From an optimization exercise on the open Yosys and OpenROAD flow, aimed at small area, a short achievable clock period and few clock cycles per item; shortcuts taken in it are not production practice. Where RTL was checked, it was by simulation tests only, not by an equivalence proof against the original. Some runs may be left out. An edit can pass the tests and still lose a function that they never use. The RTL of runs 4 and 5 was laid out without a check of its function.

--- flow/run.sh ---
#!/bin/bash
# synth_recipe.tcl (not shown) runs the flow's synth.tcl, then flattens the netlist and writes it again
# the make line also repeats each setting of config.mk as NAME=value (left out here)
make -C /OpenROAD-flow-scripts/flow DESIGN_CONFIG=/design/flow/config.mk WORK_HOME=/design/flow/orfs CLKGATE_MAP_FILE= SYNTH_SCRIPT=/design/flow/synth_recipe.tcl finish
--- flow/config.mk ---
export PLATFORM = sky130hd
export DESIGN_NAME = EC_TOP
export DESIGN_NICKNAME = EC_TOP
export VERILOG_FILES = /design/flow/design.v
export SDC_FILE = /design/flow/constraint.sdc
export NUM_CORES = 4
export LEC_CHECK = 0
export CAP_MARGIN = 20
export CORE_MARGIN = 2
export CORE_UTILIZATION = 40
export SLEW_MARGIN = 20
--- flow/constraint.sdc ---
create_clock -name core_clock -period 44.0 [get_ports {clk}]
set_input_delay 8.8000 -clock core_clock [delete_from_list [all_inputs] [get_ports {clk}]]
set_output_delay 8.8000 -clock core_clock [all_outputs]
set_load 0.01 [all_outputs]
--- flow/design.v ---
module INV_IP #(parameter IP_WIDTH = 6) (
    IN_1, IN_2,
    OUT_INV
);
	input  [IP_WIDTH-1:0] IN_1, IN_2;
	output reg [IP_WIDTH-1:0] OUT_INV;
		parameter LAYERS = (IP_WIDTH==7)? 9 : IP_WIDTH+1;
		parameter Q_LEN = IP_WIDTH-1;
		parameter T_LEN = IP_WIDTH;
		parameter NT_LEN = IP_WIDTH;
		parameter R_LEN = IP_WIDTH;
		parameter NR_LEN = IP_WIDTH-1;
	reg [IP_WIDTH-1 : 0] in_a, in_n;
	always@(*)begin
		if(IN_2 > IN_1)begin
			in_a = IN_1;
			in_n = IN_2;
		end else begin
			in_a = IN_2;
			in_n = IN_1;
		end
	end
	genvar layer_idx;
	genvar layer_idx2;
	generate
	if(IP_WIDTH == 6)begin:ii
			for(layer_idx = 1; layer_idx <= LAYERS-1; layer_idx = layer_idx+1)begin:gen_layer
				if(layer_idx == 1)begin:if_1
					wire [5-1 : 0] 			quotient;  
					wire 					t;
					wire signed [6-1 : 0] 	new_t;  
					wire [6-1 : 0] 			r;  
					wire [5-1 : 0]			new_r;  
					assign quotient = in_n / in_a;
					assign new_t = $signed({1'b0,quotient}) * -1;
					assign t = 1;
					assign new_r = in_n - quotient*in_a;
					assign r = in_a;
				end
				if(layer_idx == 2)begin:if_2
					wire 					l_t = ii.gen_layer[layer_idx-1].if_1.t;
					wire signed [6-1 : 0] 	l_new_t = ii.gen_layer[layer_idx-1].if_1.new_t;
					wire [6-1 : 0] 			l_r = ii.gen_layer[layer_idx-1].if_1.r;
					wire [5-1 : 0]			l_new_r = ii.gen_layer[layer_idx-1].if_1.new_r;
					wire [5-1 : 0] 			quotient;  
					wire signed [6-1 : 0] 	t;  
					wire [5-1 : 0] 			new_t;  
					wire [5-1 : 0] 			r;  
					wire [5-1 : 0] 			new_r;  
					assign quotient = l_r/l_new_r;
					assign new_t = $signed({1'd0, l_t}) -  $signed({1'b0, quotient}) * l_new_t;
					assign t = (l_new_r == 0)? {5'b0, l_t} : l_new_t;
					assign new_r = (l_new_r == 0)? l_new_r : ($signed({1'b0, l_r}) - $signed({1'b0, quotient}) * $signed({1'b0, l_new_r}));
					assign r = l_new_r;
				end
				if(layer_idx == 3)begin:if_3
					wire signed [6-1 : 0]	l_t = ii.gen_layer[layer_idx-1].if_2.t;
					wire [5-1 : 0] 			l_new_t = ii.gen_layer[layer_idx-1].if_2.new_t;
					wire [5-1 : 0] 			l_r = ii.gen_layer[layer_idx-1].if_2.r;
					wire [5-1 : 0]			l_new_r = ii.gen_layer[layer_idx-1].if_2.new_r;
					wire [4-1 : 0] 			quotient;  
					wire signed [6-1 : 0] 	t;  
					wire signed [6-1 : 0] 	new_t;  
					wire [5-1 : 0] 			r;  
					wire [4-1 : 0] 			new_r;  
					assign quotient = l_r/l_new_r;
					assign new_t = l_t - $signed({1'b0, quotient}) * $signed({1'b0,l_new_t});
					assign t = (l_new_r == 0)? l_t : {1'b0, l_new_t};
					assign new_r = (l_new_r == 0)? l_new_r : ($signed({1'b0, l_r}) - $signed({1'b0, quotient}) * $signed({1'b0, l_new_r}));
					assign r = l_new_r;
				end
				if(layer_idx == 4)begin:if_4
					wire signed [6-1 : 0]	l_t = ii.gen_layer[layer_idx-1].if_3.t;
					wire signed [6-1 : 0] 	l_new_t = ii.gen_layer[layer_idx-1].if_3.new_t;
					wire [5-1 : 0] 			l_r = ii.gen_layer[layer_idx-1].if_3.r;
					wire [5-1 : 0]			l_new_r = ii.gen_layer[layer_idx-1].if_3.new_r;
					wire [4-1 : 0] quotient;  
					wire signed [6-1 : 0] t;  
					wire [5-1 : 0] new_t;  
					wire [4-1 : 0] r;  
					wire [3-1 : 0] new_r;  
					assign quotient = l_r/l_new_r;
					assign new_t = l_t - $signed({1'b0, quotient}) * l_new_t;
					assign t = (l_new_r == 0)? l_t : l_new_t;
					assign new_r = (l_new_r == 0)? l_new_r : ($signed({1'b0, l_r}) - $signed({1'b0, quotient}) * $signed({1'b0, l_new_r}));
					assign r = l_new_r;
				end
				if(layer_idx == 5)begin:if_5
					wire signed [6-1 : 0]	l_t = ii.gen_layer[layer_idx-1].if_4.t;
					wire [5-1 : 0] 			l_new_t = ii.gen_layer[layer_idx-1].if_4.new_t;
					wire [4-1 : 0] 			l_r = ii.gen_layer[layer_idx-1].if_4.r;
					wire [3-1 : 0]			l_new_r = ii.gen_layer[layer_idx-1].if_4.new_r;
					wire [3-1 : 0] quotient;  
					wire signed [6-1 : 0] t;  
					wire signed [6-1 : 0] new_t;  
					wire [3-1 : 0] r;  
					wire [2-1 : 0] new_r;  
					assign quotient = l_r/l_new_r;
					assign new_t = l_t - $signed({1'b0, quotient}) * $signed({1'b0, l_new_t});
					assign t = (l_new_r == 0)? l_t : {1'b0,l_new_t};
					assign new_r = (l_new_r == 0)? l_new_r : ($signed({1'b0, l_r}) - $signed({1'b0, quotient}) * $signed({1'b0, l_new_r}));
					assign r = l_new_r;
				end
				if(layer_idx == 6)begin:if_6
					wire signed [6-1 : 0]	l_t = ii.gen_layer[layer_idx-1].if_5.t;
					wire signed [6-1 : 0] 	l_new_t = ii.gen_layer[layer_idx-1].if_5.new_t;
					wire [3-1 : 0] 			l_r = ii.gen_layer[layer_idx-1].if_5.r;
					wire [2-1 : 0]			l_new_r = ii.gen_layer[layer_idx-1].if_5.new_r;
					wire [2-1 : 0]quotient;  
					wire signed [6-1 : 0] t;  
					wire [5-1 : 0] new_t;  
					wire [2-1 : 0] r;  
					wire new_r;
					assign quotient = l_r/l_new_r;
					assign new_t = l_t - $signed({1'b0, quotient}) * $signed({1'b0, l_new_t});
					assign t = (l_new_r == 0)? l_t : l_new_t;
					assign new_r = (l_new_r == 0)? l_new_r : ($signed({1'b0, l_r}) - $signed({1'b0, quotient}) * $signed({1'b0, l_new_r}));
				end
			end
			wire signed [6-1 : 0] last_t = (ii.gen_layer[LAYERS-1].if_6.new_r == 0)? ii.gen_layer[LAYERS-1].if_6.t : {1'b0, ii.gen_layer[LAYERS-1].if_6.new_t}; 
			always @(*)begin
				if(in_a == 1)begin
					OUT_INV = 1;
				end
				else if(last_t < 0)begin
					OUT_INV = last_t + $signed({1'b0,in_n});
				end else begin
					OUT_INV = last_t;
				end
			end
	end 
	if (IP_WIDTH == 5 || IP_WIDTH == 7)begin:im
			for(layer_idx = 1; layer_idx <= LAYERS-1; layer_idx = layer_idx+1)begin:gen_layer
				wire [Q_LEN-1 : 0] quotient;
				wire signed [T_LEN-1 : 0] t;
				wire signed [NT_LEN-1 :0] new_t;
				wire [R_LEN-1 : 0] r;
				wire [NR_LEN-1 :0] new_r; 
				if(layer_idx == 1)begin
					assign quotient = in_n / in_a;
					assign new_t = $signed({1'b0, quotient})* -1;
					assign t = 1;
					assign new_r = $signed({1'b0, in_n}) - $signed({1'b0, quotient}) * $signed({1'b0, in_a});	
					assign r = in_a; 
				end else begin
					wire signed [T_LEN-1 : 0] l_t = im.gen_layer[layer_idx-1].t;
					wire signed [NT_LEN-1 :0] l_new_t = im.gen_layer[layer_idx-1].new_t;
					wire [R_LEN-1 : 0] l_r = im.gen_layer[layer_idx-1].r;
					wire [NR_LEN-1 :0] l_new_r = im.gen_layer[layer_idx-1].new_r; 
					assign quotient = l_r / l_new_r;				
					assign new_t = l_t - $signed({1'b0, quotient}) * l_new_t;
					assign t = (l_new_r == 0)? l_t : l_new_t;
					assign new_r = (l_new_r == 0)? l_new_r : $signed({1'b0, l_r}) - $signed({1'b0, quotient}) * $signed({1'b0, l_new_r});
					assign r = l_new_r;
				end 
		end
		wire signed [T_LEN-1 : 0] last_t = (im.gen_layer[LAYERS-1].new_r == 0)? im.gen_layer[LAYERS-1].t : im.gen_layer[LAYERS-1].new_t; 
		always @(*)begin
			if(in_a == 1)begin
				OUT_INV = 1;
			end
			else if(last_t < 0)begin
				OUT_INV = last_t + $signed({1'b0,in_n});
			end else begin
				OUT_INV = last_t;
			end
		end
	end
	endgenerate
endmodule
module EC_TOP(
    clk, rst_n, in_valid,
    in_Px, in_Py, in_Qx, in_Qy, in_prime, in_a,
    out_valid, out_Rx, out_Ry
);
	input clk, rst_n, in_valid;
	input [6-1:0] in_Px, in_Py, in_Qx, in_Qy, in_prime, in_a;
	output reg out_valid;
	output reg [6-1:0] out_Rx, out_Ry;
	reg [6-1 : 0] px, py;	
	reg [6-1 : 0] qx, qy;	
	reg [6-1 : 0] prime, a;	
	reg [6-1 : 0] s_down;
	reg [8-1 : 0] s_up; 
	wire [6-1 : 0] inv0_out;
	INV_IP #(.IP_WIDTH(6)) inv0 (.IN_1(s_down), .IN_2(prime), .OUT_INV(inv0_out));
	reg [8-1 : 0] Cmult_0;
	reg [6-1 : 0] Cmult_1;
	wire [14-1 : 0] Cmult_out;
	assign Cmult_out = Cmult_0 * Cmult_1;
	reg [14-1 : 0] Cas_add0;  
	reg [7-1 : 0] Cas_add1;
	reg [6-1 : 0] Cas_sub0;
	reg [6-1 : 0] Cas_sub1;
	wire [6-1 : 0] C_out;
	assign C_out = (Cas_add0 + Cas_add1 - Cas_sub0 - Cas_sub1) % prime;
	localparam S_INIT = 'd0;
	localparam S_DOWN = 'd1;
	localparam S_EEA  = 'd2;
	localparam S_ADJ  = 'd3;
	localparam S_P1   = 'd4;
	localparam S_P2   = 'd5;
	localparam S_OUTPUT = 'd6;
	reg [2 : 0] current_state, next_state;
	always@(posedge clk or negedge rst_n)begin
		if(!rst_n) current_state <= S_INIT;
		else current_state <= next_state;
	end
	always@(*)begin
		case(current_state)
			S_INIT: next_state = (in_valid)? S_DOWN : S_INIT;
			S_DOWN: next_state = S_EEA;
			S_EEA:  next_state = S_ADJ; 
			S_ADJ:  next_state = S_P1; 
			S_P1: next_state = S_P2;
			S_P2: next_state = S_OUTPUT;
			S_OUTPUT: next_state = S_INIT;
			default: next_state = S_INIT;
		endcase	
	end
	always@(posedge clk or negedge rst_n)begin
		if(!rst_n)begin
			px <= 0;
			py <= 0;
			qx <= 0;
			qy <= 0;
			prime <= 0;
			a <= 0;
		end else if(current_state == S_INIT && in_valid)begin
			px <= in_Px;
			py <= in_Py;
			qx <= in_Qx;
			qy <= in_Qy;
			prime <= in_prime;
			a <= in_a;
		end
	end
	always@(*)begin
		case(current_state)
			S_DOWN: begin
					Cmult_0 = px;
					Cmult_1 = 3;
				end
			S_EEA:  begin
					Cmult_0 = s_up;
					Cmult_1 = px;
				end
			S_ADJ:  begin
					Cmult_0 = s_up;
					Cmult_1 = s_down;
				end
			S_P1 :  begin
					Cmult_0 = s_down;
					Cmult_1 = s_down;
				end
			S_P2 :  begin
					Cmult_0 = (px > s_up[5:0])? (px - s_up[5:0]) : ((px + prime) - s_up[5:0]);
					Cmult_1 = s_down;
				end
			default:begin
					Cmult_0 = 0;
					Cmult_1 = 0;
				end
		endcase
	end
	always@(*)begin
		case(current_state)
		S_DOWN: begin
					if((px == qx) && (py == qy))begin
						Cas_add0 = {7'd0, py, 1'd0};
						Cas_add1 = 0;
						Cas_sub0 = 0;
						Cas_sub1 = 0;
					end else begin
						Cas_add0 = qx;
						Cas_add1 = prime;
						Cas_sub0 = px;
						Cas_sub1 = 0;
					end
				end
		S_EEA:  begin
					if((px == qx) && (py == qy))begin
						Cas_add0 = Cmult_out;
						Cas_add1 = a;
						Cas_sub0 = 0;
						Cas_sub1 = 0;
					end else begin
						Cas_add0 = qy;
						Cas_add1 = prime;
						Cas_sub0 = py;
						Cas_sub1 = 0;
					end
				end
		S_ADJ:  begin
					Cas_add0 = Cmult_out;
					Cas_add1 = 0;  
					Cas_sub0 = 0;
					Cas_sub1 = 0;
				end
		S_P1 :  begin
					Cas_add0 = Cmult_out;
					Cas_add1 = {prime,1'd0};
					Cas_sub0 = px;
					Cas_sub1 = qx;
				end
		S_P2 :  begin
					Cas_add0 = Cmult_out;
					Cas_add1 = prime;
					Cas_sub0 = py;
					Cas_sub1 = 0;
				end
		default:begin
				Cas_add0 = 0;
				Cas_add1 = 0;
				Cas_sub0 = 0;
				Cas_sub1 = 0;
			end
		endcase
	end	
	always@(posedge clk or negedge rst_n)begin
		if(!rst_n) s_up <= 0;
		else begin
			case (current_state)
				S_DOWN: s_up <= Cmult_out;
				S_EEA:  s_up <= C_out;
				S_P1:	s_up <= C_out;
			endcase
		end
	end
	always@(posedge clk or negedge rst_n)begin
		if(!rst_n) s_down <= 0;
		else begin
			case(current_state)
				S_DOWN: s_down <= C_out;
				S_EEA: s_down <= inv0_out;
				S_ADJ: s_down <= C_out;
			endcase
		end
	end
	always@(posedge clk or negedge rst_n)begin
		if(!rst_n)begin
			out_valid <= 0;
			out_Rx <= 0;
			out_Ry <= 0;
		end else if(current_state == S_P2)begin
			out_valid <= 1;
			out_Rx <= s_up[5:0];
			out_Ry <= C_out;
		end else begin
			out_valid <= 0;
			out_Rx <= 0;
			out_Ry <= 0;
		end
	end
endmodule
### The clock tree on the layout, run 1

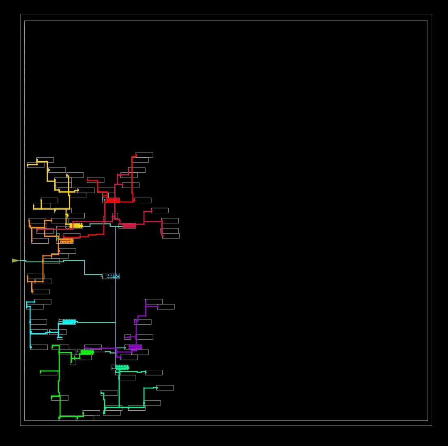
htree depth: 3
sequential cell count: 66
clk root buf: clkbuf_16
number of buffers created by CTS: 9

### Gate-type map, run 1

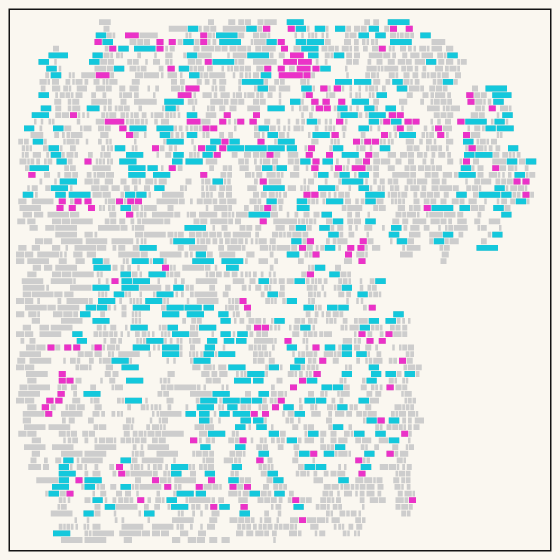
Key: cyan = adder and majority cells [cells 349]; magenta = XOR/XNOR gates [cells 179, where spread over the die]
multi-input combinational area share: 76.29%
final cell count without fillers: 3242
commonest non-fill, non-tap cell in the layout: ha_1

### Met2 routing, run 1

The bar under the picture is 50 um long.
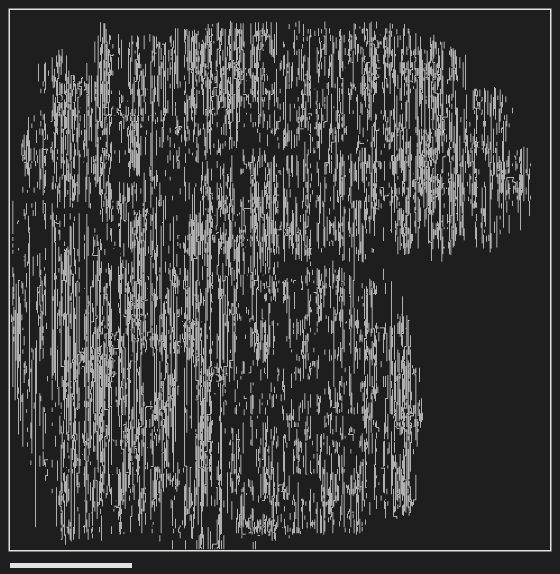
2602 nets have wire on it. The wires run mostly vertical. The longest straight run is 74.6 um.

==> notes.md, run 1 <==
share of cells above drive strength 1 17.12%; io pins 52; Top delay family on crit path compound AO/OA/AOI/OAI gates; worst min-delay path class flop to flop; largest net degree at the start of global routing 67; Top reg by flops s_up; TNS Setup 0 ns; largest cell class by area multi-input combinational cells; Non-clock buffers, area share 7.899%; commonest cells after routing, fill and taps aside ha_1 (240), nor2_1 (235), nand2_1 (228); FMAX 0.02363 GHz; DR vias 18882; Core Util, Final 48.28%; max reg flops 8; setup bufs post-CTS 18; wire length on met3 3.616 mm; Crit Reg-Reg Startpoint s_down[1]$_DFFE_PN0P_; pre-CTS WS -1.630 ns; Fill cells 4570; number of synthesized flops with an enable pin 0; vias in the first global route 17895; FF/Latch Area 1653 um2; Post-Place Cells 3155; sequential area share after synthesis 8.753%; CTS tree done; crit path kind flop to flop; Post-Route M1 WL 27.82 mm; Top Usage Layer GRT met2; register bit total from synthesis 66; Max-slew headroom 20.98%; CP Capture Point s_down[5]$_DFFE_PN0P_; 1st-iter DRT viols 1389; hold buffers post-CTS 0; first-pass GRT wire length 94.53 mm; cts repair resizes 43; Pre-antenna DRT Iters 6; Net Count, Synth 2849; port buffer count 51; Mapped Cells 2461; Seq area share 7.353%; most common cell in the synthesized netlist ha_1; WHS Path Cells 1; leading cell types by total area after synthesis ha_1 (18%), fa_1 (8.8%), dfrtp_1 (8.8%); Synth Area in Compound Gates 24.08%; met2 GRT Util 37.66%; status no timing/DRC/antenna violations; cell row count 79; Multi-input gate area 17150 um2; Chip Width 221.2 um; R2R setup slack 1.68 ns; gp weighted congestion 0.9518; Fin. Hold Viols 0; Chip Height 221.2 um; core area 46560 um2; Tmin final 42.32 ns; R2R depth 228; Tapcells 607; clk_skew 0.01147 ns; synth unique cells 108; R2R Path End s_down[5]$_DFFE_PN0P_; Max FO, Critical Path 8; Synth Cell Area 18870 um2; Tcrit/Tclk final 96.18%; max-slew violation count 0; Post-synth top cells ha_1 (266), nor2_1 (249), nand2_1 (240); clkbuf count 9; Non-clock buffers 216; Hold Startpoint s_up[6]$_DFFE_PN0P_; drt wl/cell 18.59 um; GRT Residual Overflow 0; critical path depth 228
Testbench counts for the RTL of run 1, summed over its fixed seeds: cycles 111,992, items 16,000.
### M1 wires, run 1

The bar under the picture is 50 um long. Supply wires on this layer in grey.
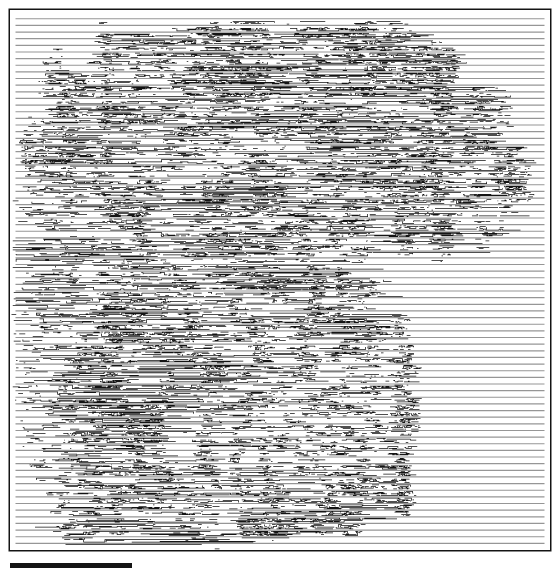

==> run 2: a larger rewrite; changed files in full <==
==> flow/design.v <==
module INV_IP(p, x, y);
  input [5:0] p;
  wire [5:0] p;
  input [4:0] x;
  wire [4:0] x;
  output [5:0] y;
  wire [5:0] y;
  wire _0000_;
  wire _0001_;
  wire _0002_;
  wire _0003_;
  wire _0004_;
  wire _0005_;
  wire _0006_;
  wire _0007_;
  wire _0008_;
  wire _0009_;
  wire _0010_;
  wire _0011_;
  wire _0012_;
  wire _0013_;
  wire _0014_;
  wire _0015_;
  wire _0016_;
  wire _0017_;
  wire _0018_;
  wire _0019_;
  wire _0020_;
  wire _0021_;
  wire _0022_;
  wire _0023_;
  wire _0024_;
  wire _0025_;
  wire _0026_;
  wire _0027_;
  wire _0028_;
  wire _0029_;
  wire _0030_;
  wire _0031_;
  wire _0032_;
  wire _0033_;
  wire _0034_;
  wire _0035_;
  wire _0036_;
  wire _0037_;
  wire _0038_;
  wire _0039_;
  wire _0040_;
  wire _0041_;
  wire _0042_;
  wire _0043_;
  wire _0044_;
  wire _0045_;
  wire _0046_;
  wire _0047_;
  wire _0048_;
  wire _0049_;
  wire _0050_;
  wire _0051_;
  wire _0052_;
  wire _0053_;
  wire _0054_;
  wire _0055_;
  wire _0056_;
  wire _0057_;
  wire _0058_;
  wire _0059_;
  wire _0060_;
  wire _0061_;
  wire _0062_;
  wire _0063_;
  wire _0064_;
  wire _0065_;
  wire _0066_;
  wire _0067_;
  wire _0068_;
  wire _0069_;
  wire _0070_;
  wire _0071_;
  wire _0072_;
  wire _0073_;
  wire _0074_;
  wire _0075_;
  wire _0076_;
  wire _0077_;
  wire _0078_;
  wire _0079_;
  wire _0080_;
  wire _0081_;
  wire _0082_;
  wire _0083_;
  wire _0084_;
  wire _0085_;
  wire _0086_;
  wire _0087_;
  wire _0088_;
  wire _0089_;
  wire _0090_;
  wire _0091_;
  wire _0092_;
  wire _0093_;
  wire _0094_;
  wire _0095_;
  wire _0096_;
  wire _0097_;
  wire _0098_;
  wire _0099_;
  wire _0100_;
  wire _0101_;
  wire _0102_;
  wire _0103_;
  wire _0104_;
  wire _0105_;
  wire _0106_;
  wire _0107_;
  wire _0108_;
  wire _0109_;
  wire _0110_;
  wire _0111_;
  wire _0112_;
  wire _0113_;
  wire _0114_;
  wire _0115_;
  wire _0116_;
  wire _0117_;
  wire _0118_;
  wire _0119_;
  wire _0120_;
  wire _0121_;
  wire _0122_;
  wire _0123_;
  wire _0124_;
  wire _0125_;
  wire _0126_;
  wire _0127_;
  wire _0128_;
  wire _0129_;
  wire _0130_;
  wire _0131_;
  wire _0132_;
  wire _0133_;
  wire _0134_;
  wire _0135_;
  wire _0136_;
  wire _0137_;
  wire _0138_;
  wire _0139_;
  wire _0140_;
  wire _0141_;
  wire _0142_;
  wire _0143_;
  wire _0144_;
  wire _0145_;
  wire _0146_;
  wire _0147_;
  wire _0148_;
  wire _0149_;
  wire _0150_;
  wire _0151_;
  wire _0152_;
  wire _0153_;
  wire _0154_;
  wire _0155_;
  wire _0156_;
  wire _0157_;
  wire _0158_;
  wire _0159_;
  wire _0160_;
  wire _0161_;
  wire _0162_;
  wire _0163_;
  wire _0164_;
  wire _0165_;
  wire _0166_;
  wire _0167_;
  wire _0168_;
  wire _0169_;
  wire _0170_;
  wire _0171_;
  wire _0172_;
  wire _0173_;
  wire _0174_;
  wire _0175_;
  wire _0176_;
  wire _0177_;
  wire _0178_;
  wire _0179_;
  wire _0180_;
  wire _0181_;
  wire _0182_;
  wire _0183_;
  wire _0184_;
  wire _0185_;
  wire _0186_;
  wire _0187_;
  wire _0188_;
  wire _0189_;
  wire _0190_;
  wire _0191_;
  wire _0192_;
  wire _0193_;
  wire _0194_;
  wire _0195_;
  wire _0196_;
  wire _0197_;
  wire _0198_;
  wire _0199_;
  wire _0200_;
  wire _0201_;
  wire _0202_;
  wire _0203_;
  wire _0204_;
  wire _0205_;
  wire _0206_;
  wire _0207_;
  wire _0208_;
  wire _0209_;
  wire _0210_;
  wire _0211_;
  wire _0212_;
  wire _0213_;
  wire _0214_;
  wire _0215_;
  wire _0216_;
  wire _0217_;
  wire _0218_;
  wire _0219_;
  wire _0220_;
  wire _0221_;
  wire _0222_;
  wire _0223_;
  wire _0224_;
  wire _0225_;
  wire _0226_;
  wire _0227_;
  wire _0228_;
  wire _0229_;
  wire _0230_;
  wire _0231_;
  wire _0232_;
  wire _0233_;
  wire _0234_;
  wire _0235_;
  wire _0236_;
  wire _0237_;
  wire _0238_;
  wire _0239_;
  wire _0240_;
  wire _0241_;
  wire _0242_;
  wire _0243_;
  wire _0244_;
  wire _0245_;
  wire _0246_;
  wire _0247_;
  wire _0248_;
  wire _0249_;
  wire _0250_;
  wire _0251_;
  wire _0252_;
  wire _0253_;
  wire _0254_;
  wire _0255_;
  wire _0256_;
  wire _0257_;
  wire _0258_;
  wire _0259_;
  wire _0260_;
  wire _0261_;
  wire _0262_;
  wire _0263_;
  wire _0264_;
  wire _0265_;
  wire _0266_;
  wire _0267_;
  wire _0268_;
  wire _0269_;
  wire _0270_;
  wire _0271_;
  wire _0272_;
  wire _0273_;
  wire _0274_;
  wire _0275_;
  wire _0276_;
  wire _0277_;
  wire _0278_;
  wire _0279_;
  wire _0280_;
  wire _0281_;
  wire _0282_;
  wire _0283_;
  wire _0284_;
  wire _0285_;
  wire _0286_;
  wire _0287_;
  wire _0288_;
  wire _0289_;
  wire _0290_;
  wire _0291_;
  wire _0292_;
  wire _0293_;
  wire _0294_;
  wire _0295_;
  wire _0296_;
  wire _0297_;
  wire _0298_;
  wire _0299_;
  wire _0300_;
  wire _0301_;
  wire _0302_;
  wire _0303_;
  wire _0304_;
  wire _0305_;
  wire _0306_;
  wire _0307_;
  wire _0308_;
  wire _0309_;
  wire _0310_;
  wire _0311_;
  wire _0312_;
  wire _0313_;
  wire _0314_;
  wire _0315_;
  wire _0316_;
  wire _0317_;
  wire _0318_;
  wire _0319_;
  wire _0320_;
  wire _0321_;
  wire _0322_;
  wire _0323_;
  wire _0324_;
  wire _0325_;
  wire _0326_;
  wire _0327_;
  wire _0328_;
  wire _0329_;
  wire _0330_;
  wire _0331_;
  wire _0332_;
  wire _0333_;
  wire _0334_;
  wire _0335_;
  wire _0336_;
  wire _0337_;
  wire _0338_;
  wire _0339_;
  wire _0340_;
  wire _0341_;
  wire _0342_;
  wire _0343_;
  wire _0344_;
  wire _0345_;
  wire _0346_;
  wire _0347_;
  wire _0348_;
  wire _0349_;
  wire _0350_;
  wire _0351_;
  wire _0352_;
  wire _0353_;
  wire _0354_;
  wire _0355_;
  wire _0356_;
  wire _0357_;
  wire _0358_;
  wire _0359_;
  wire _0360_;
  wire _0361_;
  wire _0362_;
  wire _0363_;
  wire _0364_;
  wire _0365_;
  wire _0366_;
  wire _0367_;
  wire _0368_;
  wire _0369_;
  wire _0370_;
  wire _0371_;
  wire _0372_;
  wire _0373_;
  wire _0374_;
  wire _0375_;
  wire _0376_;
  wire _0377_;
  wire _0378_;
  wire _0379_;
  wire _0380_;
  wire _0381_;
  wire _0382_;
  wire _0383_;
  wire _0384_;
  wire _0385_;
  wire _0386_;
  wire _0387_;
  wire _0388_;
  wire _0389_;
  wire _0390_;
  wire _0391_;
  wire _0392_;
  wire _0393_;
  wire _0394_;
  wire _0395_;
  wire _0396_;
  wire _0397_;
  wire _0398_;
  wire _0399_;
  wire _0400_;
  wire _0401_;
  wire _0402_;
  wire _0403_;
  wire _0404_;
  wire _0405_;
  wire _0406_;
  wire _0407_;
  wire _0408_;
  wire _0409_;
  wire _0410_;
  wire _0411_;
  wire _0412_;
  wire _0413_;
  wire _0414_;
  wire _0415_;
  wire _0416_;
  wire _0417_;
  wire _0418_;
  wire _0419_;
  wire _0420_;
  wire _0421_;
  wire _0422_;
  wire _0423_;
  wire _0424_;
  wire _0425_;
  wire _0426_;
  wire _0427_;
  wire _0428_;
  wire _0429_;
  wire _0430_;
  wire _0431_;
  wire _0432_;
  wire _0433_;
  wire _0434_;
  wire _0435_;
  wire _0436_;
  wire _0437_;
  wire _0438_;
  wire _0439_;
  wire _0440_;
  wire _0441_;
  wire _0442_;
  wire _0443_;
  wire _0444_;
  wire _0445_;
  wire _0446_;
  wire _0447_;
  wire _0448_;
  wire _0449_;
  wire _0450_;
  wire _0451_;
  wire _0452_;
  wire _0453_;
  wire _0454_;
  wire _0455_;
  wire _0456_;
  wire _0457_;
  wire _0458_;
  wire _0459_;
  wire _0460_;
  wire _0461_;
  wire _0462_;
  wire _0463_;
  wire _0464_;
  wire _0465_;
  wire _0466_;
  wire _0467_;
  wire _0468_;
  wire _0469_;
  wire _0470_;
  wire _0471_;
  wire _0472_;
  wire _0473_;
  wire _0474_;
  wire _0475_;
  wire _0476_;
  wire _0477_;
  wire _0478_;
  wire _0479_;
  wire _0480_;
  wire _0481_;
  wire _0482_;
  wire _0483_;
  wire _0484_;
  wire _0485_;
  wire _0486_;
  wire _0487_;
  wire _0488_;
  wire _0489_;
  wire _0490_;
  wire _0491_;
  wire _0492_;
  wire _0493_;
  wire _0494_;
  wire _0495_;
  wire _0496_;
  wire _0497_;
  wire _0498_;
  wire _0499_;
  wire _0500_;
  wire _0501_;
  wire _0502_;
  wire _0503_;
  wire _0504_;
  wire _0505_;
  wire _0506_;
  wire _0507_;
  wire _0508_;
  wire _0509_;
  wire _0510_;
  wire _0511_;
  wire _0512_;
  wire _0513_;
  wire _0514_;
  wire _0515_;
  wire _0516_;
  wire _0517_;
  wire _0518_;
  wire _0519_;
  wire _0520_;
  wire _0521_;
  wire _0522_;
  wire _0523_;
  wire _0524_;
  wire _0525_;
  wire _0526_;
  wire _0527_;
  wire _0528_;
  wire _0529_;
  wire _0530_;
  wire _0531_;
  wire _0532_;
  wire _0533_;
  wire _0534_;
  wire _0535_;
  wire _0536_;
  wire _0537_;
  wire _0538_;
  wire _0539_;
  wire _0540_;
  wire _0541_;
  wire _0542_;
  wire _0543_;
  wire _0544_;
  wire _0545_;
  wire _0546_;
  wire _0547_;
  wire _0548_;
  assign _0079_ = ~x[3];
  assign _0090_ = ~x[4];
  assign _0101_ = p[1] & p[0];
  assign _0112_ = _0101_ & ~(p[2]);
  assign _0123_ = p[3] & ~(p[2]);
  assign _0134_ = _0101_ & _0123_;
  assign _0145_ = x[2] | x[1];
  assign _0156_ = ~(x[2] | x[0]);
  assign _0167_ = x[0] | _0145_;
  assign _0178_ = x[2] & ~(x[0]);
  assign _0188_ = x[3] & ~(_0178_);
  assign _0199_ = ~(_0167_ & _0188_);
  assign _0210_ = x[1] & ~(x[0]);
  assign _0221_ = x[0] | ~(x[1]);
  assign _0232_ = _0079_ & _0221_;
  assign _0243_ = x[2] | ~(x[1]);
  assign _0254_ = ~(_0079_ & _0243_);
  assign _0265_ = _0210_ | _0254_;
  assign _0276_ = x[4] & _0199_;
  assign _0286_ = ~(_0265_ & _0276_);
  assign _0297_ = x[2] & x[0];
  assign _0308_ = x[2] ? x[0] : x[1];
  assign _0319_ = ~(_0079_ & _0308_);
  assign _0330_ = x[1] & x[0];
  assign _0341_ = _0090_ & ~(_0330_);
  assign _0352_ = ~(_0319_ & _0341_);
  assign _0363_ = ~(_0286_ & _0352_);
  assign _0374_ = ~(_0134_ & _0363_);
  assign _0384_ = p[4] & _0374_;
  assign _0395_ = x[0] & ~(x[1]);
  assign _0406_ = x[2] | ~(x[0]);
  assign _0417_ = x[2] | _0210_;
  assign _0428_ = x[1] ^ x[0];
  assign _0439_ = x[2] | _0428_;
  assign _0450_ = _0079_ | _0439_;
  assign _0461_ = ~(x[2] & x[1]);
  assign _0471_ = _0395_ | ~(x[2]);
  assign _0482_ = x[2] & x[3];
  assign _0493_ = _0395_ | ~(_0482_);
  assign _0504_ = ~(_0450_ & _0493_);
  assign _0507_ = ~(x[4] & _0504_);
  assign _0508_ = ~(x[1] & _0297_);
  assign _0509_ = x[4] & _0508_;
  assign _0510_ = x[4] & ~(x[3]);
  assign _0511_ = ~(_0508_ & _0510_);
  assign _0512_ = p[0] & ~(p[1]);
  assign _0513_ = p[2] & p[0];
  assign _0514_ = p[2] & _0512_;
  assign _0515_ = _0514_ & ~(p[3]);
  assign _0516_ = x[2] & ~(x[3]);
  assign _0517_ = ~(x[0] & x[3]);
  assign _0518_ = x[3] ? x[0] : x[2];
  assign _0519_ = _0330_ | ~(_0518_);
  assign _0520_ = ~(_0090_ & _0519_);
  assign _0521_ = _0515_ & _0520_;
  assign _0522_ = _0511_ & _0521_;
  assign _0523_ = ~(_0507_ & _0522_);
  assign _0524_ = x[3] & _0406_;
  assign _0525_ = x[1] | ~(x[2]);
  assign _0526_ = x[1] | ~(_0178_);
  assign _0527_ = ~(_0524_ & _0526_);
  assign _0528_ = _0210_ | _0471_;
  assign _0529_ = _0527_ | ~(_0508_);
  assign _0530_ = x[2] | _0221_;
  assign _0531_ = x[3] & ~(_0297_);
  assign _0532_ = ~(_0530_ & _0531_);
  assign _0533_ = _0090_ ? _0532_ : _0529_;
  assign _0534_ = _0079_ & ~(_0330_);
  assign _0535_ = _0090_ & _0525_;
  assign _0536_ = ~(_0534_ & _0535_);
  assign _0537_ = _0471_ & _0510_;
  assign _0538_ = p[3] & _0514_;
  assign _0539_ = _0538_ & ~(_0537_);
  assign _0540_ = _0536_ & _0539_;
  assign _0541_ = ~(_0533_ & _0540_);
  assign _0542_ = _0523_ & _0541_;
  assign _0543_ = ~(_0384_ & _0542_);
  assign _0544_ = x[1] | ~(_0297_);
  assign _0545_ = x[3] & _0544_;
  assign _0546_ = ~(x[3] & _0544_);
  assign _0547_ = ~(_0417_ & _0545_);
  assign _0548_ = _0510_ & ~(_0156_);
  assign _0000_ = ~(_0528_ & _0548_);
  assign _0001_ = p[2] & _0101_;
  assign _0002_ = p[2] & p[3];
  assign _0003_ = _0101_ & _0002_;
  assign _0004_ = ~(x[3] | x[4]);
  assign _0005_ = _0090_ & _0221_;
  assign _0006_ = _0221_ & _0004_;
  assign _0007_ = ~(_0544_ & _0006_);
  assign _0008_ = _0546_ & _0007_;
  assign _0009_ = _0003_ & _0008_;
  assign _0010_ = ~(_0000_ & _0009_);
  assign _0011_ = _0510_ & ~(x[1]);
  assign _0012_ = ~(_0516_ | _0011_);
  assign _0013_ = _0515_ & _0012_;
  assign _0014_ = x[4] & ~(_0395_);
  assign _0015_ = x[2] | _0395_;
  assign _0016_ = _0090_ | _0015_;
  assign _0017_ = ~(_0090_ & _0178_);
  assign _0018_ = ~(_0079_ & _0461_);
  assign _0019_ = _0017_ & ~(_0018_);
  assign _0020_ = ~(_0016_ & _0019_);
  assign _0021_ = ~(_0530_ & _0545_);
  assign _0022_ = _0134_ & _0021_;
  assign _0023_ = ~(_0020_ & _0022_);
  assign _0024_ = ~(x[4] & _0178_);
  assign _0025_ = ~(_0232_ & _0024_);
  assign _0026_ = _0512_ & ~(p[2]);
  assign _0027_ = _0123_ & _0512_;
  assign _0028_ = x[3] & _0461_;
  assign _0029_ = _0027_ & ~(_0028_);
  assign _0030_ = ~(_0025_ & _0029_);
  assign _0031_ = ~(_0547_ & _0013_);
  assign _0032_ = _0030_ & _0031_;
  assign _0033_ = _0023_ & _0032_;
  assign _0034_ = ~(_0010_ & _0033_);
  assign _0035_ = p[4] | _0034_;
  assign _0036_ = p[5] & _0543_;
  assign _0037_ = ~(_0035_ & _0036_);
  assign _0038_ = p[4] & ~(p[5]);
  assign _0039_ = ~(_0526_ & _0534_);
  assign _0040_ = _0145_ & _0461_;
  assign _0041_ = ~(x[3] & _0040_);
  assign _0042_ = x[0] | ~(_0145_);
  assign _0043_ = x[0] | _0041_;
  assign _0044_ = ~(_0039_ & _0043_);
  assign _0045_ = ~(_0514_ & _0044_);
  assign _0046_ = x[3] & ~(x[1]);
  assign _0047_ = _0428_ | ~(_0516_);
  assign _0048_ = _0079_ ? _0528_ : x[1];
  assign _0049_ = _0145_ & _0001_;
  assign _0050_ = ~(_0048_ & _0049_);
  assign _0051_ = ~(_0045_ & _0050_);
  assign _0052_ = _0079_ & ~(_0395_);
  assign _0053_ = ~(x[1] | _0178_);
  assign _0054_ = ~(_0040_ & _0052_);
  assign _0055_ = ~(_0221_ & _0531_);
  assign _0056_ = _0001_ & _0055_;
  assign _0057_ = ~(_0054_ & _0056_);
  assign _0058_ = _0156_ & _0046_;
  assign _0059_ = ~(_0026_ & _0058_);
  assign _0060_ = ~(x[1] & _0112_);
  assign _0061_ = _0112_ & ~(_0508_);
  assign _0062_ = _0059_ & ~(_0061_);
  assign _0063_ = ~(_0057_ & _0062_);
  assign _0064_ = p[3] ? _0051_ : _0063_;
  assign _0065_ = ~(_0038_ & _0064_);
  assign y[4] = ~(_0037_ & _0065_);
  assign _0066_ = ~(_0090_ & _0145_);
  assign _0067_ = _0145_ & _0004_;
  assign _0068_ = ~(x[1] & _0178_);
  assign _0069_ = x[0] ? x[2] : _0461_;
  assign _0070_ = ~(_0067_ & _0069_);
  assign _0071_ = ~(x[2] | x[3]);
  assign _0072_ = ~(_0014_ & _0071_);
  assign _0073_ = x[0] ? x[1] : x[2];
  assign _0074_ = x[3] & _0073_;
  assign _0075_ = ~(_0005_ & _0074_);
  assign _0076_ = _0072_ & _0075_;
  assign _0077_ = x[2] | ~(_0330_);
  assign _0078_ = _0243_ | _0517_;
  assign _0080_ = x[1] & ~(x[3]);
  assign _0081_ = ~(_0406_ & _0080_);
  assign _0082_ = ~(_0078_ & _0081_);
  assign _0083_ = ~(_0090_ & _0082_);
  assign _0084_ = x[3] & _0015_;
  assign _0085_ = ~(x[4] & _0221_);
  assign _0086_ = _0084_ | _0085_;
  assign _0087_ = x[1] | x[0];
  assign _0088_ = ~(x[2] & _0087_);
  assign _0089_ = ~(x[2] & _0428_);
  assign _0091_ = _0428_ & _0482_;
  assign _0092_ = p[3] & _0070_;
  assign _0093_ = _0076_ & _0092_;
  assign _0094_ = ~(_0507_ & _0093_);
  assign _0095_ = ~(p[3] | _0091_);
  assign _0096_ = _0086_ & _0095_;
  assign _0097_ = ~(_0083_ & _0096_);
  assign _0098_ = ~(_0094_ & _0097_);
  assign _0099_ = ~(p[4] & _0098_);
  assign _0100_ = ~(x[3] & _0439_);
  assign _0102_ = _0330_ | ~(x[2]);
  assign _0103_ = ~(_0548_ & _0102_);
  assign _0104_ = ~(_0232_ & _0535_);
  assign _0105_ = ~(p[3] | p[4]);
  assign _0106_ = _0104_ & _0105_;
  assign _0107_ = _0103_ & _0106_;
  assign _0108_ = ~(_0100_ & _0107_);
  assign _0109_ = ~(_0099_ & _0108_);
  assign _0110_ = ~(_0514_ & _0109_);
  assign _0111_ = p[3] & ~(p[4]);
  assign _0113_ = _0003_ & ~(p[4]);
  assign _0114_ = _0532_ & _0113_;
  assign _0115_ = ~(_0330_ & _0071_);
  assign _0116_ = x[3] | ~(x[0]);
  assign _0117_ = ~(_0395_ & _0516_);
  assign _0118_ = x[4] ? _0117_ : _0115_;
  assign _0119_ = ~(_0114_ & _0118_);
  assign _0120_ = ~(_0090_ & _0156_);
  assign _0121_ = _0052_ & ~(_0297_);
  assign _0122_ = ~(_0120_ & _0121_);
  assign _0124_ = ~(_0188_ & _0077_);
  assign _0125_ = _0512_ & _0124_;
  assign _0126_ = ~(_0122_ & _0125_);
  assign _0127_ = _0079_ & _0077_;
  assign _0128_ = ~(_0088_ & _0127_);
  assign _0129_ = _0090_ & _0101_;
  assign _0130_ = _0129_ & ~(_0084_);
  assign _0131_ = ~(_0128_ & _0130_);
  assign _0132_ = _0101_ & ~(_0482_);
  assign _0133_ = ~(_0014_ & _0132_);
  assign _0135_ = _0126_ & _0133_;
  assign _0136_ = _0131_ & _0135_;
  assign _0137_ = p[4] | _0136_;
  assign _0138_ = _0254_ | ~(_0544_);
  assign _0139_ = x[3] & _0525_;
  assign _0140_ = ~(_0439_ & _0139_);
  assign _0141_ = ~(_0138_ & _0140_);
  assign _0142_ = ~(_0090_ & _0141_);
  assign _0143_ = x[2] | _0330_;
  assign _0144_ = x[1] | ~(_0116_);
  assign _0146_ = _0143_ & _0144_;
  assign _0147_ = ~(x[4] & _0146_);
  assign _0148_ = p[4] & _0101_;
  assign _0149_ = _0147_ & _0148_;
  assign _0150_ = ~(_0142_ & _0149_);
  assign _0151_ = ~(_0137_ & _0150_);
  assign _0152_ = ~(_0123_ & _0151_);
  assign _0153_ = _0110_ & _0152_;
  assign _0154_ = ~(_0119_ & _0153_);
  assign _0155_ = ~(p[5] & _0154_);
  assign _0157_ = _0079_ ? _0077_ : _0439_;
  assign _0158_ = ~(_0026_ & _0157_);
  assign _0159_ = ~(_0112_ & _0053_);
  assign _0160_ = x[3] ? x[0] : x[1];
  assign _0161_ = _0001_ & ~(_0524_);
  assign _0162_ = ~(_0254_ & _0161_);
  assign _0163_ = _0158_ & _0162_;
  assign _0164_ = _0159_ & _0163_;
  assign _0165_ = p[3] | _0164_;
  assign _0166_ = _0330_ | ~(_0139_);
  assign _0168_ = ~(_0428_ & _0516_);
  assign _0169_ = _0512_ & _0168_;
  assign _0170_ = _0166_ & _0169_;
  assign _0171_ = ~(_0002_ & _0170_);
  assign _0172_ = x[3] & _0068_;
  assign _0173_ = ~(_0417_ & _0172_);
  assign _0174_ = _0516_ | ~(_0173_);
  assign _0175_ = ~(_0003_ & _0174_);
  assign _0176_ = _0171_ & _0175_;
  assign _0177_ = ~(_0165_ & _0176_);
  assign _0179_ = ~(_0038_ & _0177_);
  assign _0180_ = ~(x[1] | _0297_);
  assign _0181_ = ~(_0112_ & _0180_);
  assign _0182_ = _0053_ | ~(_0068_);
  assign _0183_ = ~(_0514_ & _0182_);
  assign _0184_ = ~(_0181_ & _0183_);
  assign _0185_ = _0111_ & ~(p[5]);
  assign _0186_ = ~(_0184_ & _0185_);
  assign _0187_ = _0179_ & _0186_;
  assign y[3] = ~(_0155_ & _0187_);
  assign _0189_ = x[2] | ~(_0395_);
  assign _0190_ = ~(_0471_ & _0189_);
  assign _0191_ = ~(x[3] & _0190_);
  assign _0192_ = ~(_0068_ & _0127_);
  assign _0193_ = x[4] & _0192_;
  assign _0194_ = ~(_0191_ & _0193_);
  assign _0195_ = _0079_ & _0530_;
  assign _0196_ = ~(_0535_ & _0195_);
  assign _0197_ = _0090_ & _0087_;
  assign _0198_ = ~(_0028_ & _0197_);
  assign _0200_ = _0196_ & _0198_;
  assign _0201_ = ~(_0194_ & _0200_);
  assign _0202_ = ~(_0134_ & _0201_);
  assign _0203_ = x[4] & _0102_;
  assign _0204_ = ~(_0127_ & _0203_);
  assign _0205_ = x[3] & _0167_;
  assign _0206_ = ~(x[4] & _0205_);
  assign _0207_ = ~(x[0] | _0482_);
  assign _0208_ = _0066_ | _0207_;
  assign _0209_ = _0515_ & _0208_;
  assign _0211_ = _0206_ & _0209_;
  assign _0212_ = ~(_0204_ & _0211_);
  assign _0213_ = _0145_ | ~(_0116_);
  assign _0214_ = ~(_0509_ & _0213_);
  assign _0215_ = x[3] ? _0525_ : _0221_;
  assign _0216_ = x[4] | _0215_;
  assign _0217_ = ~(_0214_ & _0216_);
  assign _0218_ = ~(_0538_ & _0217_);
  assign _0219_ = _0212_ & _0218_;
  assign _0220_ = ~(_0202_ & _0219_);
  assign _0222_ = x[2] ? _0395_ : _0330_;
  assign _0223_ = ~(_0510_ & _0222_);
  assign _0224_ = x[4] | _0018_;
  assign _0225_ = _0512_ & _0224_;
  assign _0226_ = _0191_ & _0225_;
  assign _0227_ = ~(_0223_ & _0226_);
  assign _0228_ = _0395_ | ~(_0188_);
  assign _0229_ = _0073_ | ~(_0004_);
  assign _0230_ = ~(x[4] & _0071_);
  assign _0231_ = _0228_ & _0230_;
  assign _0233_ = _0101_ & _0231_;
  assign _0234_ = ~(_0229_ & _0233_);
  assign _0235_ = ~(_0227_ & _0234_);
  assign _0236_ = ~(_0123_ & _0235_);
  assign _0237_ = ~(_0510_ & _0087_);
  assign _0238_ = _0040_ | _0237_;
  assign _0239_ = _0461_ | ~(_0004_);
  assign _0240_ = _0178_ | ~(_0046_);
  assign _0241_ = _0239_ & _0240_;
  assign _0242_ = _0238_ & _0241_;
  assign _0244_ = ~(_0515_ & _0242_);
  assign _0245_ = _0090_ | _0039_;
  assign _0246_ = _0517_ & _0003_;
  assign _0247_ = _0245_ & _0246_;
  assign _0248_ = ~(_0196_ & _0247_);
  assign _0249_ = _0244_ & _0248_;
  assign _0250_ = ~(_0236_ & _0249_);
  assign _0251_ = p[4] ? _0220_ : _0250_;
  assign _0252_ = ~(_0058_ | _0091_);
  assign _0253_ = _0001_ & _0252_;
  assign _0255_ = ~(_0039_ & _0253_);
  assign _0256_ = x[2] | ~(_0087_);
  assign _0257_ = _0071_ | ~(_0256_);
  assign _0258_ = ~(_0112_ & _0257_);
  assign _0259_ = _0026_ & _0040_;
  assign _0260_ = ~(_0406_ & _0259_);
  assign _0261_ = _0258_ & _0260_;
  assign _0262_ = _0255_ & _0261_;
  assign _0263_ = p[3] | _0262_;
  assign _0264_ = ~(_0068_ & _0084_);
  assign _0266_ = x[3] | _0040_;
  assign _0267_ = _0538_ & _0116_;
  assign _0268_ = _0266_ & _0267_;
  assign _0269_ = ~(_0264_ & _0268_);
  assign _0270_ = ~(_0003_ & _0078_);
  assign _0271_ = _0127_ | _0270_;
  assign _0272_ = _0269_ & _0271_;
  assign _0273_ = ~(_0263_ & _0272_);
  assign _0274_ = ~(p[4] & _0273_);
  assign _0275_ = p[1] | ~(x[0]);
  assign _0277_ = x[1] & _0275_;
  assign _0278_ = _0513_ & _0105_;
  assign _0279_ = ~(_0277_ & _0278_);
  assign _0280_ = ~(_0308_ & _0514_);
  assign _0281_ = ~(_0060_ & _0280_);
  assign _0282_ = ~(_0111_ & _0281_);
  assign _0283_ = _0279_ & _0282_;
  assign _0284_ = ~(_0274_ & _0283_);
  assign y[2] = p[5] ? _0251_ : _0284_;
  assign _0285_ = ~(_0450_ & _0461_);
  assign _0287_ = ~(_0001_ & _0285_);
  assign _0288_ = x[3] | _0145_;
  assign _0289_ = _0112_ & _0288_;
  assign _0290_ = ~(_0077_ & _0289_);
  assign _0291_ = ~(_0026_ & _0073_);
  assign _0292_ = _0290_ & _0291_;
  assign _0293_ = _0287_ & _0292_;
  assign _0294_ = p[3] | _0293_;
  assign _0295_ = ~(x[3] & _0189_);
  assign _0296_ = _0101_ & _0116_;
  assign _0298_ = _0018_ & _0296_;
  assign _0299_ = ~(_0295_ & _0298_);
  assign _0300_ = ~(_0319_ & _0512_);
  assign _0301_ = _0074_ | _0300_;
  assign _0302_ = ~(_0299_ & _0301_);
  assign _0303_ = ~(_0002_ & _0302_);
  assign _0304_ = ~(_0294_ & _0303_);
  assign _0305_ = ~(p[4] & _0304_);
  assign _0306_ = _0221_ & _0514_;
  assign _0307_ = _0112_ | _0306_;
  assign _0309_ = ~(_0105_ & _0307_);
  assign _0310_ = _0079_ & ~(_0042_);
  assign _0311_ = ~(_0461_ & _0310_);
  assign _0312_ = x[4] & _0311_;
  assign _0313_ = ~(_0173_ & _0312_);
  assign _0314_ = ~(_0178_ & _0046_);
  assign _0315_ = ~(_0265_ & _0314_);
  assign _0316_ = ~(_0090_ & _0315_);
  assign _0317_ = p[3] & _0316_;
  assign _0318_ = ~(_0313_ & _0317_);
  assign _0320_ = _0079_ & ~(_0156_);
  assign _0321_ = ~(_0087_ & _0320_);
  assign _0322_ = ~(_0524_ & _0525_);
  assign _0323_ = _0321_ & _0322_;
  assign _0324_ = ~(x[4] & _0323_);
  assign _0325_ = _0004_ & _0077_;
  assign _0326_ = ~(_0089_ & _0325_);
  assign _0327_ = _0005_ & _0028_;
  assign _0328_ = ~(p[3] | _0327_);
  assign _0329_ = _0326_ & _0328_;
  assign _0331_ = ~(_0324_ & _0329_);
  assign _0332_ = _0514_ & _0318_;
  assign _0333_ = ~(_0331_ & _0332_);
  assign _0334_ = _0090_ ? _0189_ : _0077_;
  assign _0335_ = ~(x[3] & _0334_);
  assign _0336_ = x[0] ? x[2] : x[1];
  assign _0337_ = ~(_0079_ & _0336_);
  assign _0338_ = _0134_ & _0337_;
  assign _0339_ = ~(_0335_ & _0338_);
  assign _0340_ = p[4] & _0339_;
  assign _0342_ = ~(_0333_ & _0340_);
  assign _0343_ = ~(_0510_ & _0256_);
  assign _0344_ = _0322_ & _0343_;
  assign _0345_ = _0178_ | _0344_;
  assign _0346_ = ~(_0007_ & _0345_);
  assign _0347_ = ~(_0134_ & _0346_);
  assign _0348_ = ~(_0188_ & _0535_);
  assign _0349_ = _0027_ & _0348_;
  assign _0350_ = x[2] | ~(_0232_);
  assign _0351_ = ~(_0203_ & _0350_);
  assign _0353_ = _0349_ & _0351_;
  assign _0354_ = ~(_0326_ & _0353_);
  assign _0355_ = ~(_0537_ & _0189_);
  assign _0356_ = ~(_0004_ & _0222_);
  assign _0357_ = ~(x[3] & _0143_);
  assign _0358_ = _0515_ & _0357_;
  assign _0359_ = _0356_ & _0358_;
  assign _0360_ = ~(_0355_ & _0359_);
  assign _0361_ = _0354_ & _0360_;
  assign _0362_ = ~(_0535_ & _0127_);
  assign _0364_ = ~(_0531_ & _0015_);
  assign _0365_ = ~(x[1] & _0510_);
  assign _0366_ = _0003_ & _0365_;
  assign _0367_ = _0364_ & _0366_;
  assign _0368_ = _0362_ & _0367_;
  assign _0369_ = ~(p[4] | _0368_);
  assign _0370_ = _0361_ & _0369_;
  assign _0371_ = ~(_0347_ & _0370_);
  assign _0372_ = p[5] & _0342_;
  assign _0373_ = ~(_0371_ & _0372_);
  assign _0375_ = ~(_0112_ & _0042_);
  assign _0376_ = ~(_0514_ & _0073_);
  assign _0377_ = ~(_0375_ & _0376_);
  assign _0378_ = ~(_0111_ & _0377_);
  assign _0379_ = _0309_ & _0378_;
  assign _0380_ = _0305_ & _0379_;
  assign _0381_ = p[5] | _0380_;
  assign y[1] = ~(_0373_ & _0381_);
  assign _0382_ = _0297_ | ~(_0288_);
  assign _0383_ = _0382_ | ~(_0450_);
  assign _0385_ = ~(_0090_ & _0383_);
  assign _0386_ = ~(_0312_ & _0314_);
  assign _0387_ = p[3] & _0386_;
  assign _0388_ = ~(_0385_ & _0387_);
  assign _0389_ = _0090_ & ~(_0195_);
  assign _0390_ = ~(_0173_ & _0389_);
  assign _0391_ = x[4] & ~(_0534_);
  assign _0392_ = ~(_0264_ & _0391_);
  assign _0393_ = _0390_ & _0392_;
  assign _0394_ = p[3] | ~(_0393_);
  assign _0396_ = _0514_ & _0394_;
  assign _0397_ = ~(_0388_ & _0396_);
  assign _0398_ = _0534_ | ~(_0297_);
  assign _0399_ = ~(_0428_ & _0071_);
  assign _0400_ = x[4] & _0399_;
  assign _0401_ = ~(_0398_ & _0400_);
  assign _0402_ = _0066_ | _0160_;
  assign _0403_ = _0134_ & _0402_;
  assign _0404_ = ~(_0401_ & _0403_);
  assign _0405_ = p[4] & _0404_;
  assign _0407_ = ~(_0397_ & _0405_);
  assign _0408_ = ~(_0210_ & _0071_);
  assign _0409_ = _0090_ | _0408_;
  assign _0410_ = _0041_ & _0409_;
  assign _0411_ = _0101_ & ~(_0004_);
  assign _0412_ = _0101_ & ~(_0180_);
  assign _0413_ = _0411_ | _0412_;
  assign _0414_ = ~(_0410_ & _0413_);
  assign _0415_ = ~(_0078_ & _0169_);
  assign _0416_ = ~(_0414_ & _0415_);
  assign _0418_ = ~(_0123_ & _0416_);
  assign _0419_ = ~(_0439_ & _0510_);
  assign _0420_ = ~(_0439_ & _0537_);
  assign _0421_ = _0003_ & ~(_0482_);
  assign _0422_ = _0070_ & _0421_;
  assign _0423_ = ~(_0420_ & _0422_);
  assign _0424_ = ~(_0528_ & _0067_);
  assign _0425_ = _0508_ & ~(_0237_);
  assign _0426_ = _0515_ & ~(_0425_);
  assign _0427_ = _0424_ & _0426_;
  assign _0429_ = _0527_ & _0427_;
  assign _0430_ = ~(p[4] | _0429_);
  assign _0431_ = _0423_ & _0430_;
  assign _0432_ = ~(_0418_ & _0431_);
  assign _0433_ = p[5] & _0432_;
  assign _0434_ = ~(_0407_ & _0433_);
  assign _0435_ = ~(_0330_ & _0514_);
  assign _0436_ = ~(_0060_ & _0435_);
  assign _0437_ = ~(_0111_ & _0436_);
  assign _0438_ = ~(_0221_ & _0278_);
  assign _0440_ = _0437_ & _0438_;
  assign _0441_ = p[5] | _0440_;
  assign _0442_ = _0026_ & _0168_;
  assign _0443_ = ~(_0252_ & _0442_);
  assign _0444_ = ~(_0071_ | _0087_);
  assign _0445_ = ~(_0112_ & _0444_);
  assign _0446_ = ~(_0544_ & _0115_);
  assign _0447_ = ~(_0001_ & _0446_);
  assign _0448_ = _0443_ & _0447_;
  assign _0449_ = _0445_ & _0448_;
  assign _0451_ = p[3] | _0449_;
  assign _0452_ = _0101_ & ~(_0310_);
  assign _0453_ = ~(_0529_ & _0452_);
  assign _0454_ = _0493_ & _0408_;
  assign _0455_ = _0512_ & _0047_;
  assign _0456_ = ~(_0454_ & _0455_);
  assign _0457_ = ~(_0453_ & _0456_);
  assign _0458_ = ~(_0002_ & _0457_);
  assign _0459_ = ~(_0451_ & _0458_);
  assign _0460_ = ~(_0038_ & _0459_);
  assign _0462_ = _0441_ & _0460_;
  assign y[0] = ~(_0434_ & _0462_);
  assign _0463_ = _0090_ | _0189_;
  assign _0464_ = _0079_ & _0508_;
  assign _0465_ = ~(_0463_ & _0464_);
  assign _0466_ = ~(_0105_ & _0465_);
  assign _0467_ = _0172_ | _0466_;
  assign _0468_ = x[0] ? _0525_ : _0145_;
  assign _0469_ = ~(_0510_ & _0468_);
  assign _0470_ = _0516_ ? _0395_ : _0210_;
  assign _0472_ = _0210_ | _0295_;
  assign _0473_ = x[4] ? _0472_ : _0470_;
  assign _0474_ = ~(_0469_ & _0473_);
  assign _0475_ = ~(p[3] & _0474_);
  assign _0476_ = _0079_ | _0222_;
  assign _0477_ = _0510_ & ~(_0526_);
  assign _0478_ = ~(_0325_ | _0477_);
  assign _0479_ = _0476_ & _0478_;
  assign _0480_ = p[3] | _0479_;
  assign _0481_ = p[4] & _0480_;
  assign _0483_ = ~(_0475_ & _0481_);
  assign _0484_ = ~(_0467_ & _0483_);
  assign _0485_ = ~(_0514_ & _0484_);
  assign _0486_ = _0524_ | ~(_0288_);
  assign _0487_ = ~(_0493_ & _0486_);
  assign _0488_ = _0090_ ? _0487_ : _0048_;
  assign _0489_ = ~(_0148_ & _0488_);
  assign _0490_ = _0512_ & ~(_0205_);
  assign _0491_ = ~(_0419_ & _0490_);
  assign _0492_ = _0079_ ? _0395_ : _0178_;
  assign _0494_ = ~(_0411_ & _0492_);
  assign _0495_ = ~(_0491_ & _0494_);
  assign _0496_ = _0526_ & _0004_;
  assign _0497_ = ~(p[4] | _0496_);
  assign _0498_ = ~(_0495_ & _0497_);
  assign _0499_ = ~(_0489_ & _0498_);
  assign _0500_ = ~(_0123_ & _0499_);
  assign _0501_ = _0357_ | ~(_0088_);
  assign _0502_ = ~(_0000_ & _0501_);
  assign _0503_ = ~(_0113_ & _0502_);
  assign _0505_ = _0500_ & _0503_;
  assign _0506_ = ~(_0485_ & _0505_);
  assign y[5] = p[5] & _0506_;
endmodule
module EC_TOP(
    clk, rst_n, in_valid,
    in_Px, in_Py, in_Qx, in_Qy, in_prime, in_a,
    out_valid, out_Rx, out_Ry
);
    input clk, rst_n, in_valid;
    input [6-1:0] in_Px, in_Py, in_Qx, in_Qy, in_prime, in_a;
    output reg out_valid;
    output reg [6-1:0] out_Rx, out_Ry;
    reg c1, c2, c3, c4;
    always @(posedge clk or negedge rst_n) begin
        if (!rst_n) begin
            c1 <= 1'b0; c2 <= 1'b0; c3 <= 1'b0; c4 <= 1'b0; out_valid <= 1'b0;
        end else begin
            c1 <= in_valid;
            c2 <= c1;
            c3 <= c2;
            c4 <= c3;
            out_valid <= c4;
        end
    end
    reg [5:0] p, px, py, qx, qy, ca;
    always @(posedge clk) begin
        if (in_valid) begin
            p  <= in_prime;
            px <= in_Px;
            py <= in_Py;
            qx <= in_Qx;
            qy <= in_Qy;
            ca <= in_a;
        end
    end
    wire dbl = (px == qx);
    wire [7:0] d    = dbl ? ({1'b0, py, 1'b0} - {2'b0, p}) : ({2'b0, qx} - {2'b0, px});
    wire       dneg = d[7];
    wire [5:0] dabs = dneg ? (6'd0 - d[5:0]) : d[5:0];
    wire [6:0] dcmp = {1'b0, p} - {dabs, 1'b0};         
    wire       fold = dcmp[6];
    wire [5:0] xh   = fold ? (p - dabs) : dabs;
    wire [5:0] jh;
    INV_IP u_inv (.p(p), .x(xh[4:0]), .y(jh));
    wire [5:0] jv   = (dneg ^ fold) ? (p - jh) : jh;
    reg  [5:0] ra, rb;           
    reg  [7:0] mx;
    reg  [5:0] my;
    reg  [6:0] mc;
    reg  [6:0] mk;
    always @(*) begin
        mx = 8'd0; my = 6'd0; mc = 7'd0; mk = 7'd0;
        if (c1) begin
            mx = dbl ? ({2'b0, px} + {1'b0, px, 1'b0}) : 8'd0;
            my = px;
            mc = dbl ? {1'b0, ca} : ({1'b0, qy} + {1'b0, p} - {1'b0, py});
        end
        if (c2) begin
            mx = {2'b0, ra};
            my = rb;
        end
        if (c3) begin
            mx = {2'b0, ra};
            my = ra;
            mk = {p, 1'b0} - {1'b0, px} - {1'b0, qx};
        end
        if (c4) begin
            mx = {2'b0, px} + {2'b0, p} - {2'b0, out_Rx};
            my = rb;
            mk = {1'b0, p} - {1'b0, py};
        end
    end
    wire [8:0] sa [0:6];
    wire [8:0] sb [0:6];
    assign sa[0] = {2'b0, mc};
    assign sb[0] = 9'd0;
    genvar i;
    generate
        for (i = 0; i < 6; i = i + 1) begin : it
            wire [8:0] v3 = my[i] ? {1'b0, mx} : 9'd0;
            wire       m  = sa[i][0] ^ sb[i][0] ^ v3[0];
            wire [8:0] v4 = m ? {3'b0, p} : 9'd0;
            wire [8:0] s1 = sa[i] ^ sb[i] ^ v3;
            wire [8:0] k1 = (sa[i] & sb[i]) | (sa[i] & v3) | (sb[i] & v3);
            wire [8:0] c1s = {k1[7:0], 1'b0};
            wire [8:0] s2 = s1 ^ c1s ^ v4;
            wire [8:0] k2 = (s1 & c1s) | (s1 & v4) | (c1s & v4);
            assign sa[i+1] = {1'b0, s2[8:1]};
            assign sb[i+1] = k2;
        end
    endgenerate
    wire [8:0] r   = sa[6] + sb[6] + {2'b0, mk};           
    wire [8:0] r1  = r - {3'b0, p};
    wire [8:0] r2  = r - {2'b0, p, 1'b0};
    wire [8:0] r3  = r - ({3'b0, p} + {2'b0, p, 1'b0});
    wire [5:0] res = !r3[8] ? r3[5:0] : !r2[8] ? r2[5:0] : !r1[8] ? r1[5:0] : r[5:0];
    wire [6:0] e1 = {ra, 1'b0};
    wire [5:0] f1 = (e1 >= {1'b0, p}) ? (e1 - {1'b0, p}) : e1[5:0];
    wire [6:0] e2 = {f1, 1'b0};
    wire [5:0] f2 = (e2 >= {1'b0, p}) ? (e2 - {1'b0, p}) : e2[5:0];
    wire [6:0] e3 = {f2, 1'b0};
    wire [5:0] f3 = (e3 >= {1'b0, p}) ? (e3 - {1'b0, p}) : e3[5:0];
    always @(posedge clk) begin
        if (c1) begin
            ra <= res;
            rb <= jv;
        end
        if (c2) ra <= res;
        if (c3) begin
            rb <= f3;
            out_Rx <= res;
        end
        if (c4) out_Ry <= res;
    end
endmodule
### M1 wires, run 2

The bar under the picture is 50 um long. Supply wires on this layer in grey.
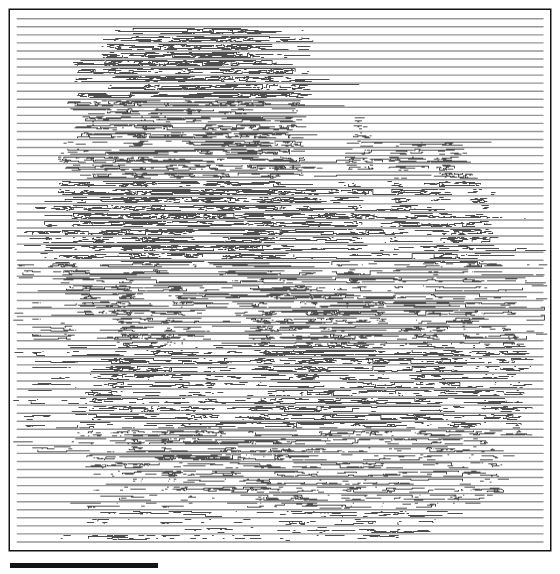
The layer carries 19000 um of wire. The longest straight run is 70.8 um. The layer holds 45% of the routed length.

==> run 2 against run 1 <==
  * Synthesized cell count fell by 40%
  * Critical endpoint is now out_Rx[1]$_DFFE_PP_
  * Wire length fell by 29%
  * Synthesized area fell by 32%
  * Cell count fell by 41%
  * Still clean on timing, DRC and antenna
==> notes.md, run 2 <==
sequential cell count 65; Non-clock buffers 78; htree depth 3; Top Usage Layer GRT met2; Max FO, Critical Path 11; FF/Latch Area 1927 um2; first-pass GRT wire length 66.40 mm; drt wl/cell 22.30 um; CP Capture Point out_Rx[1]$_DFFE_PP_; Fin. Hold Viols 0; Hold Startpoint c2$_DFF_PN0_; most common cell in the synthesized netlist inv_1; CTS tree done; sequential area share after synthesis 15.12%; met2 GRT Util 40.33%; Post-synth top cells inv_1 (176), ha_1 (149), nand2_1 (129); hold buffers post-CTS 0; wire length on met3 3.705 mm; crit path kind flop to flop; Post-Route M1 WL 19.00 mm; vias in the first global route 11489; synth unique cells 92; multi-input combinational area share 70.52%; 1st-iter DRT viols 1011; Pre-antenna DRT Iters 6; Net Count, Synth 1769; Non-clock buffers, area share 5.051%; Chip Width 182.5 um; R2R setup slack 29.04 ns; Synth Area in Compound Gates 22.37%; core area 31470 um2; leading cell types by total area after synthesis fa_1 (17%), ha_1 (15%), edfxtp_1 (14%); cell row count 65; Tcrit/Tclk final 34.00%; DR vias 11571; commonest cells after routing, fill and taps aside inv_1 (176), ha_1 (149), nand2_1 (129); Core Util, Final 44.55%; GRT Residual Overflow 0; io pins 52; Crit Reg-Reg Startpoint px[1]$_DFFE_PP_; Fill cells 3105; Mapped Cells 1472; number of synthesized flops with an enable pin 60; worst min-delay path class flop to flop; Top delay family on crit path adder cells; status no timing/DRC/antenna violations
Testbench counts for the RTL of run 2, summed over its fixed seeds: cycles 95,992, items 16,000.
### Layout detail, run 2

Window x 66 to 116, y 66 to 116 um. Cells in grey, sequential cells in the stronger grey; small squares are vias.
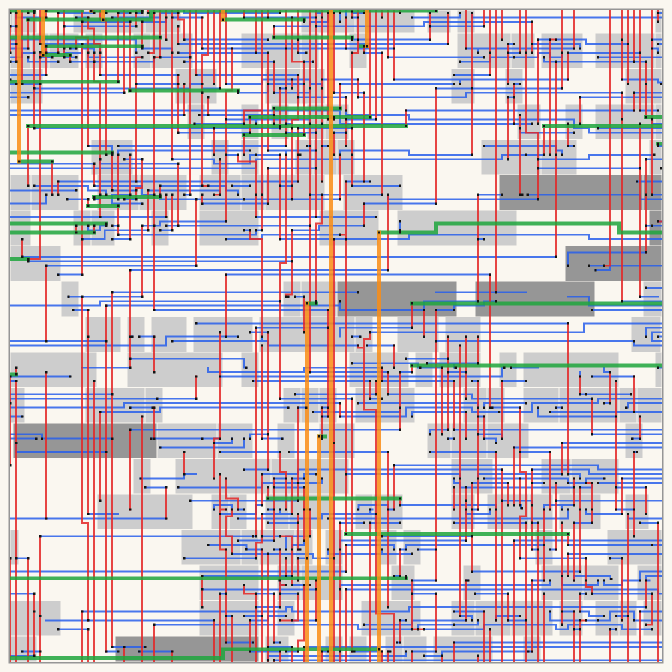
Key: red = metal 2; green = metal 3; orange = metal 4; blue = metal 1
Most frequent: inv_1 (25), ha_1 (22), nand2_1 (18). Sequential cells in the window: 6. Netlist names of flops here include px (2), rb (2). 160 logic cells have their middle in the window.

### Gate-type map, run 2

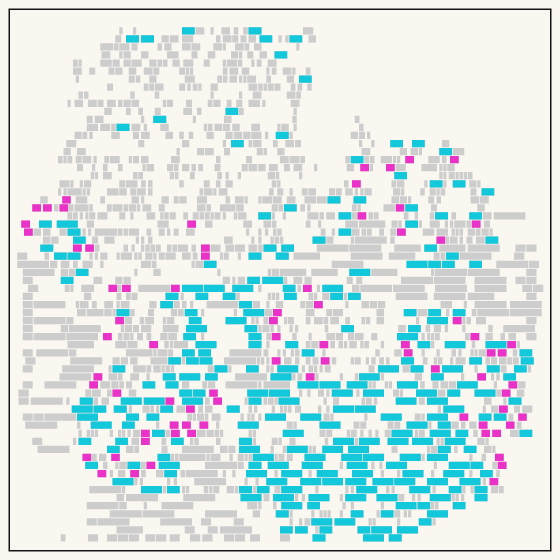

--- run 3 (changed files replaced; the others as in run 2) ---
==> flow/design.v <==
module INV_IP (
    input  [5:0] p,
    input  [4:0] x,
    output [5:0] y
);
    wire n0;
    wire n1;
    wire n2;
    wire n3;
    wire n4;
    wire n5;
    wire n6;
    wire n7;
    wire n8;
    wire n9;
    wire n10;
    wire n11;
    wire n12;
    wire n13;
    wire n14;
    wire n15;
    wire n16;
    wire n17;
    wire n18;
    wire n19;
    wire n20;
    wire n21;
    wire n22;
    wire n23;
    wire n24;
    wire n25;
    wire n26;
    wire n27;
    wire n28;
    wire n29;
    wire n30;
    wire n31;
    wire n32;
    wire n33;
    wire n34;
    wire n35;
    wire n36;
    wire n37;
    wire n38;
    wire n39;
    wire n40;
    wire n41;
    wire n42;
    wire n43;
    wire n44;
    wire n45;
    wire n46;
    wire n47;
    wire n48;
    wire n49;
    wire n50;
    wire n51;
    wire n52;
    wire n53;
    wire n54;
    wire n55;
    wire n56;
    wire n57;
    wire n58;
    wire n59;
    wire n60;
    wire n61;
    wire n62;
    wire n63;
    wire n64;
    wire n65;
    wire n66;
    wire n67;
    wire n68;
    wire n69;
    wire n70;
    wire n71;
    wire n72;
    wire n73;
    wire n74;
    wire n75;
    wire n76;
    wire n77;
    wire n78;
    wire n79;
    wire n80;
    wire n81;
    wire n82;
    wire n83;
    wire n84;
    wire n85;
    wire n86;
    wire n87;
    wire n88;
    wire n89;
    wire n90;
    wire n91;
    wire n92;
    wire n93;
    wire n94;
    wire n95;
    wire n96;
    wire n97;
    wire n98;
    wire n99;
    wire n100;
    wire n101;
    wire n102;
    wire n103;
    wire n104;
    wire n105;
    wire n106;
    wire n107;
    wire n108;
    wire n109;
    wire n110;
    wire n111;
    wire n112;
    wire n113;
    wire n114;
    wire n115;
    wire n116;
    wire n117;
    wire n118;
    wire n119;
    wire n120;
    wire n121;
    wire n122;
    wire n123;
    wire n124;
    wire n125;
    wire n126;
    wire n127;
    wire n128;
    wire n129;
    wire n130;
    wire n131;
    wire n132;
    wire n133;
    wire n134;
    wire n135;
    wire n136;
    wire n137;
    wire n138;
    wire n139;
    wire n140;
    wire n141;
    wire n142;
    wire n143;
    wire n144;
    wire n145;
    wire n146;
    wire n147;
    wire n148;
    wire n149;
    wire n150;
    wire n151;
    wire n152;
    wire n153;
    wire n154;
    wire n155;
    wire n156;
    wire n157;
    wire n158;
    wire n159;
    wire n160;
    wire n161;
    wire n162;
    wire n163;
    wire n164;
    wire n165;
    wire n166;
    wire n167;
    wire n168;
    wire n169;
    wire n170;
    wire n171;
    wire n172;
    wire n173;
    wire n174;
    wire n175;
    wire n176;
    wire n177;
    wire n178;
    wire n179;
    wire n180;
    wire n181;
    wire n182;
    wire n183;
    wire n184;
    wire n185;
    wire n186;
    wire n187;
    wire n188;
    wire n189;
    wire n190;
    wire n191;
    wire n192;
    wire n193;
    wire n194;
    wire n195;
    wire n196;
    wire n197;
    wire n198;
    wire n199;
    wire n200;
    wire n201;
    wire n202;
    wire n203;
    wire n204;
    wire n205;
    wire n206;
    wire n207;
    wire n208;
    wire n209;
    wire n210;
    wire n211;
    wire n212;
    wire n213;
    wire n214;
    wire n215;
    wire n216;
    wire n217;
    wire n218;
    wire n219;
    wire n220;
    wire n221;
    wire n222;
    wire n223;
    wire n224;
    wire n225;
    wire n226;
    wire n227;
    wire n228;
    wire n229;
    wire n230;
    wire n231;
    wire n232;
    wire n233;
    wire n234;
    wire n235;
    wire n236;
    wire n237;
    wire n238;
    wire n239;
    wire n240;
    wire n241;
    wire n242;
    wire n243;
    wire n244;
    wire n245;
    wire n246;
    wire n247;
    wire n248;
    wire n249;
    wire n250;
    wire n251;
    wire n252;
    wire n253;
    wire n254;
    wire n255;
    wire n256;
    wire n257;
    wire n258;
    wire n259;
    wire n260;
    wire n261;
    wire n262;
    wire n263;
    wire n264;
    wire n265;
    wire n266;
    wire n267;
    wire n268;
    wire n269;
    wire n270;
    wire n271;
    wire n272;
    wire n273;
    wire n274;
    wire n275;
    wire n276;
    wire n277;
    wire n278;
    wire n279;
    wire n280;
    wire n281;
    wire n282;
    wire n283;
    wire n284;
    wire n285;
    wire n286;
    wire n287;
    wire n288;
    wire n289;
    wire n290;
    wire n291;
    wire n292;
    wire n293;
    wire n294;
    wire n295;
    wire n296;
    wire n297;
    wire n298;
    wire n299;
    wire n300;
    wire n301;
    wire n302;
    wire n303;
    wire n304;
    wire n305;
    wire n306;
    wire n307;
    wire n308;
    wire n309;
    wire n310;
    wire n311;
    wire n312;
    wire n313;
    wire n314;
    wire n315;
    wire n316;
    wire n317;
    wire n318;
    wire n319;
    wire n320;
    wire n321;
    wire n322;
    wire n323;
    wire n324;
    wire n325;
    wire n326;
    wire n327;
    wire n328;
    wire n329;
    wire n330;
    wire n331;
    wire n332;
    wire n333;
    wire n334;
    wire n335;
    wire n336;
    wire n337;
    wire n338;
    wire n339;
    wire n340;
    wire n341;
    wire n342;
    wire n343;
    wire n344;
    wire n345;
    wire n346;
    wire n347;
    wire n348;
    wire n349;
    wire n350;
    wire n351;
    wire n352;
    wire n353;
    wire n354;
    wire n355;
    wire n356;
    wire n357;
    wire n358;
    wire n359;
    wire n360;
    wire n361;
    wire n362;
    wire n363;
    wire n364;
    wire n365;
    wire n366;
    wire n367;
    wire n368;
    wire n369;
    wire n370;
    wire n371;
    wire n372;
    wire n373;
    wire n374;
    wire n375;
    wire n376;
    wire n377;
    wire n378;
    wire n379;
    wire n380;
    wire n381;
    wire n382;
    wire n383;
    wire n384;
    wire n385;
    wire n386;
    wire n387;
    wire n388;
    wire n389;
    wire n390;
    wire n391;
    wire n392;
    wire n393;
    wire n394;
    wire n395;
    wire n396;
    wire n397;
    wire n398;
    wire n399;
    wire n400;
    wire n401;
    wire n402;
    wire n403;
    wire n404;
    wire n405;
    wire n406;
    wire n407;
    wire n408;
    wire n409;
    wire n410;
    wire n411;
    wire n412;
    wire n413;
    wire n414;
    wire n415;
    wire n416;
    wire n417;
    wire n418;
    wire n419;
    wire n420;
    wire n421;
    wire n422;
    wire n423;
    wire n424;
    wire n425;
    wire n426;
    wire n427;
    wire n428;
    wire n429;
    wire n430;
    wire n431;
    wire n432;
    wire n433;
    wire n434;
    wire n435;
    wire n436;
    wire n437;
    wire n438;
    wire n439;
    wire n440;
    wire n441;
    wire n442;
    wire n443;
    wire n444;
    wire n445;
    wire n446;
    wire n447;
    wire n448;
    wire n449;
    wire n450;
    wire n451;
    wire n452;
    wire n453;
    wire n454;
    wire n455;
    wire n456;
    wire n457;
    wire n458;
    wire n459;
    wire n460;
    wire n461;
    wire n462;
    wire n463;
    wire n464;
    wire n465;
    wire n466;
    wire n467;
    wire n468;
    wire n469;
    wire n470;
    wire n471;
    wire n472;
    wire n473;
    wire n474;
    wire n475;
    wire n476;
    wire n477;
    wire n478;
    wire n479;
    wire n480;
    wire n481;
    wire n482;
    wire n483;
    wire n484;
    wire n485;
    wire n486;
    wire n487;
    wire n488;
    wire n489;
    wire n490;
    wire n491;
    wire n492;
    wire n493;
    wire n494;
    wire n495;
    wire n496;
    wire n497;
    wire n498;
    wire n499;
    wire n500;
    wire n501;
    wire n502;
    wire n503;
    assign n0 = (p[0] & p[1]);
    assign n1 = (~p[3] & n0);
    assign n2 = (~x[2] & ~x[3]);
    assign n3 = (~p[2] & ~n2);
    assign n4 = (~p[2] & x[1]);
    assign n5 = (~n3 & ~n4);
    assign n6 = (n1 & ~n5);
    assign n7 = (~x[0] & n6);
    assign n8 = (p[0] & p[2]);
    assign n9 = (p[3] & n8);
    assign n10 = (~x[0] & ~x[1]);
    assign n11 = (x[2] & n10);
    assign n12 = (n9 & n11);
    assign n13 = (x[0] & x[1]);
    assign n14 = (~x[0] & x[2]);
    assign n15 = (~n13 & ~n14);
    assign n16 = (~p[2] & n0);
    assign n17 = (~x[0] & x[1]);
    assign n18 = (~p[3] & ~n17);
    assign n19 = (n16 & n18);
    assign n20 = (n15 & n19);
    assign n21 = (~n12 & ~n20);
    assign n22 = (x[0] & x[2]);
    assign n23 = (n1 & n22);
    assign n24 = (n21 & n23);
    assign n25 = (~n7 & ~n24);
    assign n26 = (~x[1] & ~n25);
    assign n27 = (~p[1] & n9);
    assign n28 = (x[0] & ~x[2]);
    assign n29 = (~x[3] & n17);
    assign n30 = (x[2] & n29);
    assign n31 = (~n28 & ~n30);
    assign n32 = (x[0] & ~x[1]);
    assign n33 = (~x[2] & x[3]);
    assign n34 = (~n32 & ~n33);
    assign n35 = (n31 & n34);
    assign n36 = (n27 & ~n35);
    assign n37 = (~x[1] & ~x[3]);
    assign n38 = (~n14 & n37);
    assign n39 = (n9 & n38);
    assign n40 = (~n36 & ~n39);
    assign n41 = (p[4] & ~p[5]);
    assign n42 = (p[2] & n0);
    assign n43 = (n2 & n13);
    assign n44 = (n42 & n43);
    assign n45 = (n41 & ~n44);
    assign n46 = (p[0] & ~p[2]);
    assign n47 = (~p[1] & ~p[3]);
    assign n48 = (n46 & n47);
    assign n49 = (p[3] & n42);
    assign n50 = (~n48 & ~n49);
    assign n51 = (x[1] & x[2]);
    assign n52 = (x[0] & ~x[3]);
    assign n53 = (~n51 & ~n52);
    assign n54 = (x[2] & ~x[3]);
    assign n55 = (~x[1] & ~n54);
    assign n56 = (n53 & ~n55);
    assign n57 = (~n2 & ~n56);
    assign n58 = (~n9 & ~n57);
    assign n59 = (x[0] & x[3]);
    assign n60 = (~x[2] & n59);
    assign n61 = (n13 & n54);
    assign n62 = (~n60 & ~n61);
    assign n63 = (~n17 & ~n32);
    assign n64 = (x[2] & x[3]);
    assign n65 = (n63 & n64);
    assign n66 = (n62 & ~n65);
    assign n67 = (~n58 & n66);
    assign n68 = (~n50 & ~n67);
    assign n69 = (n45 & ~n68);
    assign n70 = (n40 & n69);
    assign n71 = (~n26 & n70);
    assign n72 = (~p[1] & n8);
    assign n73 = (~p[3] & n72);
    assign n74 = (~x[3] & x[4]);
    assign n75 = (~x[3] & ~x[4]);
    assign n76 = (x[2] & n75);
    assign n77 = (~x[2] & ~n75);
    assign n78 = (~n76 & ~n77);
    assign n79 = (~n74 & n78);
    assign n80 = (n17 & n79);
    assign n81 = (n13 & n74);
    assign n82 = (~x[4] & n17);
    assign n83 = (x[4] & n32);
    assign n84 = (n33 & ~n83);
    assign n85 = (~n82 & n84);
    assign n86 = (~n81 & ~n85);
    assign n87 = (~n80 & n86);
    assign n88 = (n73 & ~n87);
    assign n89 = (~x[2] & n17);
    assign n90 = (~x[3] & n89);
    assign n91 = (n27 & ~n90);
    assign n92 = (~x[4] & n32);
    assign n93 = (n33 & n92);
    assign n94 = (x[1] & ~x[4]);
    assign n95 = (n2 & n94);
    assign n96 = (~n11 & ~n82);
    assign n97 = (~n95 & n96);
    assign n98 = (~n93 & n97);
    assign n99 = (n91 & n98);
    assign n100 = (p[4] & p[5]);
    assign n101 = (p[3] & n16);
    assign n102 = (~n13 & n54);
    assign n103 = (~n43 & ~n102);
    assign n104 = (x[3] & ~n22);
    assign n105 = (~n10 & ~n104);
    assign n106 = (n103 & n105);
    assign n107 = (~x[1] & ~x[2]);
    assign n108 = (~n59 & ~n107);
    assign n109 = (~x[4] & ~n108);
    assign n110 = (x[1] & n75);
    assign n111 = (~n109 & ~n110);
    assign n112 = (~n106 & n111);
    assign n113 = (n101 & ~n112);
    assign n114 = (n100 & ~n113);
    assign n115 = (~n99 & n114);
    assign n116 = (~n88 & n115);
    assign n117 = (~x[3] & n83);
    assign n118 = (p[3] & ~n117);
    assign n119 = (x[2] & ~n74);
    assign n120 = (~n29 & n119);
    assign n121 = (n42 & ~n120);
    assign n122 = (~n90 & n121);
    assign n123 = (n118 & n122);
    assign n124 = (~p[4] & p[5]);
    assign n125 = (~n123 & n124);
    assign n126 = (~x[1] & n75);
    assign n127 = (~n22 & n126);
    assign n128 = (p[1] & ~n127);
    assign n129 = (x[4] & n89);
    assign n130 = (x[1] & n33);
    assign n131 = (p[3] & n46);
    assign n132 = (~x[1] & x[3]);
    assign n133 = (x[2] & n132);
    assign n134 = (n131 & ~n133);
    assign n135 = (~n130 & n134);
    assign n136 = (~n129 & n135);
    assign n137 = (n128 & n136);
    assign n138 = (~p[1] & n131);
    assign n139 = (n33 & n63);
    assign n140 = (~n102 & ~n139);
    assign n141 = (~n10 & ~n140);
    assign n142 = (n138 & ~n141);
    assign n143 = (n10 & ~n33);
    assign n144 = (n62 & ~n143);
    assign n145 = (~x[4] & n107);
    assign n146 = (~x[3] & n145);
    assign n147 = (n144 & ~n146);
    assign n148 = (n73 & ~n147);
    assign n149 = (~n142 & ~n148);
    assign n150 = (~n137 & n149);
    assign n151 = (n125 & n150);
    assign n152 = (~p[4] & ~p[5]);
    assign n153 = (p[3] & x[1]);
    assign n154 = (n16 & n153);
    assign n155 = (~n27 & ~n154);
    assign n156 = (p[2] & ~n13);
    assign n157 = (~n155 & ~n156);
    assign n158 = (n152 & ~n157);
    assign n159 = (n8 & n18);
    assign n160 = (n158 & ~n159);
    assign n161 = (~n151 & ~n160);
    assign n162 = (~n116 & n161);
    assign y[0] = (~n71 & n162);
    assign n163 = (p[3] & ~x[0]);
    assign n164 = (n13 & n49);
    assign n165 = (~n163 & ~n164);
    assign n166 = (n33 & ~n165);
    assign n167 = (~n138 & ~n166);
    assign n168 = (~n0 & n33);
    assign n169 = (x[2] & n13);
    assign n170 = (~n168 & ~n169);
    assign n171 = (~n90 & n170);
    assign n172 = (~n127 & n171);
    assign n173 = (~n167 & n172);
    assign n174 = (~x[0] & n74);
    assign n175 = (~x[2] & n174);
    assign n176 = (~x[2] & n13);
    assign n177 = (x[2] & n32);
    assign n178 = (~n64 & ~n177);
    assign n179 = (~n176 & n178);
    assign n180 = (n73 & n179);
    assign n181 = (~n175 & n180);
    assign n182 = (n124 & ~n181);
    assign n183 = (~x[4] & n176);
    assign n184 = (x[3] & n22);
    assign n185 = (~n54 & ~n74);
    assign n186 = (~x[1] & ~n185);
    assign n187 = (~n184 & ~n186);
    assign n188 = (~n183 & n187);
    assign n189 = (n49 & ~n188);
    assign n190 = (n54 & n83);
    assign n191 = (x[2] & ~n75);
    assign n192 = (n10 & ~n191);
    assign n193 = (n28 & n75);
    assign n194 = (~n169 & ~n193);
    assign n195 = (~n192 & n194);
    assign n196 = (~n190 & n195);
    assign n197 = (n101 & ~n196);
    assign n198 = (~n189 & ~n197);
    assign n199 = (n182 & n198);
    assign n200 = (~n173 & n199);
    assign n201 = (x[4] & ~n155);
    assign n202 = (n27 & n37);
    assign n203 = (x[3] & ~n92);
    assign n204 = (n101 & ~n203);
    assign n205 = (~n202 & ~n204);
    assign n206 = (~n201 & n205);
    assign n207 = (~x[2] & ~n17);
    assign n208 = (~n206 & n207);
    assign n209 = (x[2] & n72);
    assign n210 = (x[4] & n17);
    assign n211 = (~x[4] & n10);
    assign n212 = (~n52 & ~n211);
    assign n213 = (~n210 & n212);
    assign n214 = (p[3] & ~n213);
    assign n215 = (n13 & n75);
    assign n216 = (~n214 & ~n215);
    assign n217 = (n209 & ~n216);
    assign n218 = (n37 & n101);
    assign n219 = (~n73 & ~n218);
    assign n220 = (~x[0] & n33);
    assign n221 = (n53 & ~n220);
    assign n222 = (~n145 & ~n221);
    assign n223 = (~n219 & ~n222);
    assign n224 = (n100 & ~n223);
    assign n225 = (~n217 & n224);
    assign n226 = (~n208 & n225);
    assign n227 = (~n153 & ~n163);
    assign n228 = (~n18 & n227);
    assign n229 = (n72 & ~n228);
    assign n230 = (~n16 & ~n229);
    assign n231 = (n163 & ~n209);
    assign n232 = (~n230 & ~n231);
    assign n233 = (n101 & n107);
    assign n234 = (n152 & ~n233);
    assign n235 = (~n232 & n234);
    assign n236 = (~x[3] & n22);
    assign n237 = (~x[0] & n64);
    assign n238 = (~n236 & ~n237);
    assign n239 = (n91 & n238);
    assign n240 = (x[1] & n54);
    assign n241 = (~n60 & ~n240);
    assign n242 = (n9 & ~n241);
    assign n243 = (~n6 & ~n242);
    assign n244 = (~n239 & n243);
    assign n245 = (~n13 & ~n244);
    assign n246 = (p[2] & n139);
    assign n247 = (~n51 & ~n246);
    assign n248 = (n1 & ~n247);
    assign n249 = (~n15 & n48);
    assign n250 = (n41 & ~n249);
    assign n251 = (~n248 & n250);
    assign n252 = (~n245 & n251);
    assign n253 = (~n235 & ~n252);
    assign n254 = (~n226 & n253);
    assign y[1] = (~n200 & n254);
    assign n255 = (~n22 & n153);
    assign n256 = (n103 & ~n255);
    assign n257 = (~x[4] & ~n29);
    assign n258 = (~n256 & ~n257);
    assign n259 = (n118 & ~n133);
    assign n260 = (~x[1] & x[2]);
    assign n261 = (~n74 & ~n176);
    assign n262 = (~n260 & ~n261);
    assign n263 = (x[4] & n130);
    assign n264 = (~n83 & ~n236);
    assign n265 = (~n263 & n264);
    assign n266 = (~n191 & n265);
    assign n267 = (~n262 & n266);
    assign n268 = (~p[3] & ~n267);
    assign n269 = (~n259 & ~n268);
    assign n270 = (~n258 & ~n269);
    assign n271 = (n72 & ~n270);
    assign n272 = (~n31 & ~n83);
    assign n273 = (n32 & n64);
    assign n274 = (~n146 & ~n273);
    assign n275 = (~x[4] & n240);
    assign n276 = (n84 & ~n145);
    assign n277 = (~n275 & ~n276);
    assign n278 = (n274 & n277);
    assign n279 = (~n272 & n278);
    assign n280 = (n101 & ~n279);
    assign n281 = (n100 & ~n280);
    assign n282 = (~n271 & n281);
    assign n283 = (~n83 & ~n132);
    assign n284 = (~n108 & ~n283);
    assign n285 = (n73 & ~n284);
    assign n286 = (x[3] & n32);
    assign n287 = (x[2] & n74);
    assign n288 = (~n286 & ~n287);
    assign n289 = (~n2 & ~n13);
    assign n290 = (n288 & n289);
    assign n291 = (n96 & ~n290);
    assign n292 = (n49 & ~n291);
    assign n293 = (~n285 & ~n292);
    assign n294 = (~n240 & ~n293);
    assign n295 = (~n138 & ~n164);
    assign n296 = (~n54 & ~n130);
    assign n297 = (n4 & ~n296);
    assign n298 = (n5 & n74);
    assign n299 = (~n174 & ~n220);
    assign n300 = (~n273 & n299);
    assign n301 = (~n298 & n300);
    assign n302 = (~n297 & n301);
    assign n303 = (~n295 & ~n302);
    assign n304 = (~n14 & ~n215);
    assign n305 = (n288 & n304);
    assign n306 = (n101 & ~n305);
    assign n307 = (n124 & ~n306);
    assign n308 = (~n303 & n307);
    assign n309 = (~n294 & n308);
    assign n310 = (x[1] & n1);
    assign n311 = (n72 & ~n107);
    assign n312 = (~n310 & ~n311);
    assign n313 = (~n232 & ~n312);
    assign n314 = (n158 & ~n313);
    assign n315 = (~n64 & ~n132);
    assign n316 = (p[1] & ~n315);
    assign n317 = (n104 & n144);
    assign n318 = (~n316 & ~n317);
    assign n319 = (n9 & ~n318);
    assign n320 = (~n10 & n33);
    assign n321 = (~n11 & n156);
    assign n322 = (~n3 & ~n321);
    assign n323 = (~n320 & ~n322);
    assign n324 = (n1 & ~n323);
    assign n325 = (n27 & n56);
    assign n326 = (n48 & ~n51);
    assign n327 = (~n207 & n326);
    assign n328 = (n45 & ~n327);
    assign n329 = (~n325 & n328);
    assign n330 = (~n324 & n329);
    assign n331 = (~n319 & n330);
    assign n332 = (~n314 & ~n331);
    assign n333 = (~n309 & n332);
    assign y[2] = (~n282 & n333);
    assign n334 = (n128 & ~n190);
    assign n335 = (~x[0] & ~n79);
    assign n336 = (~p[4] & ~n43);
    assign n337 = (~n335 & n336);
    assign n338 = (~n334 & ~n337);
    assign n339 = (p[4] & x[4]);
    assign n340 = (n13 & n339);
    assign n341 = (n131 & ~n340);
    assign n342 = (~n338 & n341);
    assign n343 = (n33 & ~n63);
    assign n344 = (~x[4] & n343);
    assign n345 = (~n51 & ~n344);
    assign n346 = (n342 & n345);
    assign n347 = (~n65 & ~n126);
    assign n348 = (~p[3] & ~n347);
    assign n349 = (~n59 & ~n74);
    assign n350 = (n228 & ~n349);
    assign n351 = (~n74 & ~n82);
    assign n352 = (p[3] & x[2]);
    assign n353 = (~n351 & n352);
    assign n354 = (~n145 & ~n193);
    assign n355 = (~n343 & n354);
    assign n356 = (~n353 & n355);
    assign n357 = (~n350 & n356);
    assign n358 = (~n348 & n357);
    assign n359 = (n72 & ~n358);
    assign n360 = (n100 & ~n359);
    assign n361 = (~n346 & n360);
    assign n362 = (n79 & ~n176);
    assign n363 = (~n83 & ~n362);
    assign n364 = (p[1] & ~n363);
    assign n365 = (~n184 & ~n286);
    assign n366 = (~n364 & n365);
    assign n367 = (n342 & n366);
    assign n368 = (~n29 & ~n174);
    assign n369 = (n140 & n368);
    assign n370 = (n73 & ~n369);
    assign n371 = (n49 & ~n183);
    assign n372 = (~n89 & n104);
    assign n373 = (~n190 & ~n372);
    assign n374 = (n371 & n373);
    assign n375 = (n124 & ~n374);
    assign n376 = (~n370 & n375);
    assign n377 = (~n367 & n376);
    assign n378 = (~n48 & n296);
    assign n379 = (n10 & n33);
    assign n380 = (~n176 & ~n379);
    assign n381 = (~n50 & n380);
    assign n382 = (~n378 & n381);
    assign n383 = (x[1] & n2);
    assign n384 = (~n60 & ~n383);
    assign n385 = (~n49 & ~n384);
    assign n386 = (n42 & n385);
    assign n387 = (n27 & ~n289);
    assign n388 = (n9 & n184);
    assign n389 = (n41 & ~n388);
    assign n390 = (~n387 & n389);
    assign n391 = (n21 & n390);
    assign n392 = (~n386 & n391);
    assign n393 = (~n382 & n392);
    assign n394 = (~n89 & n321);
    assign n395 = (n27 & n394);
    assign n396 = (n10 & n101);
    assign n397 = (n234 & ~n396);
    assign n398 = (~n395 & n397);
    assign n399 = (~n393 & ~n398);
    assign n400 = (~n377 & n399);
    assign y[3] = (~n361 & n400);
    assign n401 = (n40 & ~n42);
    assign n402 = (~n61 & ~n132);
    assign n403 = (~n11 & n402);
    assign n404 = (n49 & n107);
    assign n405 = (~n385 & ~n404);
    assign n406 = (n403 & n405);
    assign n407 = (~n401 & n406);
    assign n408 = (~x[0] & ~n54);
    assign n409 = (n27 & n408);
    assign n410 = (~n394 & n409);
    assign n411 = (n48 & n379);
    assign n412 = (~p[5] & ~n411);
    assign n413 = (~n410 & n412);
    assign n414 = (~n24 & n413);
    assign n415 = (~n407 & n414);
    assign n416 = (~x[1] & ~n74);
    assign n417 = (x[1] & n74);
    assign n418 = (~n416 & ~n417);
    assign n419 = (n22 & ~n418);
    assign n420 = (~n132 & ~n417);
    assign n421 = (n14 & ~n420);
    assign n422 = (~n368 & ~n421);
    assign n423 = (~n419 & ~n422);
    assign n424 = (p[5] & n49);
    assign n425 = (~n423 & n424);
    assign n426 = (~x[0] & n76);
    assign n427 = (n17 & n33);
    assign n428 = (~n273 & ~n427);
    assign n429 = (~n175 & n428);
    assign n430 = (~n426 & n429);
    assign n431 = (n101 & ~n430);
    assign n432 = (~n33 & ~n55);
    assign n433 = (n138 & n432);
    assign n434 = (n212 & n433);
    assign n435 = (~n108 & n416);
    assign n436 = (n384 & ~n435);
    assign n437 = (n73 & ~n436);
    assign n438 = (n154 & ~n185);
    assign n439 = (~p[4] & ~n438);
    assign n440 = (~n437 & n439);
    assign n441 = (~n434 & n440);
    assign n442 = (~n431 & n441);
    assign n443 = (~n425 & n442);
    assign n444 = (~n11 & ~n240);
    assign n445 = (x[4] & ~n444);
    assign n446 = (~n215 & ~n445);
    assign n447 = (p[3] & ~n446);
    assign n448 = (~x[4] & ~n163);
    assign n449 = (x[4] & n163);
    assign n450 = (n320 & ~n449);
    assign n451 = (~n448 & n450);
    assign n452 = (n76 & ~n153);
    assign n453 = (~p[3] & n59);
    assign n454 = (n22 & ~n83);
    assign n455 = (~n453 & ~n454);
    assign n456 = (~n452 & n455);
    assign n457 = (~n451 & n456);
    assign n458 = (~n447 & n457);
    assign n459 = (n13 & ~n74);
    assign n460 = (~p[3] & n459);
    assign n461 = (n72 & ~n460);
    assign n462 = (~n458 & n461);
    assign n463 = (n63 & n418);
    assign n464 = (~n95 & n101);
    assign n465 = (n265 & n464);
    assign n466 = (~n463 & n465);
    assign n467 = (n100 & ~n466);
    assign n468 = (~n462 & n467);
    assign n469 = (~n443 & ~n468);
    assign y[4] = (~n415 & n469);
    assign n470 = (n408 & n418);
    assign n471 = (~n64 & n289);
    assign n472 = (~n264 & n471);
    assign n473 = (p[3] & ~n472);
    assign n474 = (~n470 & n473);
    assign n475 = (~p[3] & ~n273);
    assign n476 = (~n262 & n475);
    assign n477 = (~n474 & ~n476);
    assign n478 = (~n190 & ~n477);
    assign n479 = (n72 & ~n478);
    assign n480 = (x[4] & ~n403);
    assign n481 = (~x[4] & n220);
    assign n482 = (n101 & ~n481);
    assign n483 = (n274 & n482);
    assign n484 = (~n480 & n483);
    assign n485 = (p[4] & ~n484);
    assign n486 = (~n479 & n485);
    assign n487 = (~n88 & ~n101);
    assign n488 = (~n117 & ~n237);
    assign n489 = (~n487 & ~n488);
    assign n490 = (x[1] & ~n77);
    assign n491 = (n49 & ~n490);
    assign n492 = (~n180 & ~n491);
    assign n493 = (x[0] & ~n416);
    assign n494 = (~n492 & n493);
    assign n495 = (n63 & ~n459);
    assign n496 = (n138 & n495);
    assign n497 = (~n78 & n496);
    assign n498 = (n49 & n421);
    assign n499 = (~p[4] & ~n498);
    assign n500 = (~n497 & n499);
    assign n501 = (~n494 & n500);
    assign n502 = (~n489 & n501);
    assign n503 = (p[5] & ~n502);
    assign y[5] = (~n486 & n503);
endmodule
module EC_TOP(
    clk, rst_n, in_valid,
    in_Px, in_Py, in_Qx, in_Qy, in_prime, in_a,
    out_valid, out_Rx, out_Ry
);
    input clk, rst_n, in_valid;
    input [6-1:0] in_Px, in_Py, in_Qx, in_Qy, in_prime, in_a;
    output reg out_valid;
    output reg [6-1:0] out_Rx, out_Ry;
    reg c1, c2, c3, c4;
    always @(posedge clk or negedge rst_n) begin
        if (!rst_n) begin
            c1 <= 1'b0; c2 <= 1'b0; c3 <= 1'b0; c4 <= 1'b0; out_valid <= 1'b0;
        end else begin
            c1 <= in_valid;
            c2 <= c1;
            c3 <= c2;
            c4 <= c3;
            out_valid <= c4;
        end
    end
    wire      in_dbl = (in_Px == in_Qx);
    reg [5:0] p, px, qx, npy;
    always @(posedge clk) begin
        if (in_valid) begin
            p   <= in_prime;
            px  <= in_Px;
            qx  <= in_Qx;
            npy <= in_prime - in_Py;
        end
    end
    reg [5:0] cq;                
    reg       dbl, cadd;         
    always @(posedge clk) begin
        cq   <= !in_valid ? 6'd0 : in_dbl ? in_a : in_Qy;
        dbl  <= in_dbl;
        cadd <= in_valid & !in_dbl;
    end
    wire [7:0] d    = dbl ? ({2'b0, p} - {1'b0, npy, 1'b0}) : ({2'b0, qx} - {2'b0, px});
    wire       dneg = d[7];
    wire [5:0] dabs = dneg ? (6'd0 - d[5:0]) : d[5:0];
    wire [6:0] dcmp = {1'b0, p} - {dabs, 1'b0};         
    wire       fold = dcmp[6];
    wire [5:0] xh   = fold ? (p - dabs) : dabs;
    wire [5:0] jh;
    INV_IP u_inv (.p(p), .x(xh[4:0]), .y(jh));
    wire [5:0] jv   = (dneg ^ fold) ? (p - jh) : jh;
    reg  [7:0] ra;               
    reg  [5:0] rb;               
    wire [6:0] k3  = {p, 1'b0} - {1'b0, px} - {1'b0, qx};
    wire [6:0] mk  = c3 ? k3 : c4 ? {1'b0, npy} : 7'd0;
    wire [8:0] sa [0:6];
    wire [8:0] sb [0:6];
    assign sa[0] = {3'b0, cq};
    assign sb[0] = {3'b0, cadd ? npy : 6'd0};
    genvar i;
    generate
        for (i = 0; i < 6; i = i + 1) begin : it
            wire [8:0] v3 = rb[i] ? {1'b0, ra} : 9'd0;
            wire       m  = sa[i][0] ^ sb[i][0] ^ v3[0];
            wire [8:0] v4 = m ? {3'b0, p} : 9'd0;
            wire [8:0] s1 = sa[i] ^ sb[i] ^ v3;
            wire [8:0] k1 = (sa[i] & sb[i]) | (sa[i] & v3) | (sb[i] & v3);
            wire [8:0] c1s = {k1[7:0], 1'b0};
            wire [8:0] s2 = s1 ^ c1s ^ v4;
            wire [8:0] k2 = (s1 & c1s) | (s1 & v4) | (c1s & v4);
            assign sa[i+1] = {1'b0, s2[8:1]};
            assign sb[i+1] = k2;
        end
    endgenerate
    wire [8:0] u   = sa[6] + sb[6];
    wire [8:0] r   = sa[6] + sb[6] + {2'b0, mk};           
    wire [8:0] r1  = r - {3'b0, p};
    wire [8:0] r2  = r - {2'b0, p, 1'b0};
    wire [8:0] r3  = r - ({3'b0, p} + {2'b0, p, 1'b0});
    wire [5:0] res = !r3[8] ? r3[5:0] : !r2[8] ? r2[5:0] : !r1[8] ? r1[5:0] : r[5:0];
    wire [7:0] w0  = {1'b0, px, 1'b0} + {2'b0, qx};        
    wire [7:0] w1  = w0 - {2'b0, p};
    wire [7:0] w2  = w0 - {1'b0, p, 1'b0};
    wire [5:0] w   = !w2[7] ? w2[5:0] : !w1[7] ? w1[5:0] : w0[5:0];
    wire [8:0] x4a = {3'b0, w} + {2'b0, p, 1'b0} - u;      
    wire [8:0] x4b = x4a - {3'b0, p};
    wire [7:0] x4  = x4b[8] ? x4a[7:0] : x4b[7:0];         
    wire [6:0] e1 = {ra[5:0], 1'b0};
    wire [5:0] f1 = (e1 >= {1'b0, p}) ? (e1 - {1'b0, p}) : e1[5:0];
    wire [6:0] e2 = {f1, 1'b0};
    wire [5:0] f2 = (e2 >= {1'b0, p}) ? (e2 - {1'b0, p}) : e2[5:0];
    wire [6:0] e3 = {f2, 1'b0};
    wire [5:0] f3 = (e3 >= {1'b0, p}) ? (e3 - {1'b0, p}) : e3[5:0];
    wire [7:0] ra_o = in_valid ? ({2'b0, in_Px} + {1'b0, in_Px, 1'b0}) : x4;
    wire [5:0] rb_o = in_valid ? (in_dbl ? in_Px : 6'd0) : c1 ? jv : f3;
    always @(posedge clk) begin
        ra <= (c1 | c2) ? {2'b0, res} : ra_o;
        rb <= c2 ? res : rb_o;
        out_Ry <= res;
        if (c3) out_Rx <= res;
    end
endmodule
==> flow/config.mk <==
export PLATFORM = sky130hd
export DESIGN_NAME = EC_TOP
export DESIGN_NICKNAME = EC_TOP
export VERILOG_FILES = /design/flow/design.v
export SDC_FILE = /design/flow/constraint.sdc
export NUM_CORES = 4
export LEC_CHECK = 0
export ABC_AREA = 1
export CAP_MARGIN = 20
export CORE_MARGIN = 2
export CORE_UTILIZATION = 40
export SLEW_MARGIN = 20
### Gate-type map, run 3

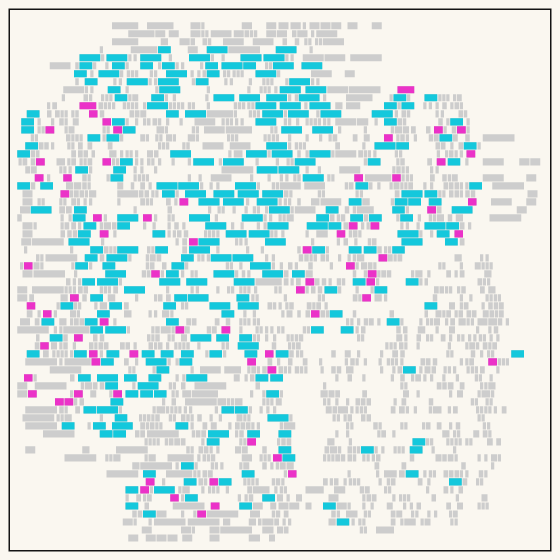
Key: cyan = adder and majority cells [cells 265]; magenta = XOR/XNOR gates [cells 70, where spread over the die]

==> run 3 against run 2 <==
  * Critical path depth is 1 lower
  * Largest cell class unchanged
  * Non-clock buffer count is 13 lower
  * Still clean on timing, DRC and antenna
  * Fmax is 14% higher
  * First-iteration DRC count is 2.2% higher
  * Wire length is 0.73% higher
==> notes.md, run 3 <==
Non-clock buffers, area share 4.319%; Pre-antenna DRT Iters 6; CTS Sinks 63; Crit Reg-Reg Startpoint p[2]$_DFFE_PP_; hold buffers post-CTS 0; Tmin final 13.15 ns; leading cell types by total area after synthesis fa_1 (16%), ha_1 (16%), nand2_1 (14%); cell row count 65; post-synthesis async set-or-reset flop share 7.937%; crit path kind flop to flop; multi-input combinational area share 68.91%; clk root buf clkbuf_16; most common cell in the synthesized netlist nand2_1; Chip Height 183.5 um; Synth Area in Compound Gates 11.71%; Top reg by flops ra; Seq area share 11.22%; Fin. Hold Viols 0; setup bufs post-CTS 0; Tcrit/Tclk final 29.89%; Max-slew headroom 32.64%; number of buffers created by CTS 9; FF/Latch Area 1587 um2; final cell count without fillers 2328; wire length on met3 2.837 mm; Worst Setup Start Kind flop; max reg flops 8; Synth warnings 1; Synth Cell Area 12890 um2; RSZ-0062 raised after global routing no; met3 global-route usage 3.823%; Final Cell Area 14140 um2; R2R Path End ra[5]$_DFF_P_; invs w/o clock 367; Net Count, Synth 2180; 1st-iter DRT viols 1033; largest cell class by area multi-input combinational cells; status no timing/DRC/antenna violations; clk buf depth 2; Fill cells 3245; Post-Route M1 WL 18.55 mm; gp weighted congestion 0.9559; register bit total from synthesis 63; clk_skew 0.01113 ns; Crit. End Element flop; number of synthesized flops with an enable pin 30; core area 31640 um2; htree depth 3; Hold Startpoint c2$_DFF_PN0_; vias in the first global route 12362; sequential cell count 63; GRT Residual Overflow 0; Post-synth top cells nand2_1 (469), inv_1 (342), ha_1 (160); critical path depth 46; Chip Width 183.5 um; pre-CTS WS 30.83 ns; R2R setup slack 30.85 ns; synth unique cells 57; Max FO, Critical Path 19; CP Capture Point ra[5]$_DFF_P_; Multi-input gate area 9741 um2; FMAX 0.07603 GHz; syn_area_per_cell 6.870 um2; clk cell area share 2.248%; Non-clock buffers 65; HPWL after DPL 34.16 mm; cts repair resizes 0; first-pass GRT wire length 67.63 mm; top layer in use met4; drt wl/cell 18.46 um; max-slew violation count 0; R2R depth 46; Top Usage Layer GRT met2; WHS Path Cells 0; TNS Setup 0 ns; commonest cells after routing, fill and taps aside nand2_1 (469), inv_1 (342), ha_1 (160); cell area after placement 13820 um2; worst min-delay path class flop to flop; Hold Path End c3$_DFF_PN0_; largest family of logic cells by synthesized area adder cells; Tapcells 402; largest net degree at the start of global routing 42; Post-Place Cells 2312; port buffer count 51; share of cells above drive strength 1 5.867%; Total Routing Usage GR 26.23%; io pins 52; Core Util, Final 44.68%; CTS tree done; clkbuf count 12; Top delay family on crit path adder cells; hold slack final 0.5468 ns; Mapped Cells 1876; sequential area share after synthesis 12.31%; commonest non-fill, non-tap cell in the layout nand2_1; nets@finish 2225
Testbench counts for the RTL of run 3, summed over its fixed seeds: cycles 95,992, items 16,000.
### Met2 routing, run 3

The bar under the picture is 50 um long.
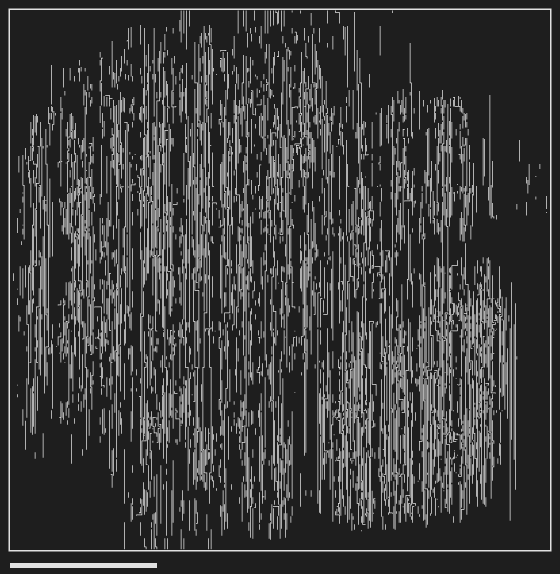
1740 nets have wire on it. The longest straight run is 72.8 um. The wires run mostly vertical. The layer holds 47% of the routed length. The layer carries 20.2 mm of wire.
drt total wl: 42.97 mm
DR vias: 12368
met2 GRT Util: 45.09%

### Layout detail, run 3

Window x 67 to 117, y 67 to 117 um. Cells in grey, sequential cells in the stronger grey; small squares are vias.
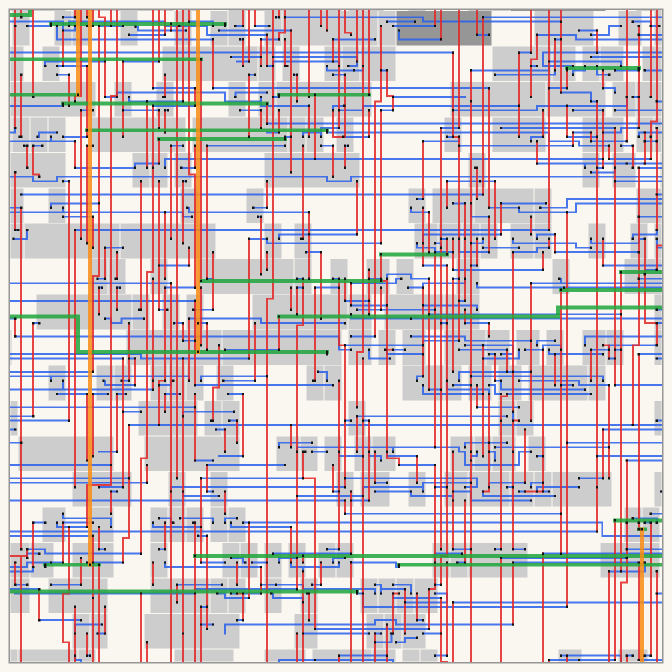

==> run 4: changes to the inputs <==
--- a/flow/design.v
+++ b/flow/design.v
@@ -1069,3 +1069,9 @@
     reg  [5:0] rb;               
-    wire [6:0] k3  = {p, 1'b0} - {1'b0, px} - {1'b0, qx};
+    wire [7:0] k3a = {1'b0, p, 1'b0};
+    wire [7:0] k3b = {2'b11, ~px};
+    wire [7:0] k3c = {2'b11, ~qx};
+    wire [7:0] k3s;
+    EC_RCA #(8) u_k3 (.a(k3a ^ k3b ^ k3c), .b({((k3a & k3b) | (k3a & k3c) | (k3b & k3c)), 1'b0}),
+                      .ci(1'b1), .s(k3s));
+    wire [6:0] k3  = k3s[6:0] + 7'd1;
     wire [6:0] mk  = c3 ? k3 : c4 ? {1'b0, npy} : 7'd0;
@@ -1090,8 +1096,16 @@
     endgenerate
-    wire [8:0] u   = sa[6] + sb[6];
-    wire [8:0] r   = sa[6] + sb[6] + {2'b0, mk};           
-    wire [8:0] r1  = r - {3'b0, p};
-    wire [8:0] r2  = r - {2'b0, p, 1'b0};
-    wire [8:0] r3  = r - ({3'b0, p} + {2'b0, p, 1'b0});
-    wire [5:0] res = !r3[8] ? r3[5:0] : !r2[8] ? r2[5:0] : !r1[8] ? r1[5:0] : r[5:0];
+    wire [9:0] ua  = {1'b0, sa[6]};
+    wire [9:0] ub  = {1'b0, sb[6]};
+    wire [9:0] uk  = {3'b0, mk};
+    wire [9:0] np1, np3;                                    
+    EC_RCA #(10) u_np1 (.a(~{4'b0, p}), .b(10'd0), .ci(1'b1), .s(np1));
+    EC_RCA #(10) u_np3 (.a(np1), .b({np1[8:0], 1'b0}), .ci(1'b0), .s(np3));
+    wire [9:0] np2 = {np1[8:0], 1'b0};
+    wire [9:0] a1  = ua ^ ub ^ uk;
+    wire [9:0] b1  = {((ua & ub) | (ua & uk) | (ub & uk)), 1'b0};
+    wire [9:0] r0  = a1 + b1;
+    wire [9:0] r1  = (a1 ^ b1 ^ np1) + {((a1 & b1) | (a1 & np1) | (b1 & np1)), 1'b0};
+    wire [9:0] r2  = (a1 ^ b1 ^ np2) + {((a1 & b1) | (a1 & np2) | (b1 & np2)), 1'b0};
+    wire [9:0] r3  = (a1 ^ b1 ^ np3) + {((a1 & b1) | (a1 & np3) | (b1 & np3)), 1'b0};
+    wire [5:0] res = !r3[9] ? r3[5:0] : !r2[9] ? r2[5:0] : !r1[9] ? r1[5:0] : r0[5:0];
     wire [7:0] w0  = {1'b0, px, 1'b0} + {2'b0, qx};        
@@ -1100,11 +1114,16 @@
     wire [5:0] w   = !w2[7] ? w2[5:0] : !w1[7] ? w1[5:0] : w0[5:0];
-    wire [8:0] x4a = {3'b0, w} + {2'b0, p, 1'b0} - u;      
-    wire [8:0] x4b = x4a - {3'b0, p};
-    wire [7:0] x4  = x4b[8] ? x4a[7:0] : x4b[7:0];         
-    wire [6:0] e1 = {ra[5:0], 1'b0};
-    wire [5:0] f1 = (e1 >= {1'b0, p}) ? (e1 - {1'b0, p}) : e1[5:0];
-    wire [6:0] e2 = {f1, 1'b0};
-    wire [5:0] f2 = (e2 >= {1'b0, p}) ? (e2 - {1'b0, p}) : e2[5:0];
-    wire [6:0] e3 = {f2, 1'b0};
-    wire [5:0] f3 = (e3 >= {1'b0, p}) ? (e3 - {1'b0, p}) : e3[5:0];
+    wire [9:0] wc0 = {4'b0, w} + {3'b0, p, 1'b0} + 10'd2;   
+    wire [9:0] wc1 = {4'b0, w} + {4'b0, p} + 10'd2;         
+    wire [9:0] na  = ~ua;
+    wire [9:0] nb  = ~ub;
+    wire [9:0] x40 = (na ^ nb ^ wc0) + {((na & nb) | (na & wc0) | (nb & wc0)), 1'b0};
+    wire [9:0] x41 = (na ^ nb ^ wc1) + {((na & nb) | (na & wc1) | (nb & wc1)), 1'b0};
+    wire [7:0] x4  = x41[9] ? x40[7:0] : x41[7:0];         
+    wire [6:0] e1 = {1'b0, ra[5:0]};
+    wire [7:0] g1 = {e1, 1'b0} - {2'b0, p};
+    wire [5:0] f1 = g1[7] ? {e1[4:0], 1'b0} : g1[5:0];
+    wire [7:0] g2 = {1'b0, f1, 1'b0} - {2'b0, p};
+    wire [5:0] f2 = g2[7] ? {f1[4:0], 1'b0} : g2[5:0];
+    wire [7:0] g3 = {1'b0, f2, 1'b0} - {2'b0, p};
+    wire [5:0] f3 = g3[7] ? {f2[4:0], 1'b0} : g3[5:0];
     wire [7:0] ra_o = in_valid ? ({2'b0, in_Px} + {1'b0, in_Px, 1'b0}) : x4;
@@ -1118 +1137,17 @@
 endmodule
+module EC_RCA #(parameter W = 8) (
+    input  [W-1:0] a,
+    input  [W-1:0] b,
+    input          ci,
+    output [W-1:0] s
+);
+    wire [W:0] c;
+    assign c[0] = ci;
+    genvar k;
+    generate
+        for (k = 0; k < W; k = k + 1) begin : bit_
+            assign s[k]   = a[k] ^ b[k] ^ c[k];
+            assign c[k+1] = (a[k] & b[k]) | (a[k] & c[k]) | (b[k] & c[k]);
+        end
+    endgenerate
+endmodule
--- a/flow/config.mk
+++ b/flow/config.mk
@@ -10,3 +10,4 @@
 export CORE_MARGIN = 2
-export CORE_UTILIZATION = 40
+export CORE_UTILIZATION = 70
+export PLACE_DENSITY = 0.85
 export SLEW_MARGIN = 20
### Layout detail, run 4

Window x 47 to 97, y 47 to 97 um. Cells in grey, sequential cells in the stronger grey; small squares are vias.
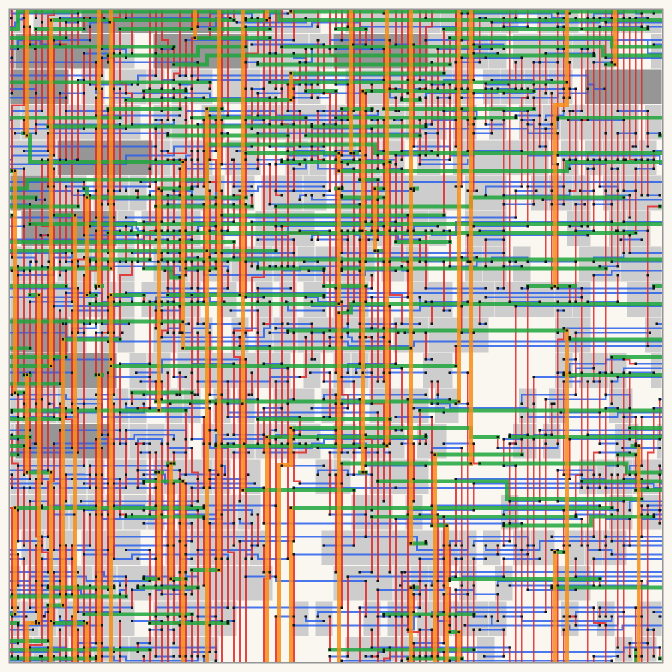
Key: blue = metal 1; orange = metal 4; green = metal 3; red = metal 2
Netlist names of flops here include rb (4), ra (2). Sequential cells in the window: 10. Most frequent: nand2_1 (81), inv_1 (37), nor2_1 (32). 303 logic cells have their middle in the window.

### The clock tree on the layout, run 4

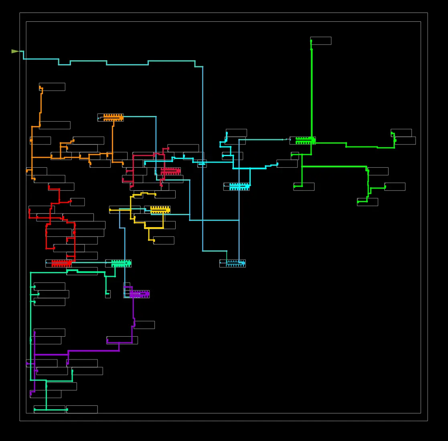
sequential cell count: 63
CTS Sinks: 63

==> run 4 against run 3 <==
  * Register-to-register slack gained 0.99 ns
  * Hold slack worse by 0.14 ns
  * Still clean on timing, DRC and antenna
  * Utilization is 32 points higher
  * Count of clock-buffer cells in the layout down 2
  * Largest cell class unchanged
  * Sequential cell count unchanged
  * Sequential share of layout area is 0.56 points lower
  * Wire length increased by 15%
  * Clock skew increased by 0.0037 ns
  * Synthesized area rose by 7.3%
==> notes.md, run 4 <==
syn_area_per_cell 7.185 um2; Post-synth top cells nand2_1 (421), inv_1 (389), ha_1 (171); largest family of logic cells by synthesized area adder cells; multi-input combinational area share 70.91%; final cell count without fillers 2241; Multi-input gate area 10550 um2; critical path depth 42; commonest cells after routing, fill and taps aside nand2_1 (421), inv_1 (389), ha_1 (171); Worst Setup Start Kind flop; DR vias 14350; Seq area share 10.66%; Top Usage Layer GRT met2; cts repair resizes 0; TNS Setup 0 ns; htree depth 3; Total Routing Usage GR 48.54%; max reg flops 8; clk buf depth 2; Max-slew headroom 35.36%; clk root buf clkbuf_16; most common cell in the synthesized netlist nand2_1; vias in the first global route 14376; clk cell area share 1.900%; R2R depth 42; Final Cell Area 14880 um2; FF/Latch Area 1587 um2; drt wl/cell 22.10 um; cell row count 51; status no timing/DRC/antenna violations; met3 global-route usage 14.97%; hold buffers post-CTS 0; number of synthesized flops with an enable pin 30; met2 GRT Util 74.46%; synth unique cells 62; Tapcells 265; Hold Path End out_valid$_DFF_PN0_; GRT Residual Overflow 0; gp weighted congestion 1.022; first-pass GRT wire length 75.70 mm; largest cell class by area multi-input combinational cells; largest net degree at the start of global routing 46
### Gate-type map, run 4

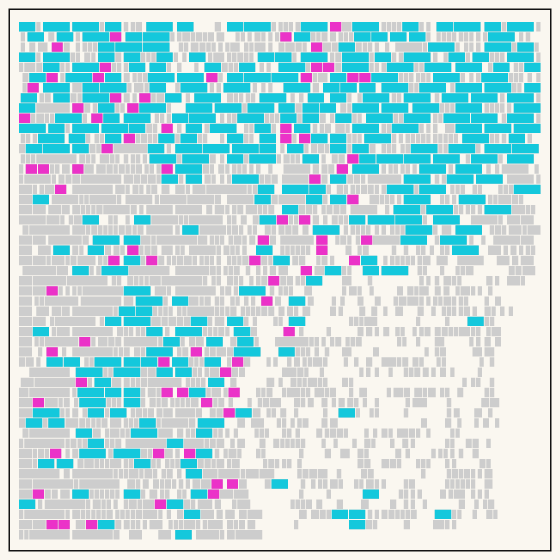

==> run 5: changes to the inputs <==
--- a/flow/config.mk
+++ b/flow/config.mk
@@ -10,4 +10,3 @@
 export CORE_MARGIN = 2
-export CORE_UTILIZATION = 70
-export PLACE_DENSITY = 0.85
+export CORE_UTILIZATION = 40
 export SLEW_MARGIN = 20
### Gate-type map, run 5

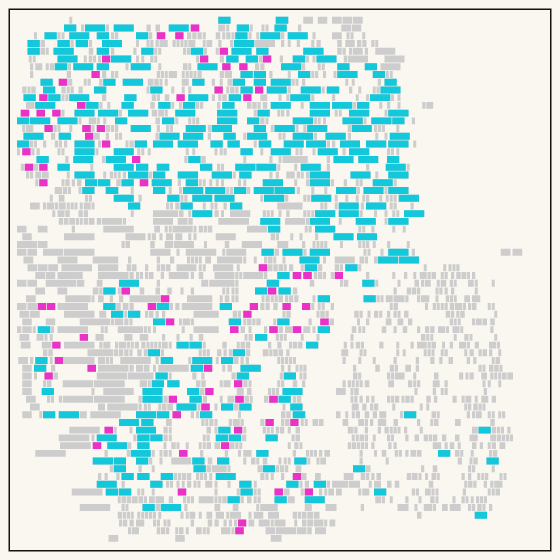
Key: cyan = adder and majority cells [cells 314]; magenta = XOR/XNOR gates [cells 76]

==> run 5 against run 4 <==
  * Wire length down 9.5%
  * Critical path depth up 1
  * Synthesized cell count unchanged
  * Via count down 11%
  * Global-route usage down 23 points
  * Setup slack better by 0.28 ns
  * Critical endpoint is now rb[0]$_DFF_P_
  * Largest cell class unchanged
  * Highest routed layer unchanged
==> notes.md, run 5 <==
status no timing/DRC/antenna violations; Total Routing Usage GR 25.46%; HPWL after DPL 36.37 mm; Post-Route M1 WL 19.73 mm; Worst Setup Start Kind flop; number of buffers created by CTS 9; sequential area share after synthesis 11.47%; syn_area_per_cell 7.185 um2; largest cell class by area multi-input combinational cells; met3 global-route usage 2.878%; hold buffers post-CTS 0; Non-clock buffers 61; max-slew violation count 0; GRT Residual Overflow 0; invs w/o clock 407; worst min-delay path class flop to flop; crit path kind flop to flop; Pre-antenna DRT Iters 6; Chip Width 190.0 um; cell row count 68; largest net degree at the start of global routing 46; CP Capture Point rb[0]$_DFF_P_; drt wl/cell 18.46 um; clk buf depth 2; R2R setup slack 32.12 ns; first-pass GRT wire length 70.32 mm; cts repair resizes 0; Crit Reg-Reg Startpoint rb[0]$_DFF_P_; pre-CTS WS 32.19 ns; multi-input combinational area share 69.54%; clkbuf count 9; commonest non-fill, non-tap cell in the layout nand2_1; Hold Path End out_valid$_DFF_PN0_; 1st-iter DRT viols 1104; met2 GRT Util 42.10%; Tmin final 11.88 ns; critical path depth 43; Fill cells 3491; Top Usage Layer GRT met2
### M1 wires, run 5

The bar under the picture is 50 um long. Supply wires on this layer in grey.
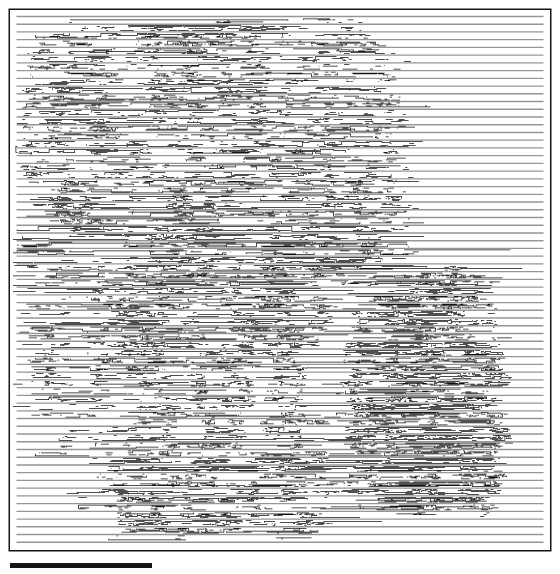
The longest straight run is 76.5 um. The layer holds 44% of the routed length. The layer carries 19700 um of wire. 2174 nets have wire on it.

### The clock tree on the layout, run 5

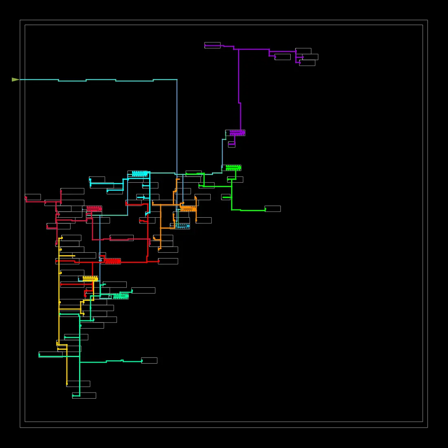

==> run 6: changes to the inputs <==
--- a/flow/design.v
+++ b/flow/design.v
@@ -1076,3 +1076,11 @@
     wire [6:0] k3  = k3s[6:0] + 7'd1;
-    wire [6:0] mk  = c3 ? k3 : c4 ? {1'b0, npy} : 7'd0;
+    wire [7:0] k4  = {2'b0, npy} + (yq[6] ? ra : 8'd0);    
+    wire [7:0] mk  = c3 ? {1'b0, k3} : c4 ? k4 : 8'd0;
+    wire [7:0] ya  = {2'b0, px};
+    wire [7:0] yb  = {2'b0, p};
+    wire [7:0] yc  = {2'b11, ~out_Rx};
+    wire [7:0] yq;
+    EC_RCA #(8) u_yq (.a(ya ^ yb ^ yc), .b({((ya & yb) | (ya & yc) | (yb & yc)), 1'b0}),
+                      .ci(1'b1), .s(yq));
+    wire [5:0] my  = c4 ? {yq[5:1], ~(px[0] ^ out_Rx[0])} : rb;
     wire [8:0] sa [0:6];
@@ -1084,3 +1092,3 @@
         for (i = 0; i < 6; i = i + 1) begin : it
-            wire [8:0] v3 = rb[i] ? {1'b0, ra} : 9'd0;
+            wire [8:0] v3 = my[i] ? {1'b0, ra} : 9'd0;
             wire       m  = sa[i][0] ^ sb[i][0] ^ v3[0];
@@ -1098,3 +1106,3 @@
     wire [9:0] ub  = {1'b0, sb[6]};
-    wire [9:0] uk  = {3'b0, mk};
+    wire [9:0] uk  = {2'b0, mk};
     wire [9:0] np1, np3;                                    
@@ -1110,13 +1118,2 @@
     wire [5:0] res = !r3[9] ? r3[5:0] : !r2[9] ? r2[5:0] : !r1[9] ? r1[5:0] : r0[5:0];
-    wire [7:0] w0  = {1'b0, px, 1'b0} + {2'b0, qx};        
-    wire [7:0] w1  = w0 - {2'b0, p};
-    wire [7:0] w2  = w0 - {1'b0, p, 1'b0};
-    wire [5:0] w   = !w2[7] ? w2[5:0] : !w1[7] ? w1[5:0] : w0[5:0];
-    wire [9:0] wc0 = {4'b0, w} + {3'b0, p, 1'b0} + 10'd2;   
-    wire [9:0] wc1 = {4'b0, w} + {4'b0, p} + 10'd2;         
-    wire [9:0] na  = ~ua;
-    wire [9:0] nb  = ~ub;
-    wire [9:0] x40 = (na ^ nb ^ wc0) + {((na & nb) | (na & wc0) | (nb & wc0)), 1'b0};
-    wire [9:0] x41 = (na ^ nb ^ wc1) + {((na & nb) | (na & wc1) | (nb & wc1)), 1'b0};
-    wire [7:0] x4  = x41[9] ? x40[7:0] : x41[7:0];         
     wire [6:0] e1 = {1'b0, ra[5:0]};
@@ -1128,4 +1125,4 @@
     wire [5:0] f3 = g3[7] ? {f2[4:0], 1'b0} : g3[5:0];
-    wire [7:0] ra_o = in_valid ? ({2'b0, in_Px} + {1'b0, in_Px, 1'b0}) : x4;
-    wire [5:0] rb_o = in_valid ? (in_dbl ? in_Px : 6'd0) : c1 ? jv : f3;
+    wire [7:0] ra_o = in_valid ? ({2'b0, in_Px} + {1'b0, in_Px, 1'b0}) : {2'b0, f3};
+    wire [5:0] rb_o = in_valid ? (in_dbl ? in_Px : 6'd0) : jv;
     always @(posedge clk) begin
### The clock tree on the layout, run 6

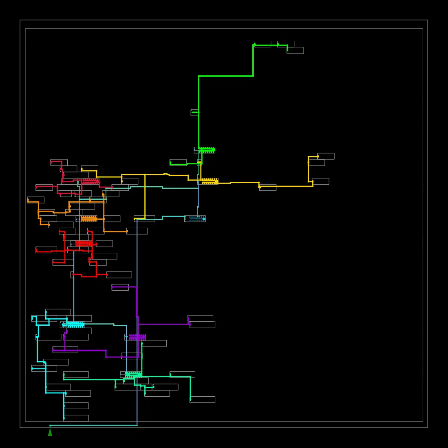

### M1 wires, run 6

The bar under the picture is 50 um long. Supply wires on this layer in grey.
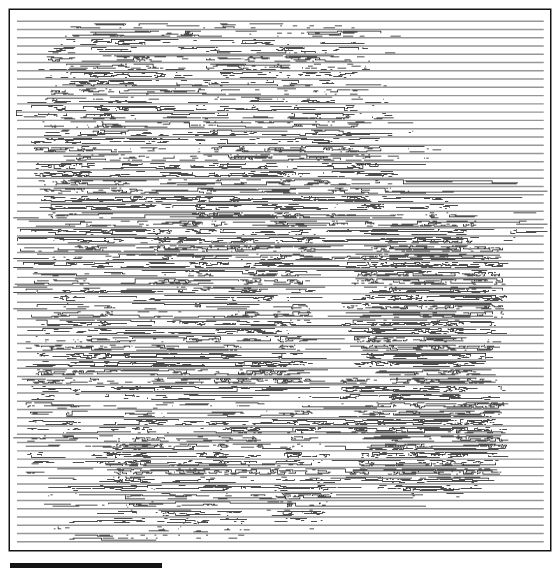
The layer holds 44% of the routed length. The wires run mostly horizontal.
DR vias: 11151
drt total wl: 40.25 mm

==> run 6 against run 5 <==
  * Fmax down 3.5%
  * Utilization up 0.50 points
  * Cell count down 13%
  * Wire length down 10%
  * Setup slack worse by 0.42 ns
  * Critical path depth up 3
  * First-iteration DRC count down 5.0%
  * Sequential cell count unchanged
  * Global-route usage up 1.1 points
  * Sequential share of layout area up 1.5 points
  * Non-clock buffer count up 4
  * Critical endpoint is now ra[3]$_DFF_P_
==> notes.md, run 6 <==
setup bufs post-CTS 0; register bit total from synthesis 63; Worst Setup Start Kind flop; status no timing/DRC/antenna violations; cell row count 63; cell area after placement 13000 um2; CP Capture Point ra[3]$_DFF_P_; core area 29720 um2; number of buffers created by CTS 9; R2R Path End ra[3]$_DFF_P_; vias in the first global route 11228; Crit. End Element flop; Chip Width 177.8 um; Post-Route M1 WL 17.64 mm; R2R setup slack 31.70 ns; Max FO, Critical Path 16; Synth Area in Compound Gates 11.32%; RSZ-0062 raised after global routing no; Final Cell Area 13300 um2; clk root buf clkbuf_16; FMAX 0.08128 GHz; nets@finish 2007; sequential cell count 63; Hold Path End c2$_DFF_PN0_; first-pass GRT wire length 63.51 mm; Top delay family on crit path adder cells; Tapcells 390; syn_area_per_cell 7.273 um2; invs w/o clock 327; Fin. Hold Viols 0; largest family of logic cells by synthesized area adder cells; met2 GRT Util 43.51%; hold slack final 0.3779 ns; Tmin final 12.30 ns; Top Usage Layer GRT met2; sequential area share after synthesis 13.13%; hold buffers post-CTS 0; met3 global-route usage 2.999%; Chip Height 177.8 um; Non-clock buffers 65; Fill cells 3035; top layer in use met4; clk cell area share 2.249%; clk_skew 0.01130 ns; synth unique cells 53; post-synthesis async set-or-reset flop share 7.937%; cts repair resizes 0; most common cell in the synthesized netlist nand2_1; Crit Reg-Reg Startpoint p[0]$_DFFE_PP_; Max-slew headroom 40.56%; Tcrit/Tclk final 27.96%; Synth warnings 3; drt wl/cell 19.13 um; Post-synth top cells nand2_1 (375), inv_1 (316), nor2_1 (145); commonest non-fill, non-tap cell in the layout nand2_1; TNS Setup 0 ns; 1st-iter DRT viols 1049; largest cell class by area multi-input combinational cells; htree depth 3; final cell count without fillers 2104; worst min-delay path class flop to flop
Testbench counts for the RTL of run 6, summed over its fixed seeds: cycles 95,992, items 16,000.

separate check: timing with driven ports:
In the flow no input, the clock included, has a driving cell. The finished layouts below were timed again as built, in two steps.
Step 1 sets driving cells, clkbuf_16 on the clock port and buf_2 on the other inputs (assumed; they add their load-dependent delay and slew).
Step 2 also shifts input and output timing later by t, the mid clock arrival at the registers, as if the neighbouring blocks saw the same clock.
a / b / c = ideal / step 1 / step 2; a / b = the first two.
| run | shift t [ns] | slack for setup (ns) | latest minus earliest clock arrival (ns) | pins driven straight from the clock port |
|---|---|---|---|---|
| run 1 | 0.369 | 1.680 / 1.680 / 1.680 | 0.011 / 0.011 | 1 |
| run 2 | 0.390 | 29.038 / 29.038 / 29.038 | 0.006 / 0.006 | 1 |
| run 3 | 0.400 | 30.848 / 30.848 / 30.848 | 0.011 / 0.011 | 1 |
| run 4 | 0.405 | 31.837 / 31.837 / 31.837 | 0.015 / 0.015 | 1 |
| run 5 | 0.392 | 32.121 / 32.121 / 32.121 | 0.011 / 0.011 | 1 |
| run 6 | 0.384 | 31.696 / 31.696 / 31.696 | 0.011 / 0.011 | 1 |
After both steps setup and hold are still met in every run listed.
